Source: an optimization exercise on an open RTL-to-GDS flow (aim: small area, a short achievable clock period and few clock cycles). Production flows keep margins and buffers that such runs may drop.
Only simulation tests tie the RTL to the original design; equivalence was not proved.
The series may have gaps, and a smaller design here may also do less where the tests do not look.

--- flow/design.v: outline only ---
// module associative_memory: 201 lines
// module am_pn_a: 2751 lines
// module am_pn_b: 177 lines
// module am_pu_a: 2750 lines
// module am_pu_b: 150 lines
// module am_fa: 4 lines
module associative_memory
(
	input Clk_CI, Reset_RI,
	input ValidIn_SI, ReadyIn_SI,
	output ReadyOut_SO, ValidOut_SO,
	input [2-1:0] ModeIn_SI,
	input [5-1:0] LabelIn_DI,
	input [0:1000-1] HypervectorIn_DI,
	output [5-1:0] LabelOut_DO,
	output [10-1:0] DistanceOut_DO
);
  // ...
==> flow/run.sh <==
#!/bin/bash
# synth_recipe.tcl (not shown) runs the flow's synth.tcl, then flattens the netlist and writes it again
# the make line also repeats each setting of config.mk as NAME=value (left out here)
make -C /OpenROAD-flow-scripts/flow DESIGN_CONFIG=/design/flow/config.mk WORK_HOME=/design/flow/orfs CLKGATE_MAP_FILE= SYNTH_SCRIPT=/design/flow/synth_recipe.tcl finish
==> flow/config.mk <==
export PLATFORM = sky130hd
export DESIGN_NAME = associative_memory
export DESIGN_NICKNAME = associative_memory
export VERILOG_FILES = /design/flow/design.v
export SDC_FILE = /design/flow/constraint.sdc
export NUM_CORES = 8
export LEC_CHECK = 0
export CAP_MARGIN = 20
export CORE_MARGIN = 2
export CORE_UTILIZATION = 40
export SLEW_MARGIN = 20
export SYNTH_HIERARCHICAL = 1
==> flow/constraint.sdc <==
create_clock -name core_clock -period 13.5 [get_ports {Clk_CI}]
set_input_delay 2.7000 -clock core_clock [delete_from_list [all_inputs] [get_ports {Clk_CI}]]
set_output_delay 2.7000 -clock core_clock [all_outputs]
set_load 0.01 [all_outputs]
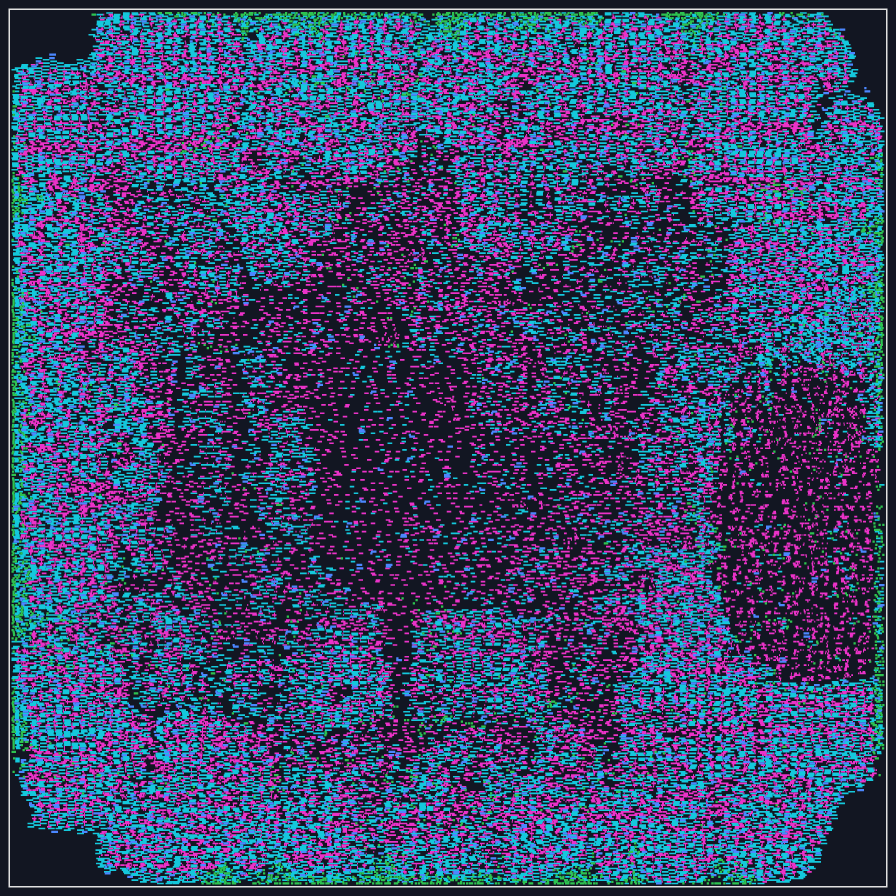
*Cells coloured by class, run 1*
- cyan: sequential cells (cells 15511; share of their area 50%)
- green: remaining buffers and delay cells (cells 2589; share of their area 2.5%)
- magenta: combinational and other logic (cells 32126; share of their area 41%)
- blue: clock drivers and dummy loads (cells 3284; share of their area 6.6%)
Seq/total area: 47.6%
Final Util: 45.9%
design area: 930000 um2

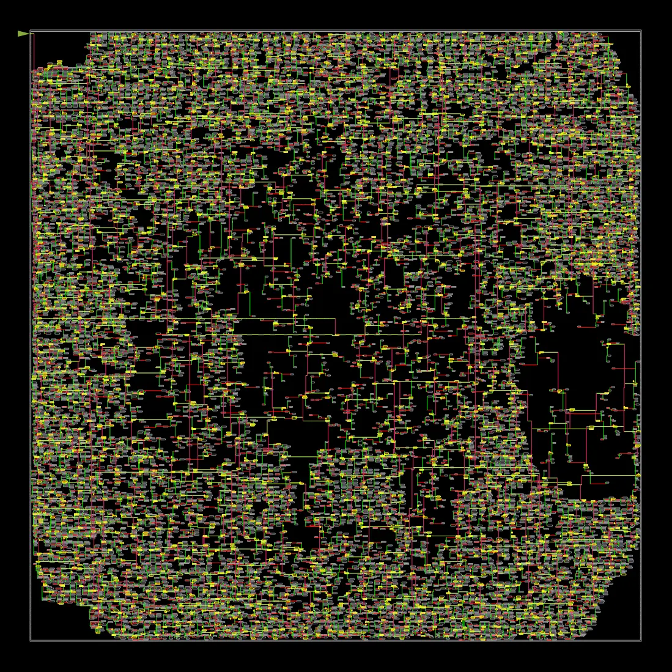
*Clock wiring as the flow saved it, run 1*
Clock Latency Late Sink: 1.71 ns
CTS buffer count: 1755
layout clock buffer count: 2278
count of flip-flops and latches: 15500

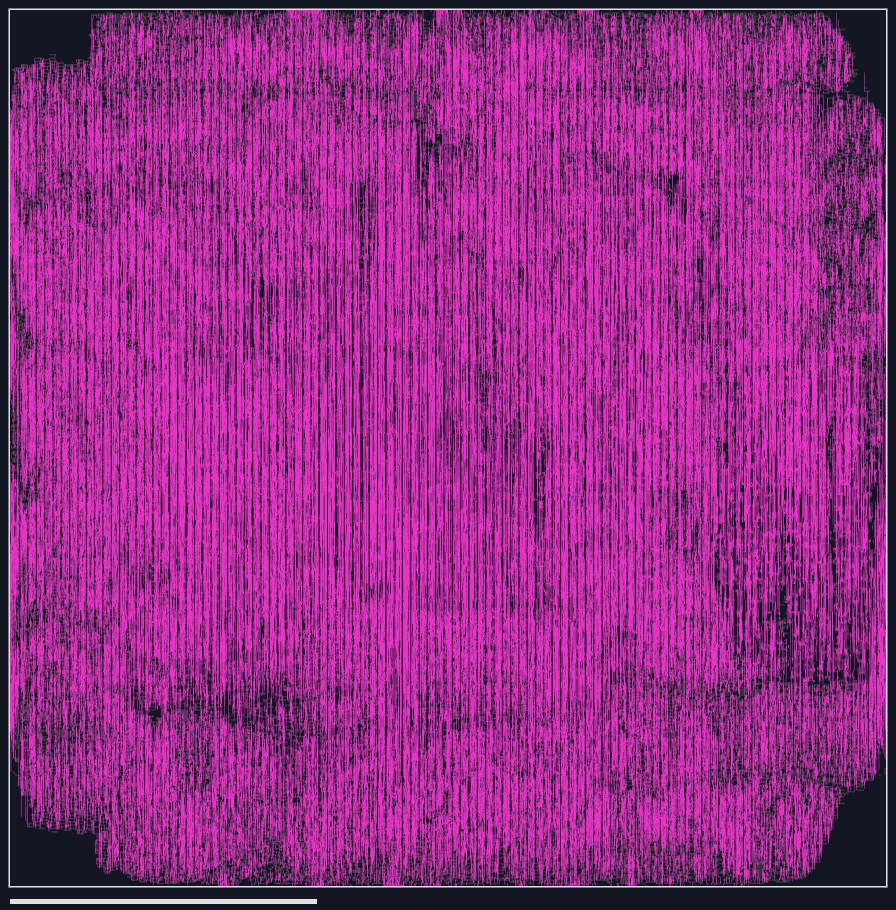
*Signal wires on met2, run 1*
Scale bar: 500 um. Cells faint in the background.
- wire length on this layer: 1930 mm
- main direction: vertical
- longest straight run: 440 um
- share of all routed wire: 41%
Vias: 481000
met2 track demand over resource: 63.2%
drt total wl: 4680 mm

==> summary.txt, run 1 <==
endpoint class of the critical path flop; register area share after synthesis 54.5%; Syn Std Cell Area roughly 810000 um2; post-route clock period utilization 61.0%; drt pass-1 iters 6; status complete, but fails checks; fin. max-slew vios 19; # port buffers approximately 1000; drt initial violations 84600; Post-route DRC 0; worst reg-to-reg setup slack 5.26 ns; post-synthesis adder-cell area fraction 35.9%; Met1 Wirelength about 1700 mm; Failed Checks antenna violations, max-capacitance violations, max-slew violations; vias in the first global route 466000; Area after DPL between 800000 and 900000 um2; GRT Overall Usage around 46%; met3 routed WL approximately 500 mm; busiest layer in global routing met2; most frequent cell after synthesis fa_1; most frequent cells in the layout fa_1 (13800), nand2_1 (13300), edfxtp_1 (13200), dfxtp_1 (2205), clkbuf_16 (1797); first-pass GRT wire length 5680 mm; core area 2030000 um2; xor/xnor share of the synthesized area less than 1%; Cell Count, Final, Fillers Out 81600; max-cap viol count 2; WP data arrival 9.77 ns; Max Freq 121 MHz; setup slack after layout 5.26 ns; die area 2040000 um2; NumNets Final 67900; Compound-Gate Fraction of Synth Area less than 1%; clk_skew 0.222 ns; Cells after DPL 77300; ys async rst share 0%; Cell variety after synth 87; root buf cell clkbuf_16; antenna-violating nets left 6; Synth warnings 25; initial antenna violation count 814; CTS tree yes; # clock sinks 15500; Post-synth top flop edfxtp_1; endpoints failing setup 0; CTS max path bufs 6; Hold Path Class flop to flop; max FFs per register 13000; GRT met1 Usage 57.3%; top cells by area, synth edfxtp_1 (49%), fa_1 (34%), nand2_1 (6.1%); RSZ-0062 raised after global routing false; num rows around 520; layout cells sized above 1 9.46%; Hold Buf Count CTS 0; largest family of logic cells by synthesized area adder cells; post-CTS repair timing setup buffer count 0; Worst R2R Path Depth 11; top post-synthesis cells by count fa_1 (13900), nand2_1 (13300), edfxtp_1 (13200)
Testbench counts for the RTL of run 1, summed over its fixed seeds: cycles 1,096.
run 1: final cells by class:
class / count / area, um2
Sequential cell: 15500 / 443000
Clock buffer: 2278 / 48300
Tap cell: 27000 / 33800
Timing Repair Buffer: 2589 / 22600
Fill cell: 176000 / 1100000
Clock inverter: 1006 / 10700
Antenna cell: 1063 / 2660
Multi-Input combinational cell: 31900 / 368000
Inverter: 201 / 754
run 1: cells by family after synthesis:
kind of cell	Yosys count
flip-flops	15500
XOR/XNOR	56
buffers and inverters	477
multiplexers	580
AO/OA/AOI/OAI	1099
AND/OR/NAND/NOR	15200
adder cells (fa/ha/maj)	14900
run 1: worst max-delay path: stages, from the launching register on:
cell	delay [ns]
dfxtp_4	0.64
buf_12	0.42
buf_12	0.34
buf_4	0.62
mux2_2	0.43
fa_1	0.51
fa_1	0.63
fa_1	0.71
fa_1	1.16
fa_1	0.78
fa_1	0.76
fa_1	0.48
==> run 2: too many edits to list; what changed since run 1 <==
flow/design.v: 6033 -> 5918 lines; modules unchanged: 1
  associative_memory: edited, 201 -> 218 lines
  am_pn_a: edited, 2751 -> 2639 lines
  am_pn_b: edited, 177 -> 199 lines
  am_pn_c: new, 48 lines
  am_pu_a: edited, 2750 -> 2462 lines
  am_pu_b: edited, 150 -> 327 lines
  am_pu_c: new, 21 lines
==> module am_pn_c as of run 2 <==
module am_pn_c (input [19:0] mi, input [9:0] pe, output [11:0] cnt);
  wire s12_981;
  wire c12_981;
  wire s12_982;
  wire c12_982;
  wire s12_983;
  wire c12_983;
  wire s12_984;
  wire c12_984;
  wire s12_985;
  wire c12_985;
  wire s12_986;
  wire c12_986;
  wire s12_987;
  wire c12_987;
  wire s13_988;
  wire c13_988;
  wire s13_989;
  wire c13_989;
  wire s13_990;
  wire c13_990;
  wire s13_991;
  wire c13_991;
  wire s13_992;
  wire c13_992;
  wire s13_993;
  wire c13_993;
  wire s14_994;
  wire c14_994;
  am_fa u981 (.a(pe[1]), .b(mi[0]), .c(mi[1]), .s(s12_981), .co(c12_981));
  am_fa u982 (.a(pe[4]), .b(mi[5]), .c(mi[4]), .s(s12_982), .co(c12_982));
  am_fa u983 (.a(pe[5]), .b(mi[8]), .c(mi[6]), .s(s12_983), .co(c12_983));
  am_fa u984 (.a(pe[6]), .b(mi[10]), .c(mi[11]), .s(s12_984), .co(c12_984));
  am_fa u985 (.a(pe[7]), .b(mi[12]), .c(mi[14]), .s(s12_985), .co(c12_985));
  am_fa u986 (.a(mi[15]), .b(mi[16]), .c(mi[13]), .s(s12_986), .co(c12_986));
  am_fa u987 (.a(pe[8]), .b(mi[17]), .c(mi[18]), .s(s12_987), .co(c12_987));
  am_fa u988 (.a(pe[2]), .b(c12_981), .c(mi[2]), .s(s13_988), .co(c13_988));
  am_fa u989 (.a(s12_983), .b(c12_982), .c(mi[7]), .s(s13_989), .co(c13_989));
  am_fa u990 (.a(c12_983), .b(s12_984), .c(mi[9]), .s(s13_990), .co(c13_990));
  am_fa u991 (.a(s12_985), .b(c12_984), .c(s12_986), .s(s13_991), .co(c13_991));
  am_fa u992 (.a(c12_985), .b(s12_987), .c(c12_986), .s(s13_992), .co(c13_992));
  am_fa u993 (.a(pe[9]), .b(c12_987), .c(mi[19]), .s(s13_993), .co(c13_993));
  am_fa u994 (.a(pe[3]), .b(c13_988), .c(mi[3]), .s(s14_994), .co(c14_994));
  wire [10:0] ra = {c13_993, s13_993, s13_992, c13_990, c13_989, s13_989, c14_994, s14_994, s13_988, s12_981, pe[0]};
  wire [10:0] rb = {1'b0, c13_992, c13_991, s13_991, s13_990, 1'b0, s12_982, 1'b0, 1'b1, 1'b0, 1'b0};
  wire [11:0] sum = ra + rb;
  assign cnt = sum[11:0];
endmodule
==> module associative_memory as of run 2 <==
module associative_memory
(
	input Clk_CI, Reset_RI,
	input ValidIn_SI, ReadyIn_SI,
	output ReadyOut_SO, ValidOut_SO,
	input [2-1:0] ModeIn_SI,
	input [5-1:0] LabelIn_DI,
	input [0:1000-1] HypervectorIn_DI,
	output [5-1:0] LabelOut_DO,
	output [10-1:0] DistanceOut_DO
);
localparam D = 1000;
localparam NC = 13;
localparam LW = 5;
localparam DW = 10;
localparam KW = DW + 2;          
localparam FD = 6;               
localparam [0:D-1] BIT_SELECT = 1000'b1111101100001010001101000111001110100111111010110010010010010000100111111000111010011100010110101001010100010101001001000100010011000100001011111100010000010011001100010101011010100011010010011010010100001001110101011100111001101111100101000100000100100001000011010000011010000111000011000111101101100010011100111001000111001101001000000100010111000111111010001001011000001101110001001111101010001100010111001111111011111000101100000010000100100001001010111110111001010011000111100101100011010101100110001000001011100110001101101000000111100100111100000001010000110110111011111010001111100101101101110110011010001100011010101001111011011001000011111101011001111001100001101101010100100110100111100111101110101011101101010110100111010110000100000000010010000000000001111011111010000110011110110111011100111100000111000110000100110111000100001111111011110101111100110100110111010111111111010101111001100100101110101111110111110100001000110001110010100010011000000110011110001110101111100111100011011101;
localparam UOFF = 22;
localparam KOFF = 4;
integer j;
genvar i, m;
reg Ready_SP;
reg [2:0] Outst_SP;              
reg [FD-1:0] FifoV_SP;
reg [LW-1:0] FifoL_SP [0:FD-1];
reg [DW-1:0] FifoD_SP [0:FD-1];
wire Accept_S  = ValidIn_SI & Ready_SP;
wire AccPred_S = Accept_S & (ModeIn_SI == 2'b00);
wire Pop_S     = FifoV_SP[0] & ReadyIn_SI;
wire [2:0] OutstN_S = Outst_SP + {2'b0, AccPred_S} - {2'b0, Pop_S};
always @(posedge Clk_CI) begin
	if (Reset_RI) begin
		Outst_SP <= 3'd0;
		Ready_SP <= 1'b1;
	end else begin
		Outst_SP <= OutstN_S;
		Ready_SP <= (OutstN_S < FD);
	end
end
assign ReadyOut_SO = Ready_SP;
reg [0:D-1] Query_DP;
reg [LW-1:0] LabelIn_DP;
reg UpdMode_SP;
reg Shift_SP, Pred_SP;
always @(posedge Clk_CI) begin
	Query_DP   <= HypervectorIn_DI;
	LabelIn_DP <= LabelIn_DI;
	UpdMode_SP <= ModeIn_SI[1];
end
always @(posedge Clk_CI) begin
	if (Reset_RI) begin
		Shift_SP <= 1'b0;
		Pred_SP  <= 1'b0;
	end else begin
		Shift_SP <= Accept_S & ModeIn_SI[0];
		Pred_SP  <= AccPred_S;
	end
end
reg [0:D-1] Mem_DP [0:NC-1];
reg [LW-1:0] Lab_DP [0:NC-1];
reg [NC-1:0] Valid_SP;
wire UseOld_S = UpdMode_SP & Valid_SP[NC-1];
wire [0:D-1] NewEntry_D = (Query_DP & (BIT_SELECT | {D{~UpdMode_SP}}))
                        | (Mem_DP[NC-1] & ~BIT_SELECT & {D{UseOld_S}});
always @(posedge Clk_CI) begin
	if (Shift_SP) begin
		Mem_DP[0] <= NewEntry_D;
		for (j = 1; j < NC; j = j + 1) Mem_DP[j] <= Mem_DP[j-1];
	end
end
always @(posedge Clk_CI) begin
	if (Reset_RI) begin
		for (j = 0; j < NC; j = j + 1) Lab_DP[j] <= {LW{1'b0}};
		Valid_SP <= {NC{1'b0}};
	end else if (Shift_SP) begin
		Lab_DP[0] <= LabelIn_DP;
		for (j = 1; j < NC; j = j + 1) Lab_DP[j] <= Lab_DP[j-1];
		Valid_SP <= {Valid_SP[NC-2:0], 1'b1};
	end
end
localparam UW1 = 135;
localparam UW2 = 20;
wire [UW1-1:0] UPart1_D;
reg  [UW1-1:0] UPart1_DP;
wire [UW2-1:0] UPart2_D;
reg  [UW2-1:0] UPart2_DP;
wire [DW-1:0] UCnt_D;
am_pu_a u_ua (.x(NewEntry_D), .m(UPart1_D));
am_pu_b u_ub (.mi(UPart1_DP), .m(UPart2_D));
am_pu_c u_uc (.mi(UPart2_DP), .cnt(UCnt_D));
always @(posedge Clk_CI) begin
	UPart1_DP <= UPart1_D;
	UPart2_DP <= UPart2_D;
end
reg Shift2_SP, Shift3_SP;
reg [DW-1:0] Weight_DP [0:NC-1];
always @(posedge Clk_CI) begin
	Shift2_SP <= Shift_SP;
	Shift3_SP <= Shift2_SP;
end
always @(posedge Clk_CI) begin
	if (Shift3_SP) begin
		Weight_DP[0] <= UCnt_D;
		for (j = 1; j < NC; j = j + 1) Weight_DP[j] <= Weight_DP[j-1];
	end
end
localparam PW1 = 91;         
localparam PW2 = 20;         
wire [PW1-1:0] Part1_D [0:NC-1];
reg  [PW1-1:0] Part1_DP [0:NC-1];
wire [PW2-1:0] Part2_D [0:NC-1];
reg  [PW2-1:0] Part2_DP [0:NC-1];
wire [KW-1:0] Key_D [0:NC-1];
generate
	for (i = 0; i < NC; i = i + 1) begin : g_pc
		am_pn_a u_a (.e(Mem_DP[i]), .q(Query_DP), .m(Part1_D[i]));
		am_pn_b u_b (.mi(Part1_DP[i]), .m(Part2_D[i]));
		am_pn_c u_c (.mi(Part2_DP[i]), .pe(Weight_DP[i]), .cnt(Key_D[i]));
	end
endgenerate
always @(posedge Clk_CI) begin
	for (j = 0; j < NC; j = j + 1) begin
		Part1_DP[j] <= Part1_D[j];
		Part2_DP[j] <= Part2_D[j];
	end
end
reg S1V_SP, S2V_SP, S3V_SP;
reg [NC-1:0] S1Valid_SP, S2Valid_SP;
reg [LW-1:0] S1Lab_DP [0:NC-1];
reg [LW-1:0] S2Lab_DP [0:NC-1];
reg [LW-1:0] S3Lab_DP [0:NC-1];
reg [KW-1:0] S3Key_DP [0:NC-1];
reg [DW-1:0] S3Pq_DP;
always @(posedge Clk_CI) begin
	if (Reset_RI) begin
		S1V_SP <= 1'b0;
		S2V_SP <= 1'b0;
		S3V_SP <= 1'b0;
	end else begin
		S1V_SP <= Pred_SP;
		S2V_SP <= S1V_SP;
		S3V_SP <= S2V_SP;
	end
end
always @(posedge Clk_CI) begin
	S1Valid_SP <= Valid_SP;
	S2Valid_SP <= S1Valid_SP;
	S3Pq_DP <= UCnt_D;
	for (j = 0; j < NC; j = j + 1) begin
		S1Lab_DP[j] <= Lab_DP[j];
		S2Lab_DP[j] <= S1Lab_DP[j];
		S3Lab_DP[j] <= S2Lab_DP[j];
	end
	for (j = 0; j < NC-1; j = j + 1)
		S3Key_DP[j] <= Key_D[j] | {KW{~S2Valid_SP[j]}};
	S3Key_DP[NC-1] <= S2Valid_SP[NC-1] ? Key_D[NC-1] : 2 * D + UOFF + KOFF;
end
wire [NC-1:0] Win_S;
generate
	for (i = 0; i < NC; i = i + 1) begin : g_win
		wire [NC-1:0] beats;
		for (m = 0; m < NC; m = m + 1) begin : g_b
			if (m == i) assign beats[m] = 1'b1;
			else if (m < i) assign beats[m] = (S3Key_DP[i] <= S3Key_DP[m]);
			else assign beats[m] = (S3Key_DP[i] < S3Key_DP[m]);
		end
		assign Win_S[i] = &beats;
	end
endgenerate
wire [DW-1:0] Dist_D [0:NC-1];
generate
	for (i = 0; i < NC; i = i + 1) begin : g_dist
		assign Dist_D[i] = S3Key_DP[i][DW-1:0] + S3Pq_DP;
	end
endgenerate
reg [LW-1:0] ResL_D;
reg [DW-1:0] ResD_D;
always @(*) begin
	ResL_D = {LW{1'b0}};
	ResD_D = {DW{1'b0}};
	for (j = 0; j < NC; j = j + 1) begin
		ResL_D = ResL_D | (S3Lab_DP[j] & {LW{Win_S[j]}});
		ResD_D = ResD_D | (Dist_D[j] & {DW{Win_S[j]}});
	end
end
reg [FD-1:0] ShV_S;
reg [FD-1:0] Wr_S;
always @(*) begin
	ShV_S = Pop_S ? {1'b0, FifoV_SP[FD-1:1]} : FifoV_SP;
	for (j = 0; j < FD; j = j + 1)
		Wr_S[j] = S3V_SP & ~ShV_S[j] & ((j == 0) ? 1'b1 : ShV_S[j-1]);
end
always @(posedge Clk_CI) begin
	if (Reset_RI)
		FifoV_SP <= {FD{1'b0}};
	else
		FifoV_SP <= ShV_S | Wr_S;
end
generate
	for (i = 0; i < FD; i = i + 1) begin : g_fifo
		wire [LW-1:0] nl = (i == FD-1) ? {LW{1'b0}} : FifoL_SP[(i == FD-1) ? i : i+1];
		wire [DW-1:0] nd = (i == FD-1) ? {DW{1'b0}} : FifoD_SP[(i == FD-1) ? i : i+1];
		always @(posedge Clk_CI) begin
			if (Wr_S[i]) begin
				FifoL_SP[i] <= ResL_D;
				FifoD_SP[i] <= ResD_D;
			end else if (Pop_S) begin
				FifoL_SP[i] <= nl;
				FifoD_SP[i] <= nd;
			end
		end
	end
endgenerate
assign ValidOut_SO = FifoV_SP[0];
assign LabelOut_DO = FifoL_SP[0];
assign DistanceOut_DO = FifoD_SP[0];
endmodule
==> module am_pu_c as of run 2 <==
module am_pu_c (input [19:0] mi, output [9:0] cnt);
  wire s12_981;
  wire c12_981;
  wire s12_982;
  wire c12_982;
  wire s12_983;
  wire c12_983;
  wire s13_984;
  wire c13_984;
  wire s13_985;
  wire c13_985;
  am_fa u981 (.a(mi[8]), .b(mi[7]), .c(mi[6]), .s(s12_981), .co(c12_981));
  am_fa u982 (.a(mi[10]), .b(mi[9]), .c(mi[11]), .s(s12_982), .co(c12_982));
  am_fa u983 (.a(mi[12]), .b(mi[15]), .c(mi[13]), .s(s12_983), .co(c12_983));
  am_fa u984 (.a(mi[14]), .b(s12_983), .c(mi[16]), .s(s13_984), .co(c13_984));
  am_fa u985 (.a(mi[17]), .b(mi[18]), .c(c12_983), .s(s13_985), .co(c13_985));
  wire [8:0] ra = {c13_985, c13_984, s13_984, c12_981, s12_981, mi[5], mi[3], mi[2], mi[0]};
  wire [8:0] rb = {mi[19], s13_985, c12_982, s12_982, 1'b1, mi[4], 1'b1, 1'b1, mi[1]};
  wire [9:0] sum = ra + rb;
  assign cnt = sum[9:0];
endmodule
==> flow/flow/run.sh (new file) <==
#!/bin/bash
# Layout flow: the standard flow (standard.sh, all steps from synthesis to
# the final layout, with flow/config.mk's settings), changed in two ways:
#  - timing repair aims for 9 ns of setup slack on the 13.5 ns clock, so that
#    the repair steps keep working on paths longer than 4.5 ns;
#  - every port gets a sky130_fd_sc_hd__buf_2 buffer.
# The clock period, the constraints and everything else are the standard flow's.
# make's output goes to run_standard.log; each ORFS step logs under orfs/logs/.
set -euo pipefail
bash standard.sh SETUP_SLACK_MARGIN=9 "BUFFER_PORTS_ARGS=-buffer_cell sky130_fd_sc_hd__buf_2" finish > run_standard.log 2>&1
==> flow/standard.sh (new file) <==
#!/bin/bash
# synth_recipe.tcl (not shown) runs the flow's synth.tcl, then flattens the netlist and writes it again
# the make line also repeats each setting of config.mk as NAME=value (left out here)
make -C /OpenROAD-flow-scripts/flow DESIGN_CONFIG=/design/flow/config.mk WORK_HOME=/design/flow/orfs CLKGATE_MAP_FILE= SYNTH_SCRIPT=/design/flow/synth_recipe.tcl "${@:-finish}"
--- a/flow/config.mk
+++ b/flow/config.mk
@@ -8,5 +8,8 @@
 export CAP_MARGIN = 20
 export CORE_MARGIN = 2
-export CORE_UTILIZATION = 40
+export CORE_UTILIZATION = 55
+export CTS_CLUSTER_DIAMETER = 80
+export CTS_CLUSTER_SIZE = 24
 export SLEW_MARGIN = 20
 export SYNTH_HIERARCHICAL = 1
+export TNS_END_PERCENT = 0
removed: flow/run.sh
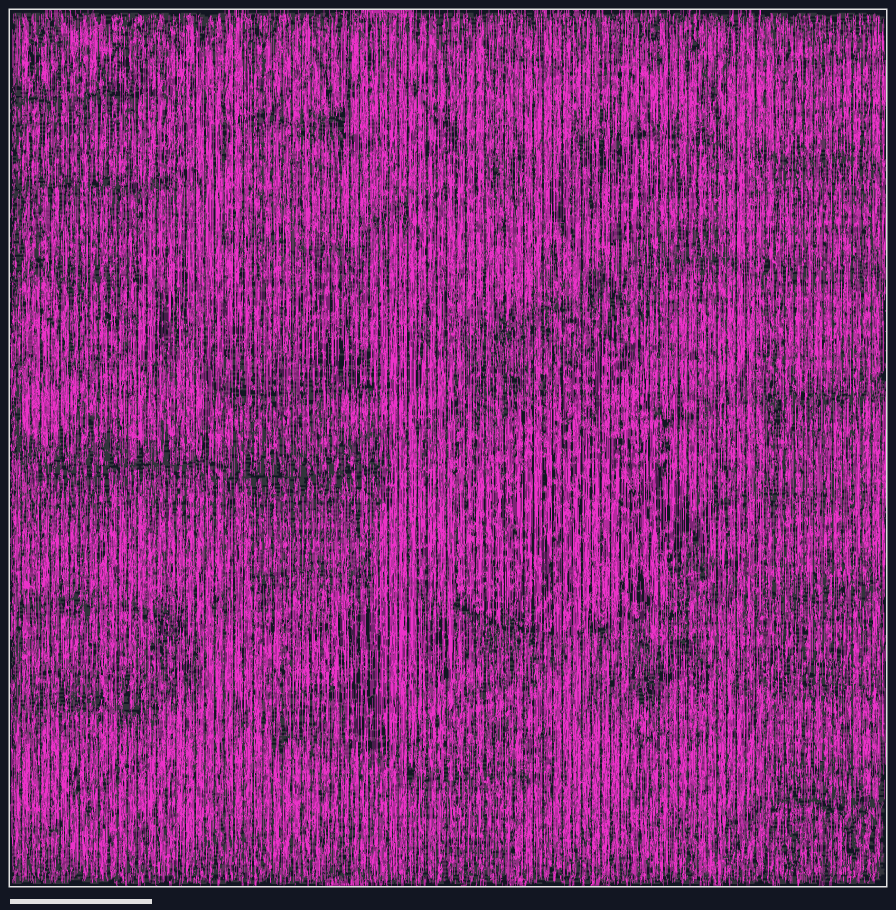
*Signal wires on met2, run 2*
Scale bar: 200 um. Cells faint in the background.
met2 track demand over resource: 59.4%
drt total wl: 2990 mm

==> run 2 against run 1 <==
Now clean on timing, DRC and antenna. Cell count decreased by 11%. Die area decreased by 26%. Synthesized cell count increased by 3.0%. Setup slack improved by 3.0 ns. Sequential share of layout area increased by 3.8 points. Global-route usage decreased by 5.7 points. Critical path depth increased by 1. Wire length decreased by 36%. Maximum frequency increased by 59%. Worst hold slack got worse by 0.027 ns.
==> summary.txt, run 2 <==
post-route clock period utilization 38.5% (-23 points); area of the multi-input gates 365000 um2 (-0.66%); clk_skew 0.114 ns (-0.108 ns); top post-synthesis cells by count fa_1 (13900), nand2_1 (13800), edfxtp_1 (13200); Cells after DPL 70400 (-8.9%); WP data arrival 6.18 ns (-3.59 ns); CP cell instances inv_1, ha_1, nor2b_1, o211ai_1, a211oi_1, o31ai_1, nor2b_1, nand4_1, buf_4, o22ai_1, nor4b_2, a31oi_1; crit path buf inv count 2 (-1); ANT cells 918 (-14%); tap cells 19900 (-26%); CTS tree yes; max-cap viol count 0 (-2); Post-route DRC 0 (unchanged); ys async rst share 0% (unchanged); busiest layer in global routing met2; CTS max path bufs 5 (-1); Cell Count, Final, Fillers Out 73000 (-11%); Hold Buf Count CTS 0 (unchanged); GRT met1 Usage 52.7% (-4.6 points); CP max stage cell nor4b_2; bufs w/o clock 1519 (-41%); vias in the first global route 462000 (-0.98%); Max Freq 192 MHz (+59%); fraction of area in multi-input gates 40.9% (+1.3 points); core area 1500000 um2 (-26%); leading cell category by total area sequential cells; sequential standard cell area 460000 um2 (+3.8%); Vias 443000 (-7.9%); antenna-violating nets left 0 (-6); register area share after synthesis 55.5% (+0.93 points); root buf cell clkbuf_16; status no timing/DRC/antenna violations; RSZ-0062 raised after global routing true; Clock buf/inv share 3.08% (-3.3 points); setup slack after layout 8.30 ns (+3.04 ns); worst reg-to-reg setup slack 8.30 ns (+3.04 ns); GRT Overall Usage 39.9% (-5.7 points); Cell variety after synth 83 (-4.6%); max FFs per register 13000 (unchanged); post-CTS repair timing setup buffer count 17 (+17); layout cells sized above 1 7.50% (-2.0 points); Hold Path Class flop to flop; Post-synth top flop edfxtp_1; Seq/total area 51.5% (+3.8 points); drt initial violations 62200 (-26%); fin. max-slew vios 0 (-19); Layout non-clock buf frac 1.17% (-1.3 points); NumNets Final 67500 (-0.61%)
Testbench counts for the RTL of run 2, summed over its fixed seeds: cycles 1,104.
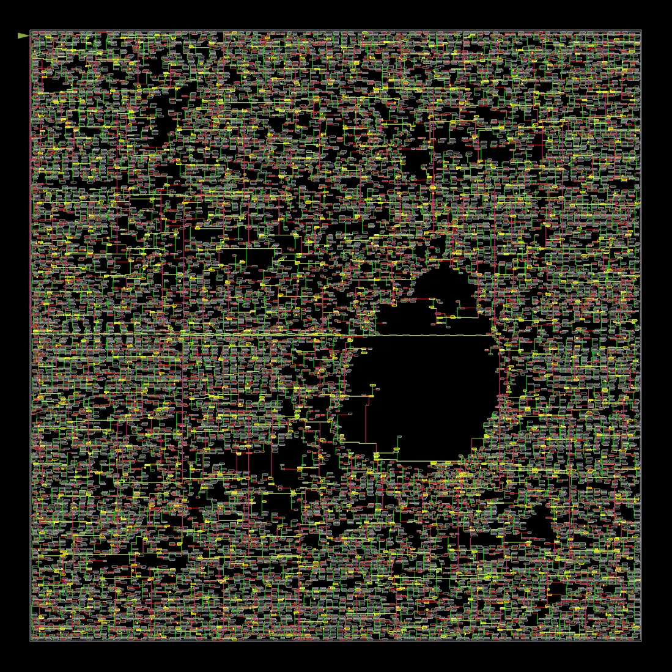
*Clock wiring as the flow saved it, run 2*
layout clock buffer count: 1275
count of flip-flops and latches: 16300
CTS buffer count: 847
Clock Latency Late Sink: 1.35 ns
# clock sinks: 16300

-- run 2: cell types whose count changed after synthesis, sizes merged, moves of 58 or more --
cell | before | now
and2 | 1021 | 13
mux2 | 500 | 0
dfxtp | 2291 | 3086
xnor2 | 40 | 130
nand2 | 13300 | 13813
nor2 | 161 | 247
inv | 200 | 724
ha | 1040 | 1140
clkbuf | 215 | 157
a31oi | 48 | 110
o21ai | 174 | 635
-- run 2: cells by family (layout without fill, tap and decap cells) --
| logic type | Yosys count | after routing | synth area share (%) |
|---|---|---|---|
| adders and majority gates | 15100 | 15100 | 35.4 |
| and+or+nand+nor | 14900 | 14900 | 7.03 |
| xor gates and xnor gates | 197 | 197 | 0.209 |
| AOI/OAI and AO/OA | 1784 | 1784 | 1.33 |
| DFF | 16300 | 16300 | 55.5 |
| muxes | 80 | 80 | 0.0968 |
| other | 0 | 918 | 0 |
| buffers and inverters | 972 | 3825 | 0.467 |
### Cells coloured by class, run 2

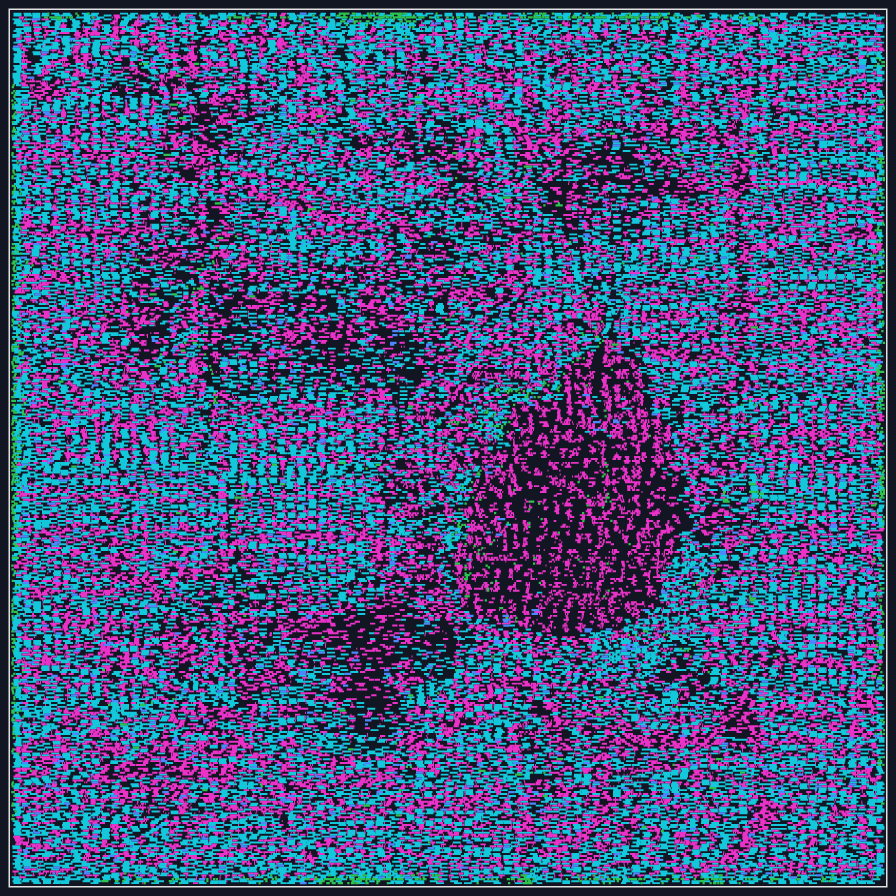

--- run 3 (diff from run 2) ---
--- a/flow/design.v
+++ b/flow/design.v
@@ -29,3 +29,3 @@
 wire AccPred_S = Accept_S & (ModeIn_SI == 2'b00);
-wire Pop_S     = FifoV_SP[0] & ReadyIn_SI;
+wire Pop_S     = FifoV_SP[0] & ReadyIn_SI;    
 wire [2:0] OutstN_S = Outst_SP + {2'b0, AccPred_S} - {2'b0, Pop_S};
@@ -199,2 +199,15 @@
 end
+reg OutV_SP;
+reg [LW-1:0] OutL_DP;
+reg [DW-1:0] OutD_DP;
+wire [LW-1:0] HeadL_D = Pop_S ? (Wr_S[0] ? ResL_D : FifoL_SP[1]) : (Wr_S[0] ? ResL_D : FifoL_SP[0]);
+wire [DW-1:0] HeadD_D = Pop_S ? (Wr_S[0] ? ResD_D : FifoD_SP[1]) : (Wr_S[0] ? ResD_D : FifoD_SP[0]);
+always @(posedge Clk_CI) begin
+	if (Reset_RI)
+		OutV_SP <= 1'b0;
+	else
+		OutV_SP <= ShV_S[0] | Wr_S[0];
+	OutL_DP <= HeadL_D;
+	OutD_DP <= HeadD_D;
+end
 generate
@@ -214,5 +227,5 @@
 endgenerate
-assign ValidOut_SO = FifoV_SP[0];
-assign LabelOut_DO = FifoL_SP[0];
-assign DistanceOut_DO = FifoD_SP[0];
+assign ValidOut_SO = OutV_SP;
+assign LabelOut_DO = OutL_DP;
+assign DistanceOut_DO = OutD_DP;
 endmodule
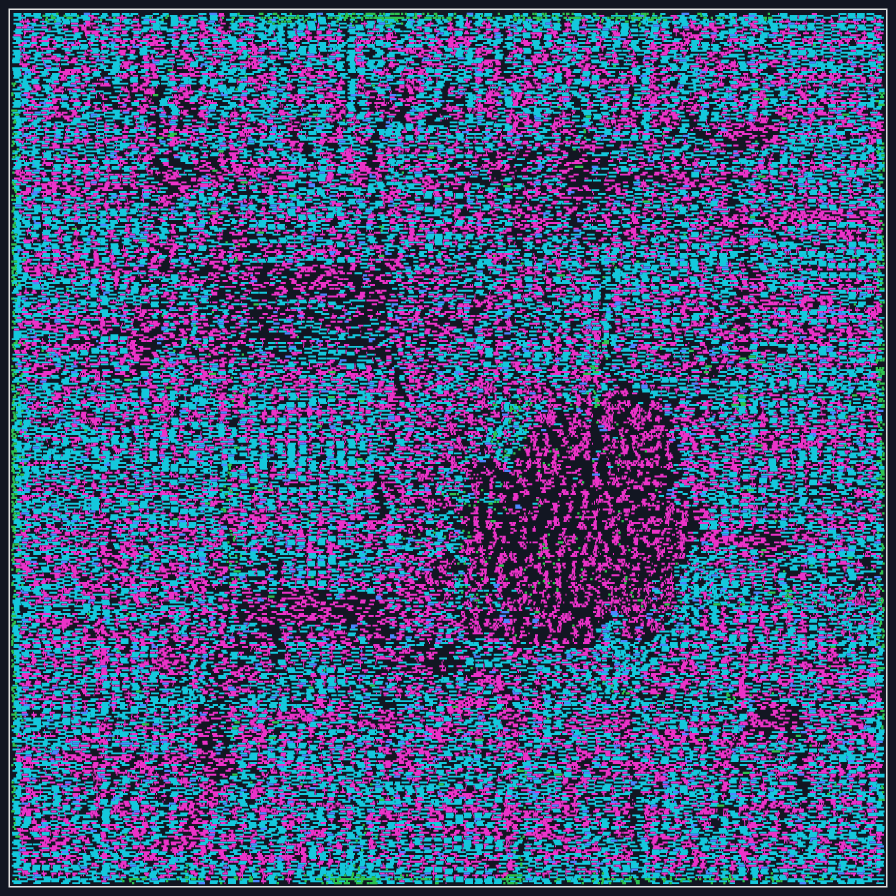
*Cells coloured by class, run 3*
- blue: clock drivers and dummy loads (cells 1603; share of their area 3.2%)
- cyan: sequential cells (cells 16321; share of their area 53%)
- magenta: combinational and other logic (cells 32849; share of their area 42%)
- green: remaining buffers and delay cells (cells 1579; share of their area 1.3%)
core area: 1500000 um2
Final Util: 59.6%
design area: 895000 um2
num rows: 450
Seq/total area: 51.4%

==> run 3 against run 2 <==
Final area rose by 0.22%. Die area about the same. Worst hold slack gained 0.0090 ns. Critical path type unchanged.
==> summary.txt, run 3 <==
status no timing/DRC/antenna violations; area of the multi-input gates 366000 um2 (+0.16%); Post-synth top flop edfxtp_1; GRT met1 Usage 53.7% (+1.0 points); setup slack after layout 8.48 ns (+0.181 ns); Cell Count, Final, Fillers Out 73000 (-0.0055%); top post-synthesis cells by count fa_1 (13900), nand2_1 (13900), edfxtp_1 (13200); clk_skew 0.0829 ns (-0.0312 ns); post-CTS repair timing setup buffer count 45 (+28); Post-route DRC 0 (unchanged); Cell variety after synth 87 (+4.8%); worst reg-to-reg setup slack 8.48 ns (+0.18 ns); CTS tree yes; ys async rst share 0% (unchanged); Clock Latency Late Sink 1.35 ns (about the same); max-cap viol count 0 (unchanged); drt initial violations 65000 (+4.4%); Met1 Wirelength 1100 mm; met2 track demand over resource 59.0% (-0.37 points); NumNets Final 67700 (+0.22%); register area share after synthesis 55.4% (about the same); Max Freq 199 MHz (+3.6%); CP max stage cell a31oi_1; max FFs per register 13000 (unchanged); CP cell instances inv_1, ha_1, nand4_1, a211o_1, a31oi_1, nor4b_1, nand4b_1, buf_4, o32ai_1, nor4_1, nand3_2, mux2_2; layout cells sized above 1 7.94% (+0.44 points); root buf cell clkbuf_16; vias in the first global route 465000 (+0.68%); post-route clock period utilization 37.2% (-1.3 points); WP data arrival 6.06 ns (-0.12 ns); CTS max path bufs 5 (unchanged); most frequent cells in the layout nand2_1 (13900), fa_1 (13600), edfxtp_1 (13200), dfxtp_1 (2218), ha_1 (1140); RSZ-0062 raised after global routing true; sequential standard cell area 461000 um2 (+0.11%); CTS buffer count 854 (+0.83%); # clock sinks 16300 (+0.092%); Hold Path Class flop to flop; GRT Overall Usage 40.6% (+0.64 points); Vias 446000 (+0.72%); Hold Buf Count CTS 0 (unchanged); drt total wl 3040 mm (+1.5%); antenna-violating nets left 0 (unchanged)
Testbench counts for the RTL of run 3, summed over its fixed seeds: cycles 1,104.
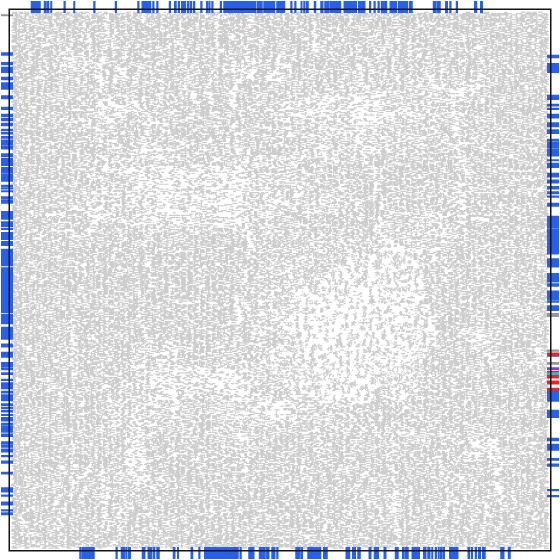
*Pin placement, run 3*
Pins as bars across the die edge, other pins in grey.
- green: `ReadyOut_SO` (pins 1; direction output; edge east)
- cyan: `ModeIn_SI` (pins 2; direction input; edge east)
- purple: `LabelOut_DO` (pins 5; direction output; edge east)
- red: `DistanceOut_DO` (pins 10; direction output; edge east)
- blue: `HypervectorIn_DI` (pins 1000; direction input; edge 302 west, 259 north, 247 south, 192 east)
chip width: 1.23 mm
Die Ht: 1.23 mm

run 3: cell count changes after synthesis, moves of 12 or more:
cell      before    now
dfxtp_1     3086   3101
nor2_1       247    212
and3_1        26     41
nand2_1    13813  13898
nand3_1      115    127
mux2_2         0     30
o21ai_1        1     23
clkbuf_1     157    174
a31oi_1      110     63
nand2b_1     212    226
run 3: final cells by class:
cell class,instances,share of cell area (%)
Clock inverter,312,0.421
Inverter,721,0.306
Antenna cell,751,0.210
Clock buffer,1291,2.71
Tap cell,19900,2.78
Sequential cell,16300,51.4
Multi-Input combinational cell,32100,40.9
Timing Repair Buffer,1579,1.25
run 3: logic make-up after synthesis:
group                      after synthesis  synth area share (%)
DFF                                  16300                  55.4
adders and majority gates            15100                  35.4
and+or+nand+nor                      15000                  7.08
AOI/OAI and AO/OA                     1730                  1.27
buffers and inverters                  971                 0.466
xor gates and xnor gates               193                 0.204
muxes                                  113                 0.141
### Signal wires on met2, run 3

Scale bar: 200 um. Cells faint in the background.
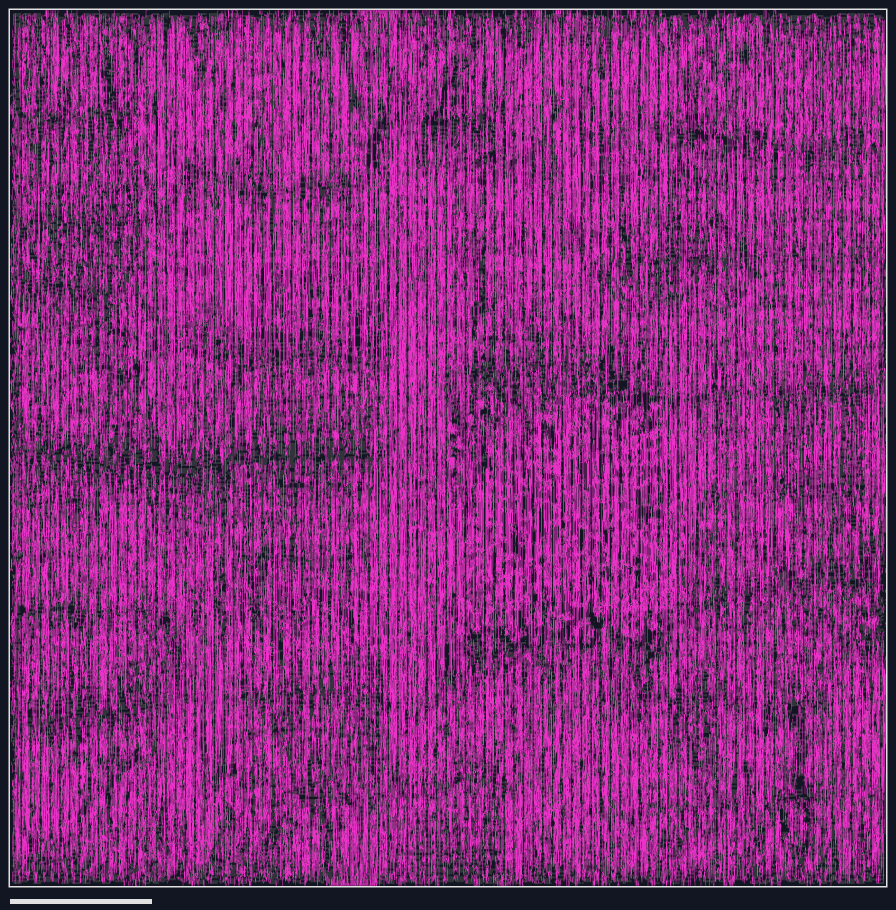

--- run 4: outline of the changes from run 3 ---
flow/design.v: 5931 -> 5858 lines; modules unchanged: 1
  associative_memory: edited, 231 -> 282 lines
  am_pn_a: edited, 2639 -> 2463 lines
  am_pn_b: edited, 199 -> 303 lines
  am_pn_c: edited, 48 -> 66 lines
  am_pu_a: edited, 2462 -> 2206 lines
  am_pu_b: edited, 327 -> 495 lines
  am_pu_c: edited, 21 -> 39 lines
==> module associative_memory as of run 4 <==
module associative_memory
(
	input Clk_CI, Reset_RI,
	input ValidIn_SI, ReadyIn_SI,
	output ReadyOut_SO, ValidOut_SO,
	input [2-1:0] ModeIn_SI,
	input [5-1:0] LabelIn_DI,
	input [0:1000-1] HypervectorIn_DI,
	output [5-1:0] LabelOut_DO,
	output [10-1:0] DistanceOut_DO
);
localparam D = 1000;
localparam NC = 13;
localparam LW = 5;
localparam DW = 10;
localparam KW = DW + 2;          
localparam FD = 7;               
localparam [0:D-1] BIT_SELECT = 1000'b1111101100001010001101000111001110100111111010110010010010010000100111111000111010011100010110101001010100010101001001000100010011000100001011111100010000010011001100010101011010100011010010011010010100001001110101011100111001101111100101000100000100100001000011010000011010000111000011000111101101100010011100111001000111001101001000000100010111000111111010001001011000001101110001001111101010001100010111001111111011111000101100000010000100100001001010111110111001010011000111100101100011010101100110001000001011100110001101101000000111100100111100000001010000110110111011111010001111100101101101110110011010001100011010101001111011011001000011111101011001111001100001101101010100100110100111100111101110101011101101010110100111010110000100000000010010000000000001111011111010000110011110110111011100111100000111000110000100110111000100001111111011110101111100110100110111010111111111010101111001100100101110101111110111110100001000110001110010100010011000000110011110001110101111100111100011011101;
localparam UOFF = 22;
localparam KOFF = 4;
integer j;
genvar i, m;
reg Ready_SP;
reg [2:0] Outst_SP;              
reg [FD-1:0] FifoV_SP;
reg [LW-1:0] FifoL_SP [0:FD-1];
reg [DW-1:0] FifoD_SP [0:FD-1];
wire Accept_S  = ValidIn_SI & Ready_SP;
wire AccPred_S = Accept_S & (ModeIn_SI == 2'b00);
wire Pop_S     = FifoV_SP[0] & ReadyIn_SI;    
wire [2:0] OutstN_S = Outst_SP + {2'b0, AccPred_S} - {2'b0, Pop_S};
always @(posedge Clk_CI) begin
	if (Reset_RI) begin
		Outst_SP <= 3'd0;
		Ready_SP <= 1'b1;
	end else begin
		Outst_SP <= OutstN_S;
		Ready_SP <= (OutstN_S < FD);
	end
end
assign ReadyOut_SO = Ready_SP;
reg [0:D-1] Query_DP;
reg [LW-1:0] LabelIn_DP;
reg UpdMode_SP;
reg Shift_SP, Pred_SP;
always @(posedge Clk_CI) begin
	Query_DP   <= HypervectorIn_DI;
	LabelIn_DP <= LabelIn_DI;
	UpdMode_SP <= ModeIn_SI[1];
end
always @(posedge Clk_CI) begin
	if (Reset_RI) begin
		Shift_SP <= 1'b0;
		Pred_SP  <= 1'b0;
	end else begin
		Shift_SP <= Accept_S & ModeIn_SI[0];
		Pred_SP  <= AccPred_S;
	end
end
reg [0:D-1] Mem_DP [0:NC-1];
reg [LW-1:0] Lab_DP [0:NC-1];
reg [NC-1:0] Valid_SP;
wire UseOld_S = UpdMode_SP & Valid_SP[NC-1];
wire [0:D-1] NewEntry_D = (Query_DP & (BIT_SELECT | {D{~UpdMode_SP}}))
                        | (Mem_DP[NC-1] & ~BIT_SELECT & {D{UseOld_S}});
always @(posedge Clk_CI) begin
	if (Shift_SP) begin
		Mem_DP[0] <= NewEntry_D;
		for (j = 1; j < NC; j = j + 1) Mem_DP[j] <= Mem_DP[j-1];
	end
end
always @(posedge Clk_CI) begin
	if (Reset_RI) begin
		for (j = 0; j < NC; j = j + 1) Lab_DP[j] <= {LW{1'b0}};
		Valid_SP <= {NC{1'b0}};
	end else if (Shift_SP) begin
		Lab_DP[0] <= LabelIn_DP;
		for (j = 1; j < NC; j = j + 1) Lab_DP[j] <= Lab_DP[j-1];
		Valid_SP <= {Valid_SP[NC-2:0], 1'b1};
	end
end
localparam UW1 = 199;
localparam UW2 = 26;
wire [UW1-1:0] UPart1_D;
reg  [UW1-1:0] UPart1_DP;
wire [UW2-1:0] UPart2_D;
reg  [UW2-1:0] UPart2_DP;
wire [DW-1:0] UCnt_D;
am_pu_a u_ua (.x(NewEntry_D), .m(UPart1_D));
am_pu_b u_ub (.mi(UPart1_DP), .m(UPart2_D));
am_pu_c u_uc (.mi(UPart2_DP), .cnt(UCnt_D));
always @(posedge Clk_CI) begin
	UPart1_DP <= UPart1_D;
	UPart2_DP <= UPart2_D;
end
reg Shift2_SP, Shift3_SP;
reg [DW-1:0] Weight_DP [0:NC-1];
always @(posedge Clk_CI) begin
	Shift2_SP <= Shift_SP;
	Shift3_SP <= Shift2_SP;
end
always @(posedge Clk_CI) begin
	if (Shift3_SP) begin
		Weight_DP[0] <= UCnt_D;
		for (j = 1; j < NC; j = j + 1) Weight_DP[j] <= Weight_DP[j-1];
	end
end
localparam PW1 = 135;         
localparam PW2 = 26;         
wire [PW1-1:0] Part1_D [0:NC-1];
reg  [PW1-1:0] Part1_DP [0:NC-1];
wire [PW2-1:0] Part2_D [0:NC-1];
reg  [PW2-1:0] Part2_DP [0:NC-1];
wire [KW-1:0] Key_D [0:NC-1];
generate
	for (i = 0; i < NC; i = i + 1) begin : g_pc
		am_pn_a u_a (.e(Mem_DP[i]), .q(Query_DP), .m(Part1_D[i]));
		am_pn_b u_b (.mi(Part1_DP[i]), .m(Part2_D[i]));
		am_pn_c u_c (.mi(Part2_DP[i]), .pe(Weight_DP[i]), .cnt(Key_D[i]));
	end
endgenerate
always @(posedge Clk_CI) begin
	for (j = 0; j < NC; j = j + 1) begin
		Part1_DP[j] <= Part1_D[j];
		Part2_DP[j] <= Part2_D[j];
	end
end
reg S1V_SP, S2V_SP, S3V_SP;
reg [NC-1:0] S1Valid_SP, S2Valid_SP;
reg [LW-1:0] S1Lab_DP [0:NC-1];
reg [LW-1:0] S2Lab_DP [0:NC-1];
reg [LW-1:0] S3Lab_DP [0:NC-1];
reg [KW-1:0] S3Key_DP [0:NC-1];
reg [DW-1:0] S3Pq_DP;
always @(posedge Clk_CI) begin
	if (Reset_RI) begin
		S1V_SP <= 1'b0;
		S2V_SP <= 1'b0;
		S3V_SP <= 1'b0;
	end else begin
		S1V_SP <= Pred_SP;
		S2V_SP <= S1V_SP;
		S3V_SP <= S2V_SP;
	end
end
always @(posedge Clk_CI) begin
	S1Valid_SP <= Valid_SP;
	S2Valid_SP <= S1Valid_SP;
	S3Pq_DP <= UCnt_D;
	for (j = 0; j < NC; j = j + 1) begin
		S1Lab_DP[j] <= Lab_DP[j];
		S2Lab_DP[j] <= S1Lab_DP[j];
		S3Lab_DP[j] <= S2Lab_DP[j];
	end
	for (j = 0; j < NC-1; j = j + 1)
		S3Key_DP[j] <= Key_D[j] | {KW{~S2Valid_SP[j]}};
	S3Key_DP[NC-1] <= S2Valid_SP[NC-1] ? Key_D[NC-1] : 2 * D + UOFF + KOFF;
end
localparam NG = 4;
localparam [5*(NG+1)-1:0] GSTART = {5'd13, 5'd9, 5'd6, 5'd3, 5'd0};
wire [DW-1:0] Dist_D [0:NC-1];
generate
	for (i = 0; i < NC; i = i + 1) begin : g_dist
		assign Dist_D[i] = S3Key_DP[i][DW-1:0] + S3Pq_DP;
	end
endgenerate
reg S4V_SP;
reg [KW-1:0] GKey_DP [0:NG-1];
reg [DW-1:0] GDist_DP [0:NG-1];
reg [LW-1:0] GLab_DP [0:NG-1];
genvar g;
generate
	for (g = 0; g < NG; g = g + 1) begin : g_grp
		localparam integer LO = GSTART[5*g +: 5];
		localparam integer HI = GSTART[5*(g+1) +: 5];
		wire [NC-1:0] win;
		for (i = 0; i < NC; i = i + 1) begin : g_w
			if (i < LO || i >= HI) begin : g_out
				assign win[i] = 1'b0;
			end else begin : g_in
				wire [NC-1:0] beats;
				for (m = 0; m < NC; m = m + 1) begin : g_b
					if (m == i || m < LO || m >= HI) assign beats[m] = 1'b1;
					else if (m < i) assign beats[m] = (S3Key_DP[i] <= S3Key_DP[m]);
					else assign beats[m] = (S3Key_DP[i] < S3Key_DP[m]);
				end
				assign win[i] = &beats;
			end
		end
		reg [KW-1:0] k;
		reg [DW-1:0] d;
		reg [LW-1:0] l;
		always @(*) begin
			k = {KW{1'b0}};
			d = {DW{1'b0}};
			l = {LW{1'b0}};
			for (j = LO; j < HI; j = j + 1) begin
				k = k | (S3Key_DP[j] & {KW{win[j]}});
				d = d | (Dist_D[j] & {DW{win[j]}});
				l = l | (S3Lab_DP[j] & {LW{win[j]}});
			end
		end
		always @(posedge Clk_CI) begin
			GKey_DP[g] <= k;
			GDist_DP[g] <= d;
			GLab_DP[g] <= l;
		end
	end
endgenerate
always @(posedge Clk_CI) begin
	if (Reset_RI)
		S4V_SP <= 1'b0;
	else
		S4V_SP <= S3V_SP;
end
wire [NG-1:0] Win_S;
generate
	for (i = 0; i < NG; i = i + 1) begin : g_gwin
		wire [NG-1:0] beats;
		for (m = 0; m < NG; m = m + 1) begin : g_b
			if (m == i) assign beats[m] = 1'b1;
			else if (m < i) assign beats[m] = (GKey_DP[i] <= GKey_DP[m]);
			else assign beats[m] = (GKey_DP[i] < GKey_DP[m]);
		end
		assign Win_S[i] = &beats;
	end
endgenerate
reg [LW-1:0] ResL_D;
reg [DW-1:0] ResD_D;
always @(*) begin
	ResL_D = {LW{1'b0}};
	ResD_D = {DW{1'b0}};
	for (j = 0; j < NG; j = j + 1) begin
		ResL_D = ResL_D | (GLab_DP[j] & {LW{Win_S[j]}});
		ResD_D = ResD_D | (GDist_DP[j] & {DW{Win_S[j]}});
	end
end
reg [FD-1:0] ShV_S;
reg [FD-1:0] Wr_S;
always @(*) begin
	ShV_S = Pop_S ? {1'b0, FifoV_SP[FD-1:1]} : FifoV_SP;
	for (j = 0; j < FD; j = j + 1)
		Wr_S[j] = S4V_SP & ~ShV_S[j] & ((j == 0) ? 1'b1 : ShV_S[j-1]);
end
always @(posedge Clk_CI) begin
	if (Reset_RI)
		FifoV_SP <= {FD{1'b0}};
	else
		FifoV_SP <= ShV_S | Wr_S;
end
reg OutV_SP;
reg [LW-1:0] OutL_DP;
reg [DW-1:0] OutD_DP;
wire [LW-1:0] HeadL_D = Pop_S ? (Wr_S[0] ? ResL_D : FifoL_SP[1]) : (Wr_S[0] ? ResL_D : FifoL_SP[0]);
wire [DW-1:0] HeadD_D = Pop_S ? (Wr_S[0] ? ResD_D : FifoD_SP[1]) : (Wr_S[0] ? ResD_D : FifoD_SP[0]);
always @(posedge Clk_CI) begin
	if (Reset_RI)
		OutV_SP <= 1'b0;
	else
		OutV_SP <= ShV_S[0] | Wr_S[0];
	OutL_DP <= HeadL_D;
	OutD_DP <= HeadD_D;
end
generate
	for (i = 0; i < FD; i = i + 1) begin : g_fifo
		wire [LW-1:0] nl = (i == FD-1) ? {LW{1'b0}} : FifoL_SP[(i == FD-1) ? i : i+1];
		wire [DW-1:0] nd = (i == FD-1) ? {DW{1'b0}} : FifoD_SP[(i == FD-1) ? i : i+1];
		always @(posedge Clk_CI) begin
			if (Wr_S[i]) begin
				FifoL_SP[i] <= ResL_D;
				FifoD_SP[i] <= ResD_D;
			end else if (Pop_S) begin
				FifoL_SP[i] <= nl;
				FifoD_SP[i] <= nd;
			end
		end
	end
endgenerate
assign ValidOut_SO = OutV_SP;
assign LabelOut_DO = OutL_DP;
assign DistanceOut_DO = OutD_DP;
endmodule
==> module am_pn_c as of run 4 <==
module am_pn_c (input [25:0] mi, input [9:0] pe, output [11:0] cnt);
  wire s11_975;
  wire c11_975;
  wire s11_976;
  wire c11_976;
  wire s11_977;
  wire c11_977;
  wire s11_978;
  wire c11_978;
  wire s11_979;
  wire c11_979;
  wire s11_980;
  wire c11_980;
  wire s11_981;
  wire c11_981;
  wire s11_982;
  wire c11_982;
  wire s12_983;
  wire c12_983;
  wire s12_984;
  wire c12_984;
  wire s12_985;
  wire c12_985;
  wire s12_986;
  wire c12_986;
  wire s12_987;
  wire c12_987;
  wire s12_988;
  wire c12_988;
  wire s13_989;
  wire c13_989;
  wire s13_990;
  wire c13_990;
  wire s13_991;
  wire c13_991;
  wire s13_992;
  wire c13_992;
  wire s13_993;
  wire c13_993;
  wire s13_994;
  wire c13_994;
  am_fa u975 (.a(pe[1]), .b(mi[0]), .c(mi[1]), .s(s11_975), .co(c11_975));
  am_fa u976 (.a(pe[4]), .b(mi[6]), .c(mi[7]), .s(s11_976), .co(c11_976));
  am_fa u977 (.a(pe[5]), .b(mi[8]), .c(mi[10]), .s(s11_977), .co(c11_977));
  am_fa u978 (.a(pe[6]), .b(mi[12]), .c(mi[14]), .s(s11_978), .co(c11_978));
  am_fa u979 (.a(mi[15]), .b(mi[13]), .c(mi[17]), .s(s11_979), .co(c11_979));
  am_fa u980 (.a(pe[7]), .b(mi[18]), .c(mi[21]), .s(s11_980), .co(c11_980));
  am_fa u981 (.a(mi[20]), .b(mi[22]), .c(mi[19]), .s(s11_981), .co(c11_981));
  am_fa u982 (.a(pe[8]), .b(mi[24]), .c(mi[23]), .s(s11_982), .co(c11_982));
  am_fa u983 (.a(pe[2]), .b(c11_975), .c(mi[2]), .s(s12_983), .co(c12_983));
  am_fa u984 (.a(s11_976), .b(mi[5]), .c(mi[4]), .s(s12_984), .co(c12_984));
  am_fa u985 (.a(mi[9]), .b(c11_976), .c(mi[11]), .s(s12_985), .co(c12_985));
  am_fa u986 (.a(s11_978), .b(mi[16]), .c(s11_979), .s(s12_986), .co(c12_986));
  am_fa u987 (.a(c11_978), .b(s11_980), .c(c11_979), .s(s12_987), .co(c12_987));
  am_fa u988 (.a(c11_980), .b(s11_982), .c(c11_981), .s(s12_988), .co(c12_988));
  am_fa u989 (.a(pe[3]), .b(c12_983), .c(mi[3]), .s(s13_989), .co(c13_989));
  am_fa u990 (.a(s12_985), .b(s11_977), .c(c12_984), .s(s13_990), .co(c13_990));
  am_fa u991 (.a(c12_985), .b(c11_977), .c(s12_986), .s(s13_991), .co(c13_991));
  am_fa u992 (.a(s12_987), .b(c12_986), .c(s11_981), .s(s13_992), .co(c13_992));
  am_fa u993 (.a(s12_988), .b(c12_987), .c(mi[25]), .s(s13_993), .co(c13_993));
  am_fa u994 (.a(pe[9]), .b(c11_982), .c(c12_988), .s(s13_994), .co(c13_994));
  wire [10:0] ra = {c13_994, c13_993, c13_992, c13_991, c13_990, s13_990, c13_989, s13_989, s12_983, s11_975, pe[0]};
  wire [10:0] rb = {1'b0, s13_994, s13_993, s13_992, s13_991, 1'b0, s12_984, 1'b0, 1'b1, 1'b0, 1'b0};
  wire [11:0] sum = ra + rb;
  assign cnt = sum[11:0];
endmodule
==> module am_pu_c as of run 4 <==
module am_pu_c (input [25:0] mi, output [9:0] cnt);
  wire s11_975;
  wire c11_975;
  wire s11_976;
  wire c11_976;
  wire s11_977;
  wire c11_977;
  wire s11_978;
  wire c11_978;
  wire s11_979;
  wire c11_979;
  wire s11_980;
  wire c11_980;
  wire s12_981;
  wire c12_981;
  wire s12_982;
  wire c12_982;
  wire s12_983;
  wire c12_983;
  wire s13_984;
  wire c13_984;
  wire s13_985;
  wire c13_985;
  am_fa u975 (.a(mi[5]), .b(mi[6]), .c(mi[7]), .s(s11_975), .co(c11_975));
  am_fa u976 (.a(mi[9]), .b(mi[8]), .c(mi[10]), .s(s11_976), .co(c11_976));
  am_fa u977 (.a(mi[12]), .b(mi[14]), .c(mi[16]), .s(s11_977), .co(c11_977));
  am_fa u978 (.a(mi[15]), .b(mi[13]), .c(mi[17]), .s(s11_978), .co(c11_978));
  am_fa u979 (.a(mi[18]), .b(mi[20]), .c(mi[19]), .s(s11_979), .co(c11_979));
  am_fa u980 (.a(mi[24]), .b(mi[25]), .c(mi[23]), .s(s11_980), .co(c11_980));
  am_fa u981 (.a(mi[11]), .b(s11_976), .c(c11_975), .s(s12_981), .co(c12_981));
  am_fa u982 (.a(s11_977), .b(c11_976), .c(s11_978), .s(s12_982), .co(c12_982));
  am_fa u983 (.a(c11_977), .b(mi[21]), .c(c11_978), .s(s12_983), .co(c12_983));
  am_fa u984 (.a(s11_979), .b(s12_983), .c(mi[22]), .s(s13_984), .co(c13_984));
  am_fa u985 (.a(c11_979), .b(s11_980), .c(c12_983), .s(s13_985), .co(c13_985));
  wire [8:0] ra = {c13_985, c13_984, s13_984, c12_981, s12_981, mi[4], mi[3], mi[2], mi[0]};
  wire [8:0] rb = {c11_980, s13_985, c12_982, s12_982, 1'b1, s11_975, 1'b1, 1'b1, mi[1]};
  wire [9:0] sum = ra + rb;
  assign cnt = sum[9:0];
endmodule
--- a/flow/config.mk
+++ b/flow/config.mk
@@ -6,10 +6,10 @@
 export NUM_CORES = 8
 export LEC_CHECK = 0
-export CAP_MARGIN = 20
+export CAP_MARGIN = 40
 export CORE_MARGIN = 2
 export CORE_UTILIZATION = 55
 export CTS_CLUSTER_DIAMETER = 80
 export CTS_CLUSTER_SIZE = 24
-export SLEW_MARGIN = 20
+export SLEW_MARGIN = 40
 export SYNTH_HIERARCHICAL = 1
 export TNS_END_PERCENT = 0
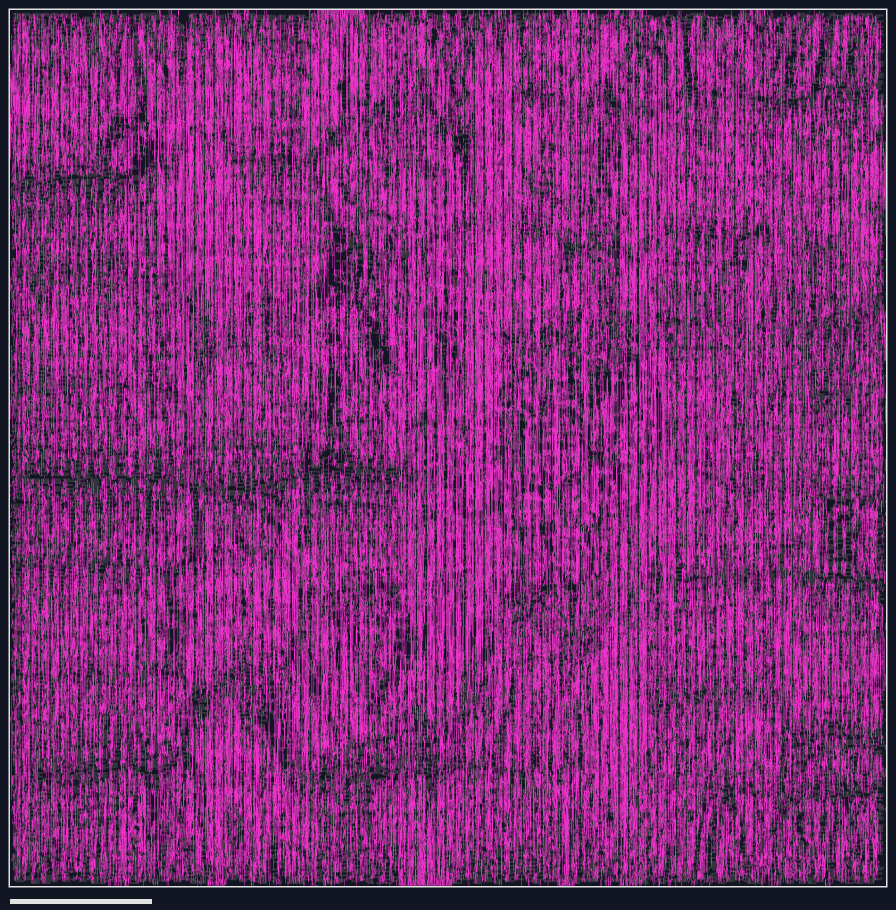
*Signal wires on met2, run 4*
Scale bar: 200 um. Cells faint in the background.
Vias: 429000
met2 track demand over resource: 54.9%
drt total wl: 2850 mm

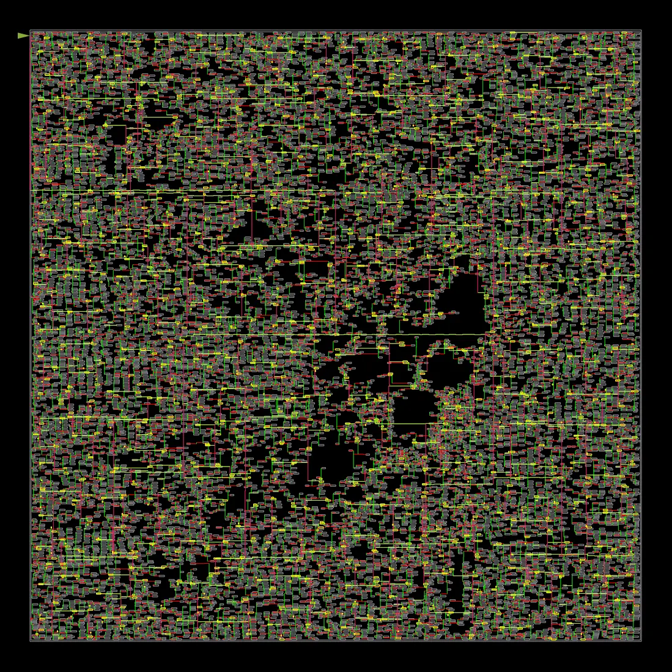
*Clock wiring as the flow saved it, run 4*
CTS buffer count: 879
count of flip-flops and latches: 17200

==> run 4 against run 3 <==
Maximum frequency increased by 5.6%. Highest routed layer unchanged. Still clean. Die area rose by 0.36%. Synthesized cell count decreased by 1.8%. Core utilization down 0.14 points. Register-to-register slack improved by 0.27 ns. Critical endpoint is now UPart2_DP[3]. Critical path type unchanged. Clock skew fell by 0.013 ns. Global-route usage shrank 2.5 points.
==> summary.txt, run 4 <==
area of the multi-input gates 351000 um2 (-4.1%); count of non-CTS inverters in the layout 774 (+7.4%); post-route clock period utilization 35.2% (-2.0 points); chip width 1.23 mm (+0.18%); layout cells sized above 1 6.12% (-1.8 points); Post-synth top flop edfxtp_1; Clock Latency Late Sink 1.34 ns (about the same); core area 1510000 um2 (+0.41%); vias in the first global route 448000 (-3.6%); max-cap viol count 0 (unchanged); layout clock buffer count 1371 (+6.2%); Hold Buf Count CTS 0 (unchanged); Layout non-clock buf frac 1.21% (-0.037 points); tap cells 20200 (+1.4%); fraction of area in multi-input gates 39.1% (-1.7 points); Die Ht 1.23 mm (+0.18%); ANT cells 793 (+5.6%); sequential standard cell area 476000 um2 (+3.5%); Seq/total area 53.1% (+1.7 points); Clock buf/inv share 3.17% (+0.032 points); Cell Count, Final, Fillers Out 72400 (-0.79%); comb_multi_in 30400 (-5.5%); CTS max path bufs 5 (unchanged); setup slack after layout 8.75 ns (+0.267 ns); Final Util 59.5% (-0.14 points); leading cell category by total area sequential cells; GRT Overall Usage 38.1% (-2.5 points); design area 897000 um2 (+0.17%); register area share after synthesis 57.3% (+1.9 points); # clock sinks 17200 (+5.2%); top post-synthesis cells by count fa_1 (13900), nand2_1 (13700), edfxtp_1 (13200); status no timing/DRC/antenna violations; antenna-violating nets left 0 (unchanged); Post-route DRC 0 (unchanged); root buf cell clkbuf_16; RSZ-0062 raised after global routing true; CTS tree yes
Testbench counts for the RTL of run 4, summed over its fixed seeds: cycles 1,112.
-- run 4: cell count changes after synthesis, moves of 57 or more --
cell	delta
ha_1	-684
a21oi_1	-225
a222oi_1	+66
nand2_1	-208
a31oi_1	-57
dfxtp_1	+830
nand3_1	-93
nand4_1	-158
-- run 4: metal layers --
layer / up-vias / wire length, um / GRT usage [%]
met5: - / 2190 / 1.21
met4: 136 / 200000 / 21.0
met3: 3926 / 337000 / 12.6
met2: 24000 / 1250000 / 54.9
met1: 233000 / 1070000 / 51.7
li1: 167000 / - / -
-- run 4: timing repair --
item | CTS | global route
buffers inserted | 10 | 2
gates resized for setup | 33 | 22
pin swaps | 1 | 0
setup endpoints to repair | 245 | 174
cloned | 7 | 1
-- run 4: cells by family after synthesis --
| logic type | synth area share [%] |
|---|---|
| flip-flops | 57.3 |
| buffers and inverters | 0.478 |
| multiplexers | 0.0928 |
| AND/OR/NAND/NOR | 6.63 |
| AO/OA/AOI/OAI | 1.07 |
| XOR/XNOR | 0.209 |
| adder cells (fa/ha/maj) | 34.2 |
-- run 4: critical path, stage by stage (launching register included) --
cell	delay [ns]
dfxtp_1	0.53
fa_1	0.52
fa_1	0.88
fa_2	0.75
fa_1	0.92
fa_1	0.53
fa_1	0.48
--- run 5 (diff from run 4) ---
--- a/flow/design.v
+++ b/flow/design.v
@@ -59,5 +59,6 @@
 end
+localparam NL = NC + 2;
 reg [0:D-1] Mem_DP [0:NC-1];
-reg [LW-1:0] Lab_DP [0:NC-1];
-reg [NC-1:0] Valid_SP;
+reg [LW-1:0] Lab_DP [0:NL-1];
+reg [NC:0] Valid_SP;
 wire UseOld_S = UpdMode_SP & Valid_SP[NC-1];
@@ -73,8 +74,8 @@
 	if (Reset_RI) begin
-		for (j = 0; j < NC; j = j + 1) Lab_DP[j] <= {LW{1'b0}};
-		Valid_SP <= {NC{1'b0}};
+		for (j = 0; j < NL; j = j + 1) Lab_DP[j] <= {LW{1'b0}};
+		Valid_SP <= {(NC+1){1'b0}};
 	end else if (Shift_SP) begin
 		Lab_DP[0] <= LabelIn_DP;
-		for (j = 1; j < NC; j = j + 1) Lab_DP[j] <= Lab_DP[j-1];
-		Valid_SP <= {Valid_SP[NC-2:0], 1'b1};
+		for (j = 1; j < NL; j = j + 1) Lab_DP[j] <= Lab_DP[j-1];
+		Valid_SP <= {Valid_SP[NC-1:0], 1'b1};
 	end
@@ -128,6 +129,10 @@
 reg S1V_SP, S2V_SP, S3V_SP;
-reg [NC-1:0] S1Valid_SP, S2Valid_SP;
-reg [LW-1:0] S1Lab_DP [0:NC-1];
-reg [LW-1:0] S2Lab_DP [0:NC-1];
-reg [LW-1:0] S3Lab_DP [0:NC-1];
+wire [NC-1:0] S2Valid_S = Shift2_SP ? Valid_SP[NC:1] : Valid_SP[NC-1:0];
+wire [LW-1:0] S3Lab_D [0:NC-1];
+generate
+	for (i = 0; i < NC; i = i + 1) begin : g_lab
+		assign S3Lab_D[i] = (Shift2_SP & Shift3_SP) ? Lab_DP[i+2] :
+		                    (Shift2_SP | Shift3_SP) ? Lab_DP[i+1] : Lab_DP[i];
+	end
+endgenerate
 reg [KW-1:0] S3Key_DP [0:NC-1];
@@ -146,13 +151,6 @@
 always @(posedge Clk_CI) begin
-	S1Valid_SP <= Valid_SP;
-	S2Valid_SP <= S1Valid_SP;
 	S3Pq_DP <= UCnt_D;
-	for (j = 0; j < NC; j = j + 1) begin
-		S1Lab_DP[j] <= Lab_DP[j];
-		S2Lab_DP[j] <= S1Lab_DP[j];
-		S3Lab_DP[j] <= S2Lab_DP[j];
-	end
 	for (j = 0; j < NC-1; j = j + 1)
-		S3Key_DP[j] <= Key_D[j] | {KW{~S2Valid_SP[j]}};
-	S3Key_DP[NC-1] <= S2Valid_SP[NC-1] ? Key_D[NC-1] : 2 * D + UOFF + KOFF;
+		S3Key_DP[j] <= Key_D[j] | {KW{~S2Valid_S[j]}};
+	S3Key_DP[NC-1] <= S2Valid_S[NC-1] ? Key_D[NC-1] : 2 * D + UOFF + KOFF;
 end
@@ -199,3 +197,3 @@
 				d = d | (Dist_D[j] & {DW{win[j]}});
-				l = l | (S3Lab_DP[j] & {LW{win[j]}});
+				l = l | (S3Lab_D[j] & {LW{win[j]}});
 			end
--- a/flow/config.mk
+++ b/flow/config.mk
@@ -14,2 +14,2 @@
 export SYNTH_HIERARCHICAL = 1
-export TNS_END_PERCENT = 0
+export TNS_END_PERCENT = 100
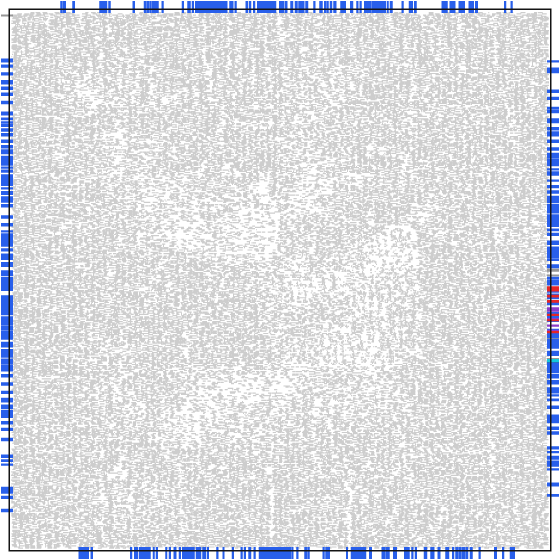
*Pin placement, run 5*
Pins as bars across the die edge, other pins in grey.
# port buffers: 1027
chip width: 1.23 mm
Die Ht: 1.23 mm

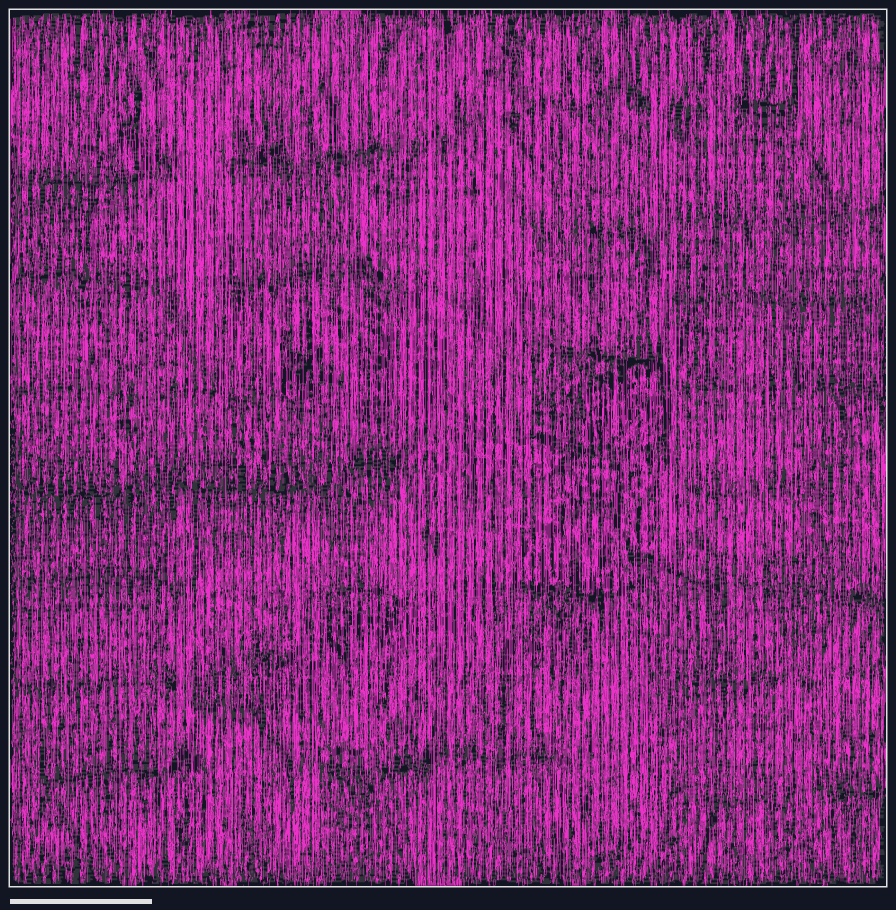
*Signal wires on met2, run 5*
Scale bar: 200 um. Cells faint in the background.
Vias: 430000
met2 track demand over resource: 55.5%
drt total wl: 2880 mm

==> run 5 against run 4 <==
Flip-flop and latch count down 210. First-iteration DRC count shrank 0.51%. Final area fell by 0.39%. Worst hold slack better by 0.12 ns. Die area down 0.28%. Register-to-register slack better by 0.14 ns. Area after synthesis fell by 0.28%. Setup slack better by 0.14 ns. Critical endpoint is now UPart1_DP[11]. Highest routed layer unchanged.
==> summary.txt, run 5 <==
status no timing/DRC/antenna violations; leading cell category by total area sequential cells; CP cell instances buf_4, buf_16, buf_16, buf_16, o21ai_0, fa_1, fa_1, fa_1, fa_1; setup slack after layout 8.89 ns (+0.138 ns); Post-route DRC 0 (unchanged); design area 893000 um2 (-0.39%); # clock sinks 17000 (-1.2%); ANT cells 674 (-15%); crit path buf inv count 4 (+4); CP top delay family adder cells; sequential standard cell area 473000 um2 (-0.81%); M3 GR Usage 13.3% (+0.72 points); tap cells 19900 (-1.3%); root buf cell clkbuf_16; count of flip-flops and latches 17000 (-1.2%); Crit path depth 9 (+3); fraction of area in multi-input gates 39.5% (+0.38 points); RSZ-0062 raised after global routing true; GRT Overall Usage 38.5% (+0.42 points); Met1 Wirelength 1070 mm (about the same); CP max stage cell fa_1; busiest layer in global routing met2; count of non-CTS inverters in the layout 725 (-6.3%); Routed met2 length 1260 mm (+1.1%); CTS buffer count 873 (-0.68%); Post-synth top flop edfxtp_1; Final Util 59.5% (about the same); CTS tree yes; top post-synthesis cells by count fa_1 (13900), nand2_1 (13700), edfxtp_1 (13200); met3 routed WL 346 mm (+2.6%); Top cell by count, worst path fa_1; vias in the first global route 452000 (+0.79%); Clock Latency Late Sink 1.43 ns (+0.09 ns); antenna-violating nets left 0 (unchanged); register area share after synthesis 57.0% (-0.34 points); core area 1500000 um2 (-0.37%); Cell Count, Final, Fillers Out 71900 (-0.67%); CTS max path bufs 5 (unchanged)
Testbench counts for the RTL of run 5, summed over its fixed seeds: cycles 1,112.
run 5: cell types whose count changed in the layout (fill, tap and decap cells not counted), moves of 48 or more:
cell / delta
a31oi_1: +118
buf_4: -132
dfxtp_1: -478
dfxtp_2: +269
diode_2: -119
inv_1: -48
nand2b_1: -149
nor2_1: +117
o21ai_0: -49
or2_2: +149
run 5: what timing repair did:
item | CTS | global route
cloned | 5 | 9
gates resized for setup | 127 | 133
buffers inserted | 6 | 5
setup endpoints to repair | 304 | 461
pin swaps | 1 | 0
run 5: kinds of logic (layout without fill, tap and decap cells):
group | Yosys count | in the layout | share of synthesized area [%]
compound gates | 1444 | 1444 | 1.14
buf+inv | 1000 | 3748 | 0.477
simple gates | 14500 | 14500 | 6.77
xor+xnor | 198 | 198 | 0.209
other cells | 0 | 674 | 0
fa+ha+maj | 14400 | 14400 | 34.3
flops | 17000 | 17000 | 57.0
mux | 104 | 104 | 0.126
--- run 6: outline of the changes from run 5 ---
flow/design.v: 5856 -> 5741 lines; modules unchanged: 4
  associative_memory: edited, 280 -> 280 lines
  am_pu_a: edited, 2206 -> 1816 lines
  am_pu_b: edited, 495 -> 713 lines
  am_pu_c: edited, 39 -> 96 lines
==> module am_pu_c as of run 6 <==
module am_pu_c (input [44:0] mi, output [9:0] cnt);
  wire s9_956;
  wire c9_956;
  wire s9_957;
  wire c9_957;
  wire s9_958;
  wire c9_958;
  wire s9_959;
  wire c9_959;
  wire s9_960;
  wire c9_960;
  wire s9_961;
  wire c9_961;
  wire s9_962;
  wire c9_962;
  wire s9_963;
  wire c9_963;
  wire s9_964;
  wire c9_964;
  wire s9_965;
  wire c9_965;
  wire s9_966;
  wire c9_966;
  wire s9_967;
  wire c9_967;
  wire s10_968;
  wire c10_968;
  wire s10_969;
  wire c10_969;
  wire s10_970;
  wire c10_970;
  wire s10_971;
  wire c10_971;
  wire s10_972;
  wire c10_972;
  wire s10_973;
  wire c10_973;
  wire s10_974;
  wire c10_974;
  wire s11_975;
  wire c11_975;
  wire s11_976;
  wire c11_976;
  wire s11_977;
  wire c11_977;
  wire s11_978;
  wire c11_978;
  wire s11_979;
  wire c11_979;
  wire s11_980;
  wire c11_980;
  wire s12_981;
  wire c12_981;
  wire s12_982;
  wire c12_982;
  wire s12_983;
  wire c12_983;
  wire s13_984;
  wire c13_984;
  wire s13_985;
  wire c13_985;
  am_fa u956 (.a(mi[4]), .b(mi[3]), .c(mi[6]), .s(s9_956), .co(c9_956));
  am_fa u957 (.a(mi[11]), .b(mi[8]), .c(mi[16]), .s(s9_957), .co(c9_957));
  am_fa u958 (.a(mi[12]), .b(mi[9]), .c(mi[14]), .s(s9_958), .co(c9_958));
  am_fa u959 (.a(mi[17]), .b(mi[10]), .c(mi[15]), .s(s9_959), .co(c9_959));
  am_fa u960 (.a(mi[18]), .b(mi[23]), .c(mi[28]), .s(s9_960), .co(c9_960));
  am_fa u961 (.a(mi[24]), .b(mi[19]), .c(mi[25]), .s(s9_961), .co(c9_961));
  am_fa u962 (.a(mi[20]), .b(mi[21]), .c(mi[26]), .s(s9_962), .co(c9_962));
  am_fa u963 (.a(mi[29]), .b(mi[22]), .c(mi[27]), .s(s9_963), .co(c9_963));
  am_fa u964 (.a(mi[30]), .b(mi[35]), .c(mi[38]), .s(s9_964), .co(c9_964));
  am_fa u965 (.a(mi[31]), .b(mi[32]), .c(mi[33]), .s(s9_965), .co(c9_965));
  am_fa u966 (.a(mi[39]), .b(mi[37]), .c(mi[34]), .s(s9_966), .co(c9_966));
  am_fa u967 (.a(mi[40]), .b(mi[43]), .c(mi[42]), .s(s9_967), .co(c9_967));
  am_fa u968 (.a(s9_956), .b(mi[5]), .c(mi[7]), .s(s10_968), .co(c10_968));
  am_fa u969 (.a(s9_957), .b(c9_956), .c(s9_959), .s(s10_969), .co(c10_969));
  am_fa u970 (.a(s9_960), .b(c9_957), .c(s9_961), .s(s10_970), .co(c10_970));
  am_fa u971 (.a(s9_962), .b(c9_959), .c(s9_963), .s(s10_971), .co(c10_971));
  am_fa u972 (.a(c9_960), .b(s9_964), .c(s9_965), .s(s10_972), .co(c10_972));
  am_fa u973 (.a(mi[36]), .b(c9_962), .c(c9_963), .s(s10_973), .co(c10_973));
  am_fa u974 (.a(c9_964), .b(c9_965), .c(c9_966), .s(s10_974), .co(c10_974));
  am_fa u975 (.a(s10_969), .b(s9_958), .c(mi[13]), .s(s11_975), .co(c11_975));
  am_fa u976 (.a(s10_970), .b(c10_969), .c(s10_971), .s(s11_976), .co(c11_976));
  am_fa u977 (.a(c10_970), .b(s10_972), .c(c9_961), .s(s11_977), .co(c11_977));
  am_fa u978 (.a(s10_973), .b(c10_971), .c(s9_966), .s(s11_978), .co(c11_978));
  am_fa u979 (.a(c10_972), .b(s10_974), .c(c10_973), .s(s11_979), .co(c11_979));
  am_fa u980 (.a(mi[44]), .b(c9_967), .c(c10_974), .s(s11_980), .co(c11_980));
  am_fa u981 (.a(c9_958), .b(s11_976), .c(c11_975), .s(s12_981), .co(c12_981));
  am_fa u982 (.a(s11_977), .b(c11_976), .c(s11_978), .s(s12_982), .co(c12_982));
  am_fa u983 (.a(c11_977), .b(s9_967), .c(c11_978), .s(s12_983), .co(c12_983));
  am_fa u984 (.a(s11_979), .b(s12_983), .c(mi[41]), .s(s13_984), .co(c13_984));
  am_fa u985 (.a(c11_979), .b(s11_980), .c(c12_983), .s(s13_985), .co(c13_985));
  wire [8:0] ra = {c13_985, c13_984, s13_984, c12_981, s12_981, c10_968, s10_968, mi[2], mi[0]};
  wire [8:0] rb = {c11_980, s13_985, c12_982, s12_982, 1'b1, s11_975, 1'b1, 1'b1, mi[1]};
  wire [9:0] sum = ra + rb;
  assign cnt = sum[9:0];
endmodule
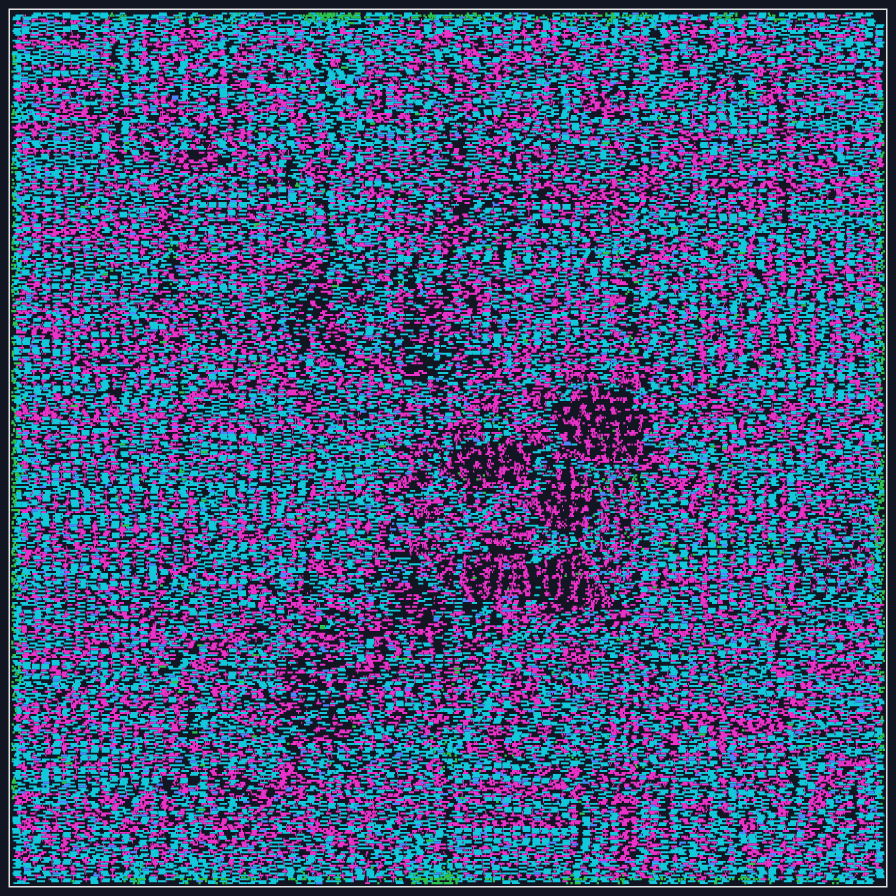
*Cells coloured by class, run 6*
- green: remaining buffers and delay cells (cells 1391; share of their area 1.1%)
- blue: clock drivers and dummy loads (cells 1659; share of their area 3.3%)
- magenta: combinational and other logic (cells 31390; share of their area 41%)
- cyan: sequential cells (cells 17073; share of their area 55%)
num rows: 451
Seq/total area: 53.0%
design area: 896000 um2

==> run 6 against run 5 <==
Still clean on timing, DRC and antenna. Worst hold slack lost 0.0045 ns. Count of clock-buffer cells in the layout grew 1. Synthesized cell count grew 0.24%. Maximum frequency grew 0.61%. Clock skew shrank 0.0070 ns. Global-route usage shrank 0.56 points. First-iteration DRC count grew 0.88%. Sequential share of layout area grew 0.096 points. Critical path type unchanged. Critical endpoint is now Part1_DP[5][22]. Largest cell class unchanged. Highest routed layer unchanged.
==> summary.txt, run 6 <==
status no timing/DRC/antenna violations; tap cells 20200 (+1.4%); Post-synth top flop edfxtp_1; GRT Overall Usage 37.9% (-0.56 points); root buf cell clkbuf_16; ANT cells 818 (+21%); CTS buffer count 878 (+0.57%); RSZ-0062 raised after global routing true; top post-synthesis cells by count fa_1 (13900), nand2_1 (13700), edfxtp_1 (13200); # port buffers 1027 (unchanged); vias in the first global route 450000 (-0.42%); CTS max path bufs 5 (unchanged); chip width 1.23 mm (+0.14%); leading cell category by total area sequential cells; Met1 Wirelength 1060 mm (-1.0%); M3 GR Usage 12.6% (-0.74 points); core area 1510000 um2 (+0.37%); count of flip-flops and latches 17100 (+0.69%); met3 routed WL 337 mm (-2.6%); sequential standard cell area 475000 um2 (+0.48%); crit path buf inv count 0 (-4); CTS-repair resized insts 116 (-8.7%); fraction of area in multi-input gates 39.4% (-0.13 points); CP max stage cell fa_1
Testbench counts for the RTL of run 6, summed over its fixed seeds: cycles 1,112.
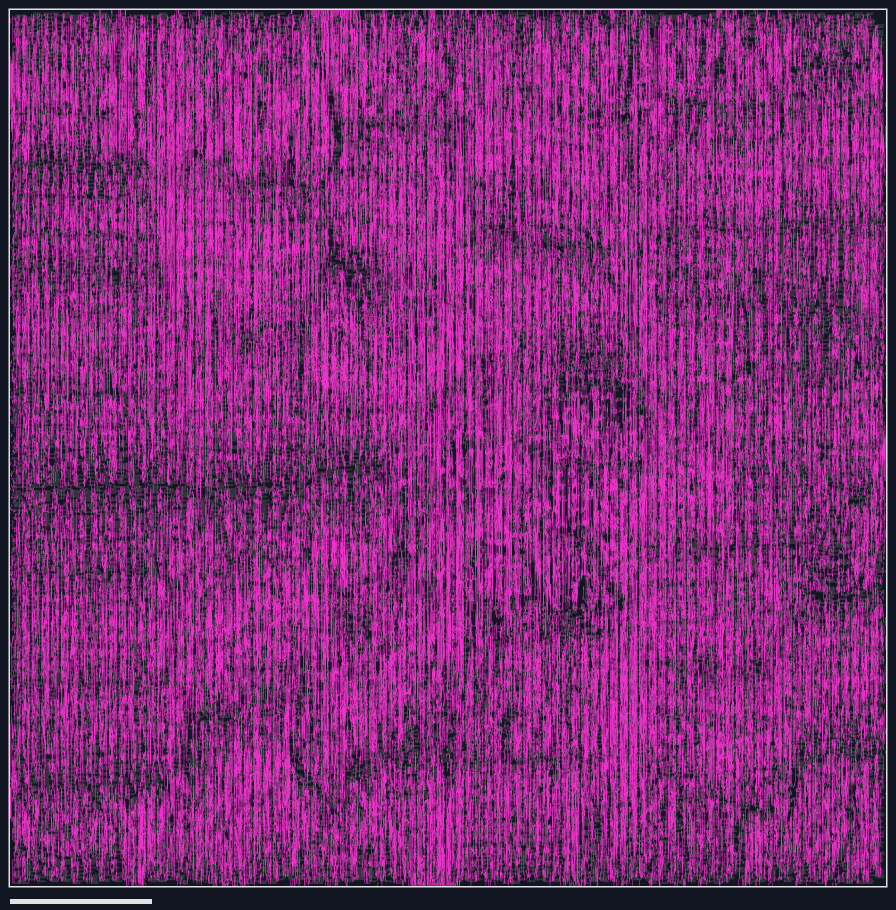
*Signal wires on met2, run 6*
Scale bar: 200 um. Cells faint in the background.
Vias: 429000
drt total wl: 2840 mm
met2 track demand over resource: 54.7%

-- run 6: changes by cell type in the layout (fill, tap and decap cells not counted), moves of 9 or more --
cell      previous run  this run
dfxtp_1           3222      3408
diode_2            674       818
dfxtp_2            495       423
buf_4              166       200
fa_1             13833     13857
fa_2                88        64
buf_16              56        36
clkbuf_1           390       376
buf_6               55        68
clkinv_4            23        35
inv_8               30        42
inv_12              14         5
-- run 6: kinds of logic after synthesis --
group                    Yosys count  synth area share (%)
XOR/XNOR                         198                 0.209
adder cells (fa/ha/maj)        14400                  34.2
AO/OA/AOI/OAI                   1444                  1.14
multiplexers                     104                 0.125
AND/OR/NAND/NOR                14500                  6.75
buffers and inverters           1001                 0.477
flip-flops                     17100                  57.1
-- run 6: per-stage QoR --
stage	hold slack (ns)	util [%]	setup WS, ns	cells
6_report	0.407	59.5	8.92	72500
5_1_grt	0.431	59.4	8.98	72300
4_1_cts	0.423	59.2	8.92	71600
3_5_place_dp	0.428	57.3	7.59	70000
3_3_place_gp	0.422	57.3	7.67	70000
2_1_floorplan	0.329	-	-81.89	48700
--- run 7 (diff from run 6) ---
--- a/flow/design.v
+++ b/flow/design.v
@@ -165,3 +165,3 @@
 reg S4V_SP;
-reg [KW-1:0] GKey_DP [0:NG-1];
+reg [NG-1:0] GInv_DP;           
 reg [DW-1:0] GDist_DP [0:NG-1];
@@ -201,3 +201,3 @@
 		always @(posedge Clk_CI) begin
-			GKey_DP[g] <= k;
+			GInv_DP[g] <= &k;
 			GDist_DP[g] <= d;
@@ -219,4 +219,4 @@
 			if (m == i) assign beats[m] = 1'b1;
-			else if (m < i) assign beats[m] = (GKey_DP[i] <= GKey_DP[m]);
-			else assign beats[m] = (GKey_DP[i] < GKey_DP[m]);
+			else if (m < i) assign beats[m] = ({GInv_DP[i], GDist_DP[i]} <= {GInv_DP[m], GDist_DP[m]});
+			else assign beats[m] = ({GInv_DP[i], GDist_DP[i]} < {GInv_DP[m], GDist_DP[m]});
 		end
==> run 7 against run 6 <==
Still clean. Core utilization down 0.12 points. Final area fell by 0.32%. Register-to-register slack improved by 0.03 ns. Area after synthesis down 0.20%. Critical path depth unchanged. Highest routed layer unchanged.
==> summary.txt, run 7 <==
top post-synthesis cells by count fa_1 (13900), nand2_1 (13700), edfxtp_1 (13200); design area 893000 um2 (-0.32%); status no timing/DRC/antenna violations; num rows 451 (unchanged); Hold WS 0.412 ns (+0.00490 ns); Met1 Wirelength 1050 mm (-0.18%); vias in the first global route 449000 (-0.31%); CP max stage cell fa_1; core area 1510000 um2 (-0.11%); GRT Overall Usage 37.9% (-0.076 points); met3 routed WL 334 mm (-0.80%); Worst R2R Path Depth 6; largest area contributor in the netlist edfxtp_1; chip width 1.23 mm (-0.10%); RSZ-0062 raised after global routing true; # port buffers 1027 (unchanged); root buf cell clkbuf_16; CTS-repair resized insts 66 (-43%); Final Util 59.3% (-0.12 points); Max Freq approximately 220 MHz; met2 track demand over resource 55.0% (+0.31 points); CTS buffer count 868 (-1.1%); Die Ht ~1.2 mm; Vias 428000 (-0.40%); drt total wl 2830 mm (-0.33%)
Testbench counts for the RTL of run 7, summed over its fixed seeds: cycles 1,112.
run 7: logic make-up after synthesis:
| group | share of synthesized area (%) |
|---|---|
| buffers and inverters | 0.486 |
| xor gates and xnor gates | 0.204 |
| muxes | 0.124 |
| adders and majority gates | 34.3 |
| AOI/OAI and AO/OA | 1.13 |
| and+or+nand+nor | 6.68 |
| DFF | 57.1 |
run 7: per-stage QoR:
step / setup slack [ns] / cells
6_report: 8.94 / 72000
4_1_cts: 8.91 / 71300
3_5_place_dp: 7.60 / 69600
5_1_grt: 8.96 / 71900
3_3_place_gp: 7.56 / 69600
2_1_floorplan: -81.89 / 48600
run 7: cell type report:
class | count | area (um2) | area share [%]
well taps | 19900 | 24900 | 2.79
clock buffers | 1372 | 25300 | 2.83
clock inverters | 265 | 2880 | 0.322
flip-flops and latches | 17000 | 474000 | 53.1
diodes | 734 | 1840 | 0.206
repair buffers | 1369 | 9400 | 1.05
multi-input cells | 30600 | 352000 | 39.4
inverters | 771 | 2890 | 0.324
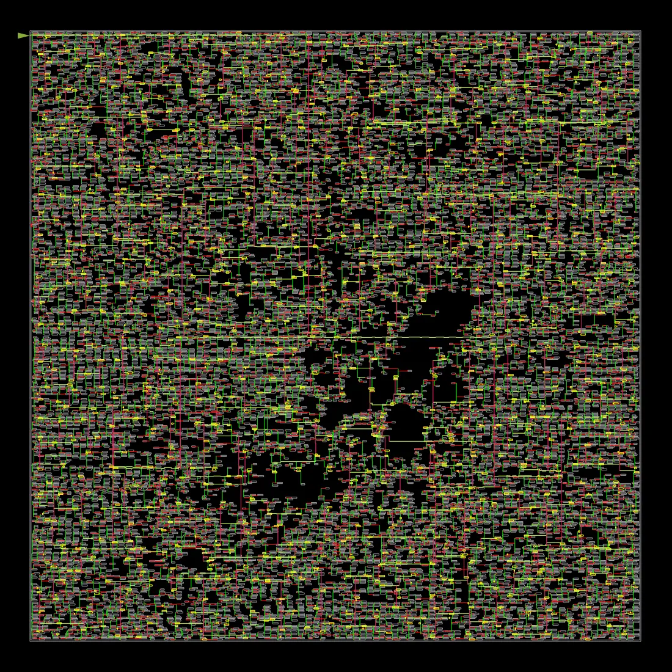
*Clock wiring as the flow saved it, run 7*
layout clock buffer count: 1372
# clock sinks: 17000
clk_skew: 0.0897 ns
count of flip-flops and latches: 17000

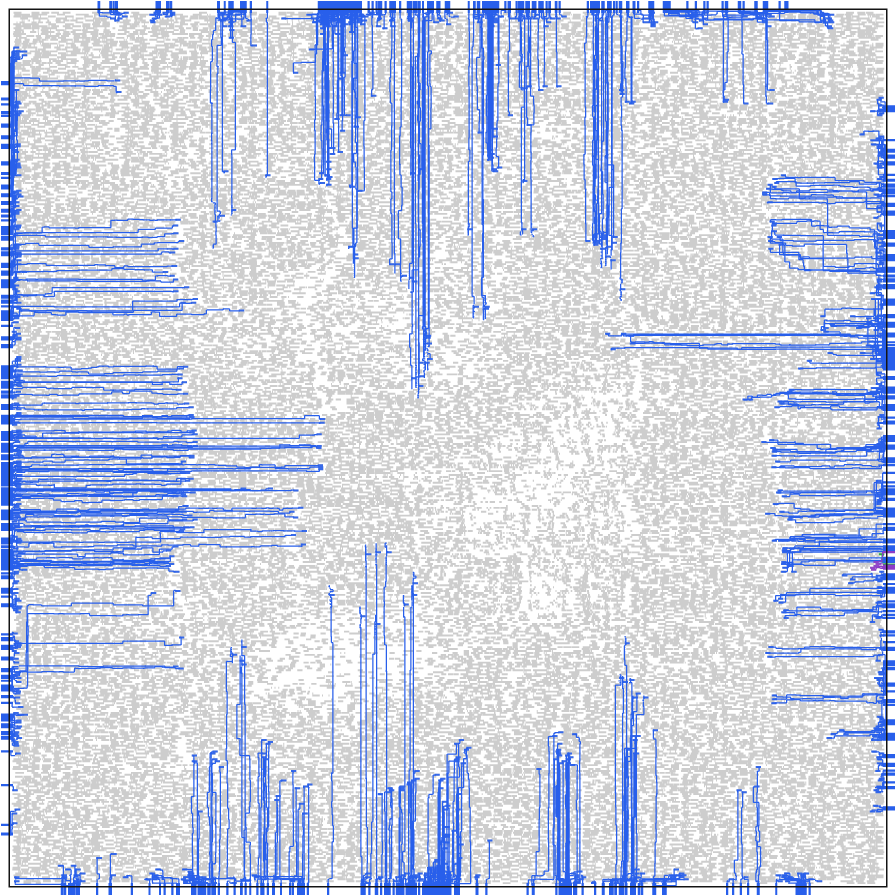
*Wires at chosen ports, followed through buffers, run 7*
- blue: `HypervectorIn_DI` (bits 1000; direction input; edge 285 west, 243 north, 236 east, 236 south; end cells 1000; wire 111 mm)
- purple: `LabelOut_DO` (bits 5; direction output; edge east; end cells 5; wire 71.1 um)
- green: `ReadyOut_SO` (bits 1; direction output; edge east; end cells 1; wire 22.7 um)
io pins: 1028

--- run 8 (diff from run 7) ---
--- a/flow/config.mk
+++ b/flow/config.mk
@@ -9,5 +9,6 @@
 export CORE_MARGIN = 2
-export CORE_UTILIZATION = 55
+export CORE_UTILIZATION = 65
 export CTS_CLUSTER_DIAMETER = 80
 export CTS_CLUSTER_SIZE = 24
+export PLACE_DENSITY = 0.7
 export SLEW_MARGIN = 40
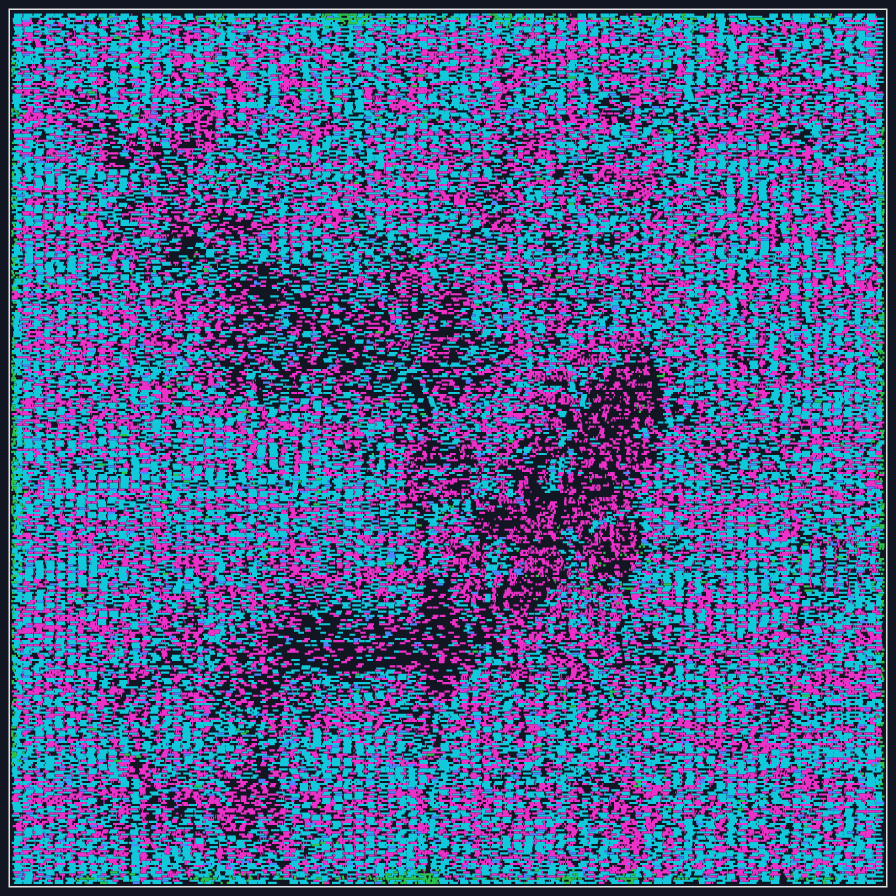
*Cells coloured by class, run 8*
- blue: clock drivers and dummy loads (cells 1592; share of their area 3.1%)
- green: remaining buffers and delay cells (cells 1312; share of their area 1.1%)
- cyan: sequential cells (cells 17029; share of their area 55%)
- magenta: combinational and other logic (cells 31341; share of their area 41%)
num rows: 414
Seq/total area: 53.4%

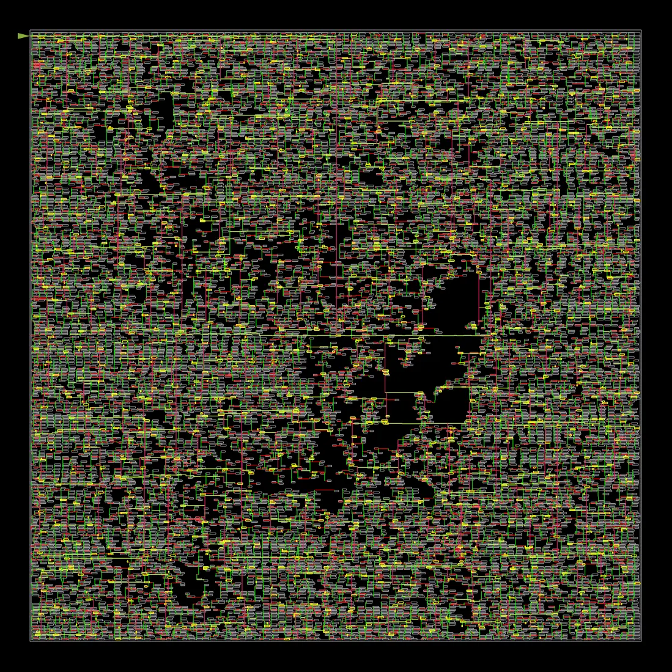
*Clock wiring as the flow saved it, run 8*
layout clock buffer count: 1391
Clock Latency Late Sink: 1.31 ns
CTS buffer count: 844

==> run 8 against run 7 <==
Area after synthesis stayed put. Wire length is 4.7% lower. Count of clock-buffer cells in the layout is 19 higher. Core utilization is 10 points higher. Cell count is 4.3% lower. Via count is 1.6% higher. Die area is 15% lower. Largest cell class unchanged. Critical endpoint is now Part1_DP[11][0]. Maximum frequency is 0.22% lower. Global-route usage is 5.1 points higher.
==> summary.txt, run 8 <==
RSZ-0062 raised after global routing false; Vias 434000 (+1.6%); CP max stage cell fa_1; # port buffers 1027 (unchanged); NumNets Final 65900; endpoints failing setup 0; # fillers 81300; Max Freq 219 MHz (-0.22%); area of the multi-input gates 352000 um2 (about the same); drt total wl 2700 mm (-4.7%); count of non-CTS inverters in the layout 771 (unchanged); Cells after DPL 66500 (-4.5%); fraction of area in multi-input gates 39.7% (+0.24 points); clk_skew 0.0882 ns (-0.00152 ns); met3 routed WL 391 mm (+17%); Layout non-clock buf frac 1.04% (-0.011 points); tap cells 16800 (-15%); Hold WS 0.419 ns (+0.00707 ns); status no timing/DRC/antenna violations; Worst R2R Path Depth 6 (unchanged); post-route clock period utilization 33.8%; largest area contributor in the netlist edfxtp_1; root buf cell clkbuf_16; core area 1270000 um2 (-16%); ANT cells 791 (+7.8%); setup slack after layout 8.93 ns (-0.0102 ns); # clock sinks 17000 (unchanged); vias in the first global route 453000 (+0.97%); chip width 1.13 mm (-8.0%); CTS-repair resized insts 40 (-39%); pre-CTS setup slack 8.25 ns (+0.647 ns); top post-synthesis cells by count fa_1 (13900), nand2_1 (13700), edfxtp_1 (13200); leading cell category by total area sequential cells; bufs w/o clock 1312 (-4.2%); Worst setup SP type flop; Cell Count, Final, Fillers Out 68900 (-4.3%); comb_multi_in 30600 (-0.0033%); met2 track demand over resource 59.5% (+4.6 points); io pins 1028 (unchanged); Met1 Wirelength 927 mm (-12%); antenna-violating nets left 0; CTS max path bufs 5; GRT Overall Usage 42.9% (+5.1 points); Clock buf/inv share 2.99% (-0.16 points); fin. max-slew vios 0; count of flip-flops and latches 17000 (unchanged)
run 8: cell counts after synthesis:
No cell type changed its count.
run 8: cell families after synthesis:
family                   after synthesis  share of synthesized area, %
adder cells (fa/ha/maj)            14400                          34.3
multiplexers                         103                         0.124
flip-flops                         17000                          57.1
AO/OA/AOI/OAI                       1489                          1.13
XOR/XNOR                             193                         0.204
AND/OR/NAND/NOR                    14400                          6.68
buffers and inverters               1038                         0.486
run 8: critical path: cells and delay by family, from the launching register on:
| family | cells | cell delay, ns |
|---|---|---|
| flops | 1 | 0.84 |
| simple gates | 1 | 0.20 |
| fa+ha+maj | 5 | 3.35 |
run 8: through the flow:
| stage | utilization [%] | cell area (um2) |
|---|---|---|
| 2_1_floorplan | - | 829000 |
| 3_3_place_gp | 67.4 | 857000 |
| 3_5_place_dp | 67.5 | 858000 |
| 4_1_cts | 69.6 | 884000 |
| 5_1_grt | 69.8 | 887000 |
| 6_report | 69.8 | 888000 |
--- run 9 (diff from run 8) ---
--- a/flow/design.v
+++ b/flow/design.v
@@ -31,2 +31,3 @@
 wire [2:0] OutstN_S = Outst_SP + {2'b0, AccPred_S} - {2'b0, Pop_S};
+reg ReadyOut_SP;
 always @(posedge Clk_CI) begin
@@ -35,2 +36,3 @@
 		Ready_SP <= 1'b1;
+		ReadyOut_SP <= 1'b1;
 	end else begin
@@ -38,5 +40,6 @@
 		Ready_SP <= (OutstN_S < FD);
+		ReadyOut_SP <= ~&OutstN_S;
 	end
 end
-assign ReadyOut_SO = Ready_SP;
+assign ReadyOut_SO = ReadyOut_SP;
 reg [0:D-1] Query_DP;
@@ -257,3 +260,3 @@
 	else
-		OutV_SP <= ShV_S[0] | Wr_S[0];
+		OutV_SP <= ShV_S[0] | (|Wr_S);
 	OutL_DP <= HeadL_D;
==> flow/flow/run.sh (replaced) <==
#!/bin/bash
# Layout flow: the standard flow (standard.sh, all steps from synthesis to
# the final layout, with flow/config.mk's settings), changed in two ways:
#  - timing repair aims for 9.25 ns of setup slack on the 13.5 ns clock, so that
#    the repair steps keep working on paths longer than 4.25 ns;
#  - every port gets a sky130_fd_sc_hd__buf_2 buffer.
# The clock period, the constraints and everything else are the standard flow's.
# make's output goes to run_standard.log; each ORFS step logs under orfs/logs/.
set -euo pipefail
bash standard.sh SETUP_SLACK_MARGIN=9.25 "BUFFER_PORTS_ARGS=-buffer_cell sky130_fd_sc_hd__buf_2" finish > run_standard.log 2>&1
--- a/flow/config.mk
+++ b/flow/config.mk
@@ -9,6 +9,5 @@
 export CORE_MARGIN = 2
-export CORE_UTILIZATION = 65
+export CORE_UTILIZATION = 55
 export CTS_CLUSTER_DIAMETER = 80
 export CTS_CLUSTER_SIZE = 24
-export PLACE_DENSITY = 0.7
 export SLEW_MARGIN = 40
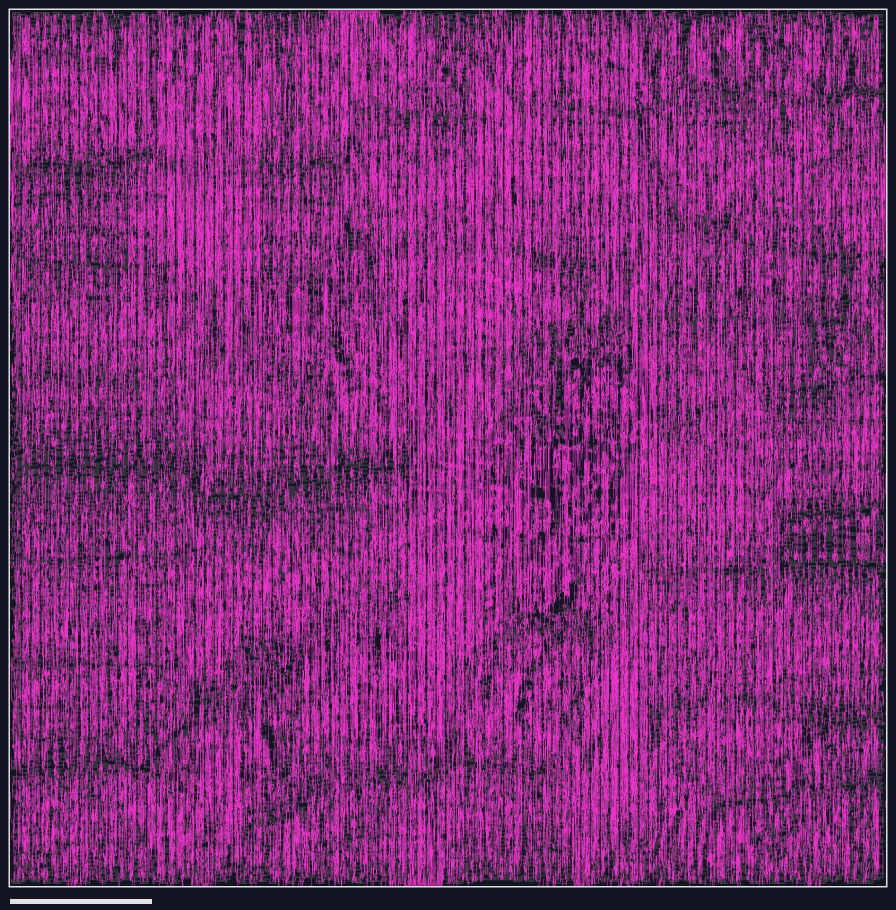
*Signal wires on met2, run 9*
Scale bar: 200 um. Cells faint in the background.
Vias: 428000
met2 track demand over resource: 54.7%
drt total wl: 2840 mm

==> run 9 against run 8 <==
Still clean. Cell count is 4.8% higher. Setup slack better by 0.14 ns. Die area is 18% higher. Count of clock-buffer cells in the layout is 38 lower. Core utilization is 10 points lower. Clock skew is 0.0047 ns higher. First-iteration DRC count is 14% lower. Maximum frequency is 3.2% higher. Highest routed layer unchanged.
==> summary.txt, run 9 <==
status no timing/DRC/antenna violations; root buf cell clkbuf_16; met3 routed WL 336 mm (-14%); # clock sinks 17000 (+0.012%); Compound-Gate Fraction of Synth Area 1.10% (-0.034 points); CP max stage cell dfxtp_2; CP top delay family flip-flops; simple-gate portion of the synthesized area 6.76% (+0.079 points); tap cells 19900 (+18%); io pins 1028 (unchanged); Cell Count, Final, Fillers Out 72200 (+4.8%); layout clock buffer count 1353 (-2.7%); mux contribution to synthesized area 0.132% (+0.0073 points); Worst R2R Path Depth 5 (-1); num rows 451 (+8.9%); # fillers 113000 (+39%); xor/xnor share of the synthesized area 0.204% (about the same); Final Util 59.4% (-10 points); Met1 Wirelength 1050 mm (+14%); pre-CTS setup slack 8.03 ns (-0.215 ns); CTS buffer count 869 (+3.0%); fraction of area in multi-input gates 39.4% (-0.23 points); antenna-violating nets left 0 (unchanged); post-route clock period utilization 32.8% (-1.0 points); Clock buf/inv share 3.12% (+0.13 points); largest area contributor in the netlist edfxtp_1; Crit path depth 1 (-5); Clock Latency Late Sink 1.36 ns (+0.05 ns); bufs w/o clock 1377 (+5.0%); Layout non-clock buf frac 1.09% (+0.050 points); clk_skew 0.0929 ns (+0.00471 ns); Hold WS 0.397 ns (-0.0222 ns); gp weighted congestion 1.11; ANT cells 849 (+7.3%); largest family of logic cells by synthesized area adder cells; area of the multi-input gates 353000 um2 (+0.20%); # port buffers 1027 (unchanged); comb_multi_in 30700 (+0.27%); top post-synthesis cells by count fa_1 (13900), nand2_1 (13700), edfxtp_1 (13200); count of flip-flops and latches 17000 (+0.012%); GRT Overall Usage 37.9% (-5.1 points); leading cell category by total area sequential cells; crit path buf inv count 1 (+1); Max Freq 226 MHz (+3.2%); count of non-CTS inverters in the layout 730 (-5.3%); core area 1510000 um2 (+18%); setup slack after layout 9.07 ns (+0.141 ns); RSZ-0062 raised after global routing true; Cells after DPL 69700 (+4.8%); endpoints failing setup 0 (unchanged); top sig layer met5
Testbench counts for the RTL of run 9, summed over its fixed seeds: cycles 1,112.
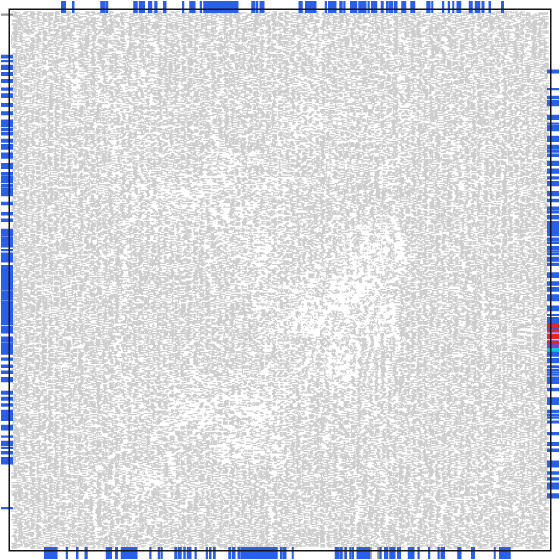
*Pin placement, run 9*
Pins as bars across the die edge, other pins in grey.
- red: `DistanceOut_DO` (pins 10; direction output; edge east)
- blue: `HypervectorIn_DI` (pins 1000; direction input; edge 281 west, 248 north, 238 south, 233 east)
- green: `ReadyOut_SO` (pins 1; direction output; edge east)
- purple: `LabelOut_DO` (pins 5; direction output; edge east)
- cyan: `ModeIn_SI` (pins 2; direction input; edge east)
- all pins by edge: 282 west, 255 east, 248 north, 243 south
Die Ht: 1.23 mm
chip width: 1.23 mm

## run 9: changes by cell type in the layout (fill, tap and decap cells not counted), moves of 60 or more
cell,delta
clkbuf_1,-85
dfxtp_1,-408
fa_1,-79
nand4_1,+60
dfxtp_2,+408
fa_2,+79
buf_4,+61
## run 9: worst register-to-register path: cells and delay by family (launching register included)
family	cells	cell delay, ns
DFF	1	0.33
adders and majority gates	5	4.04
## run 9: through the flow
step	cell area (um2)
global placement	861000
CTS	891000
global route	894000
finish	895000
detailed placement	862000
floorplan	830000
## run 9: what timing repair did
item | CTS | global route
gates resized for setup | 444 | 237
endpoints found under the setup margin | 959 | 764
pin swaps | 1 | 0
cloned | 3 | 5
buffers inserted | 4 | 0

port drivers added, routing unchanged:
The flow's constraints put no driver on any port. The routed layouts listed below were extracted and timed again, unchanged, in two steps. Step 1 (the two cells are an assumption about what drives the block):
set clk [get_ports {Clk_CI}]
set_driving_cell -lib_cell sky130_fd_sc_hd__clkbuf_16 $clk
set_driving_cell -lib_cell sky130_fd_sc_hd__buf_2 [delete_from_list [all_inputs] $clk]
Step 2, shift: input delay + t, output delay - t, t = (earliest + latest rising clock arrival at the registers) / 2. This alone moves slack from input paths to output paths. Slacks: no drivers / after step 1 / after step 2; pairs: no drivers / after step 1.
run | t (ns) | slack for setup (ns) | hold slack, ns | worst register clock-pin slew, ns
run 1 | 1.852 | 5.259 / 5.259 / 5.259 | 0.320 / 0.320 / 0.320 | 0.08 / 0.08
run 2 | 1.475 | 8.302 / 8.302 / 7.757 | 0.293 / 0.293 / 0.293 | 0.11 / 0.11
run 3 | 1.520 | 8.482 / 8.482 / 7.520 | 0.302 / 0.302 / 0.302 | 0.11 / 0.11
run 4 | 1.507 | 8.749 / 8.723 / 8.394 | 0.295 / 0.295 / 0.295 | 0.11 / 0.11
run 5 | 1.536 | 8.887 / 8.846 / 8.051 | 0.412 / 0.412 / 0.412 | 0.11 / 0.11
run 6 | 1.514 | 8.915 / 8.826 / 8.290 | 0.407 / 0.407 / 0.407 | 0.11 / 0.11
run 7 | 1.511 | 8.941 / 8.819 / 8.426 | 0.412 / 0.412 / 0.412 | 0.11 / 0.11
run 8 | 1.459 | 8.930 / 8.870 / 8.450 | 0.419 / 0.419 / 0.419 | 0.11 / 0.11
run 9 | 1.508 | 9.072 / 8.874 / 8.096 | 0.397 / 0.397 / 0.397 | 0.11 / 0.11
For run 9, which loses most, drivers alone change the setup slack by -0.198 ns; drivers and shift together by -0.976 ns.
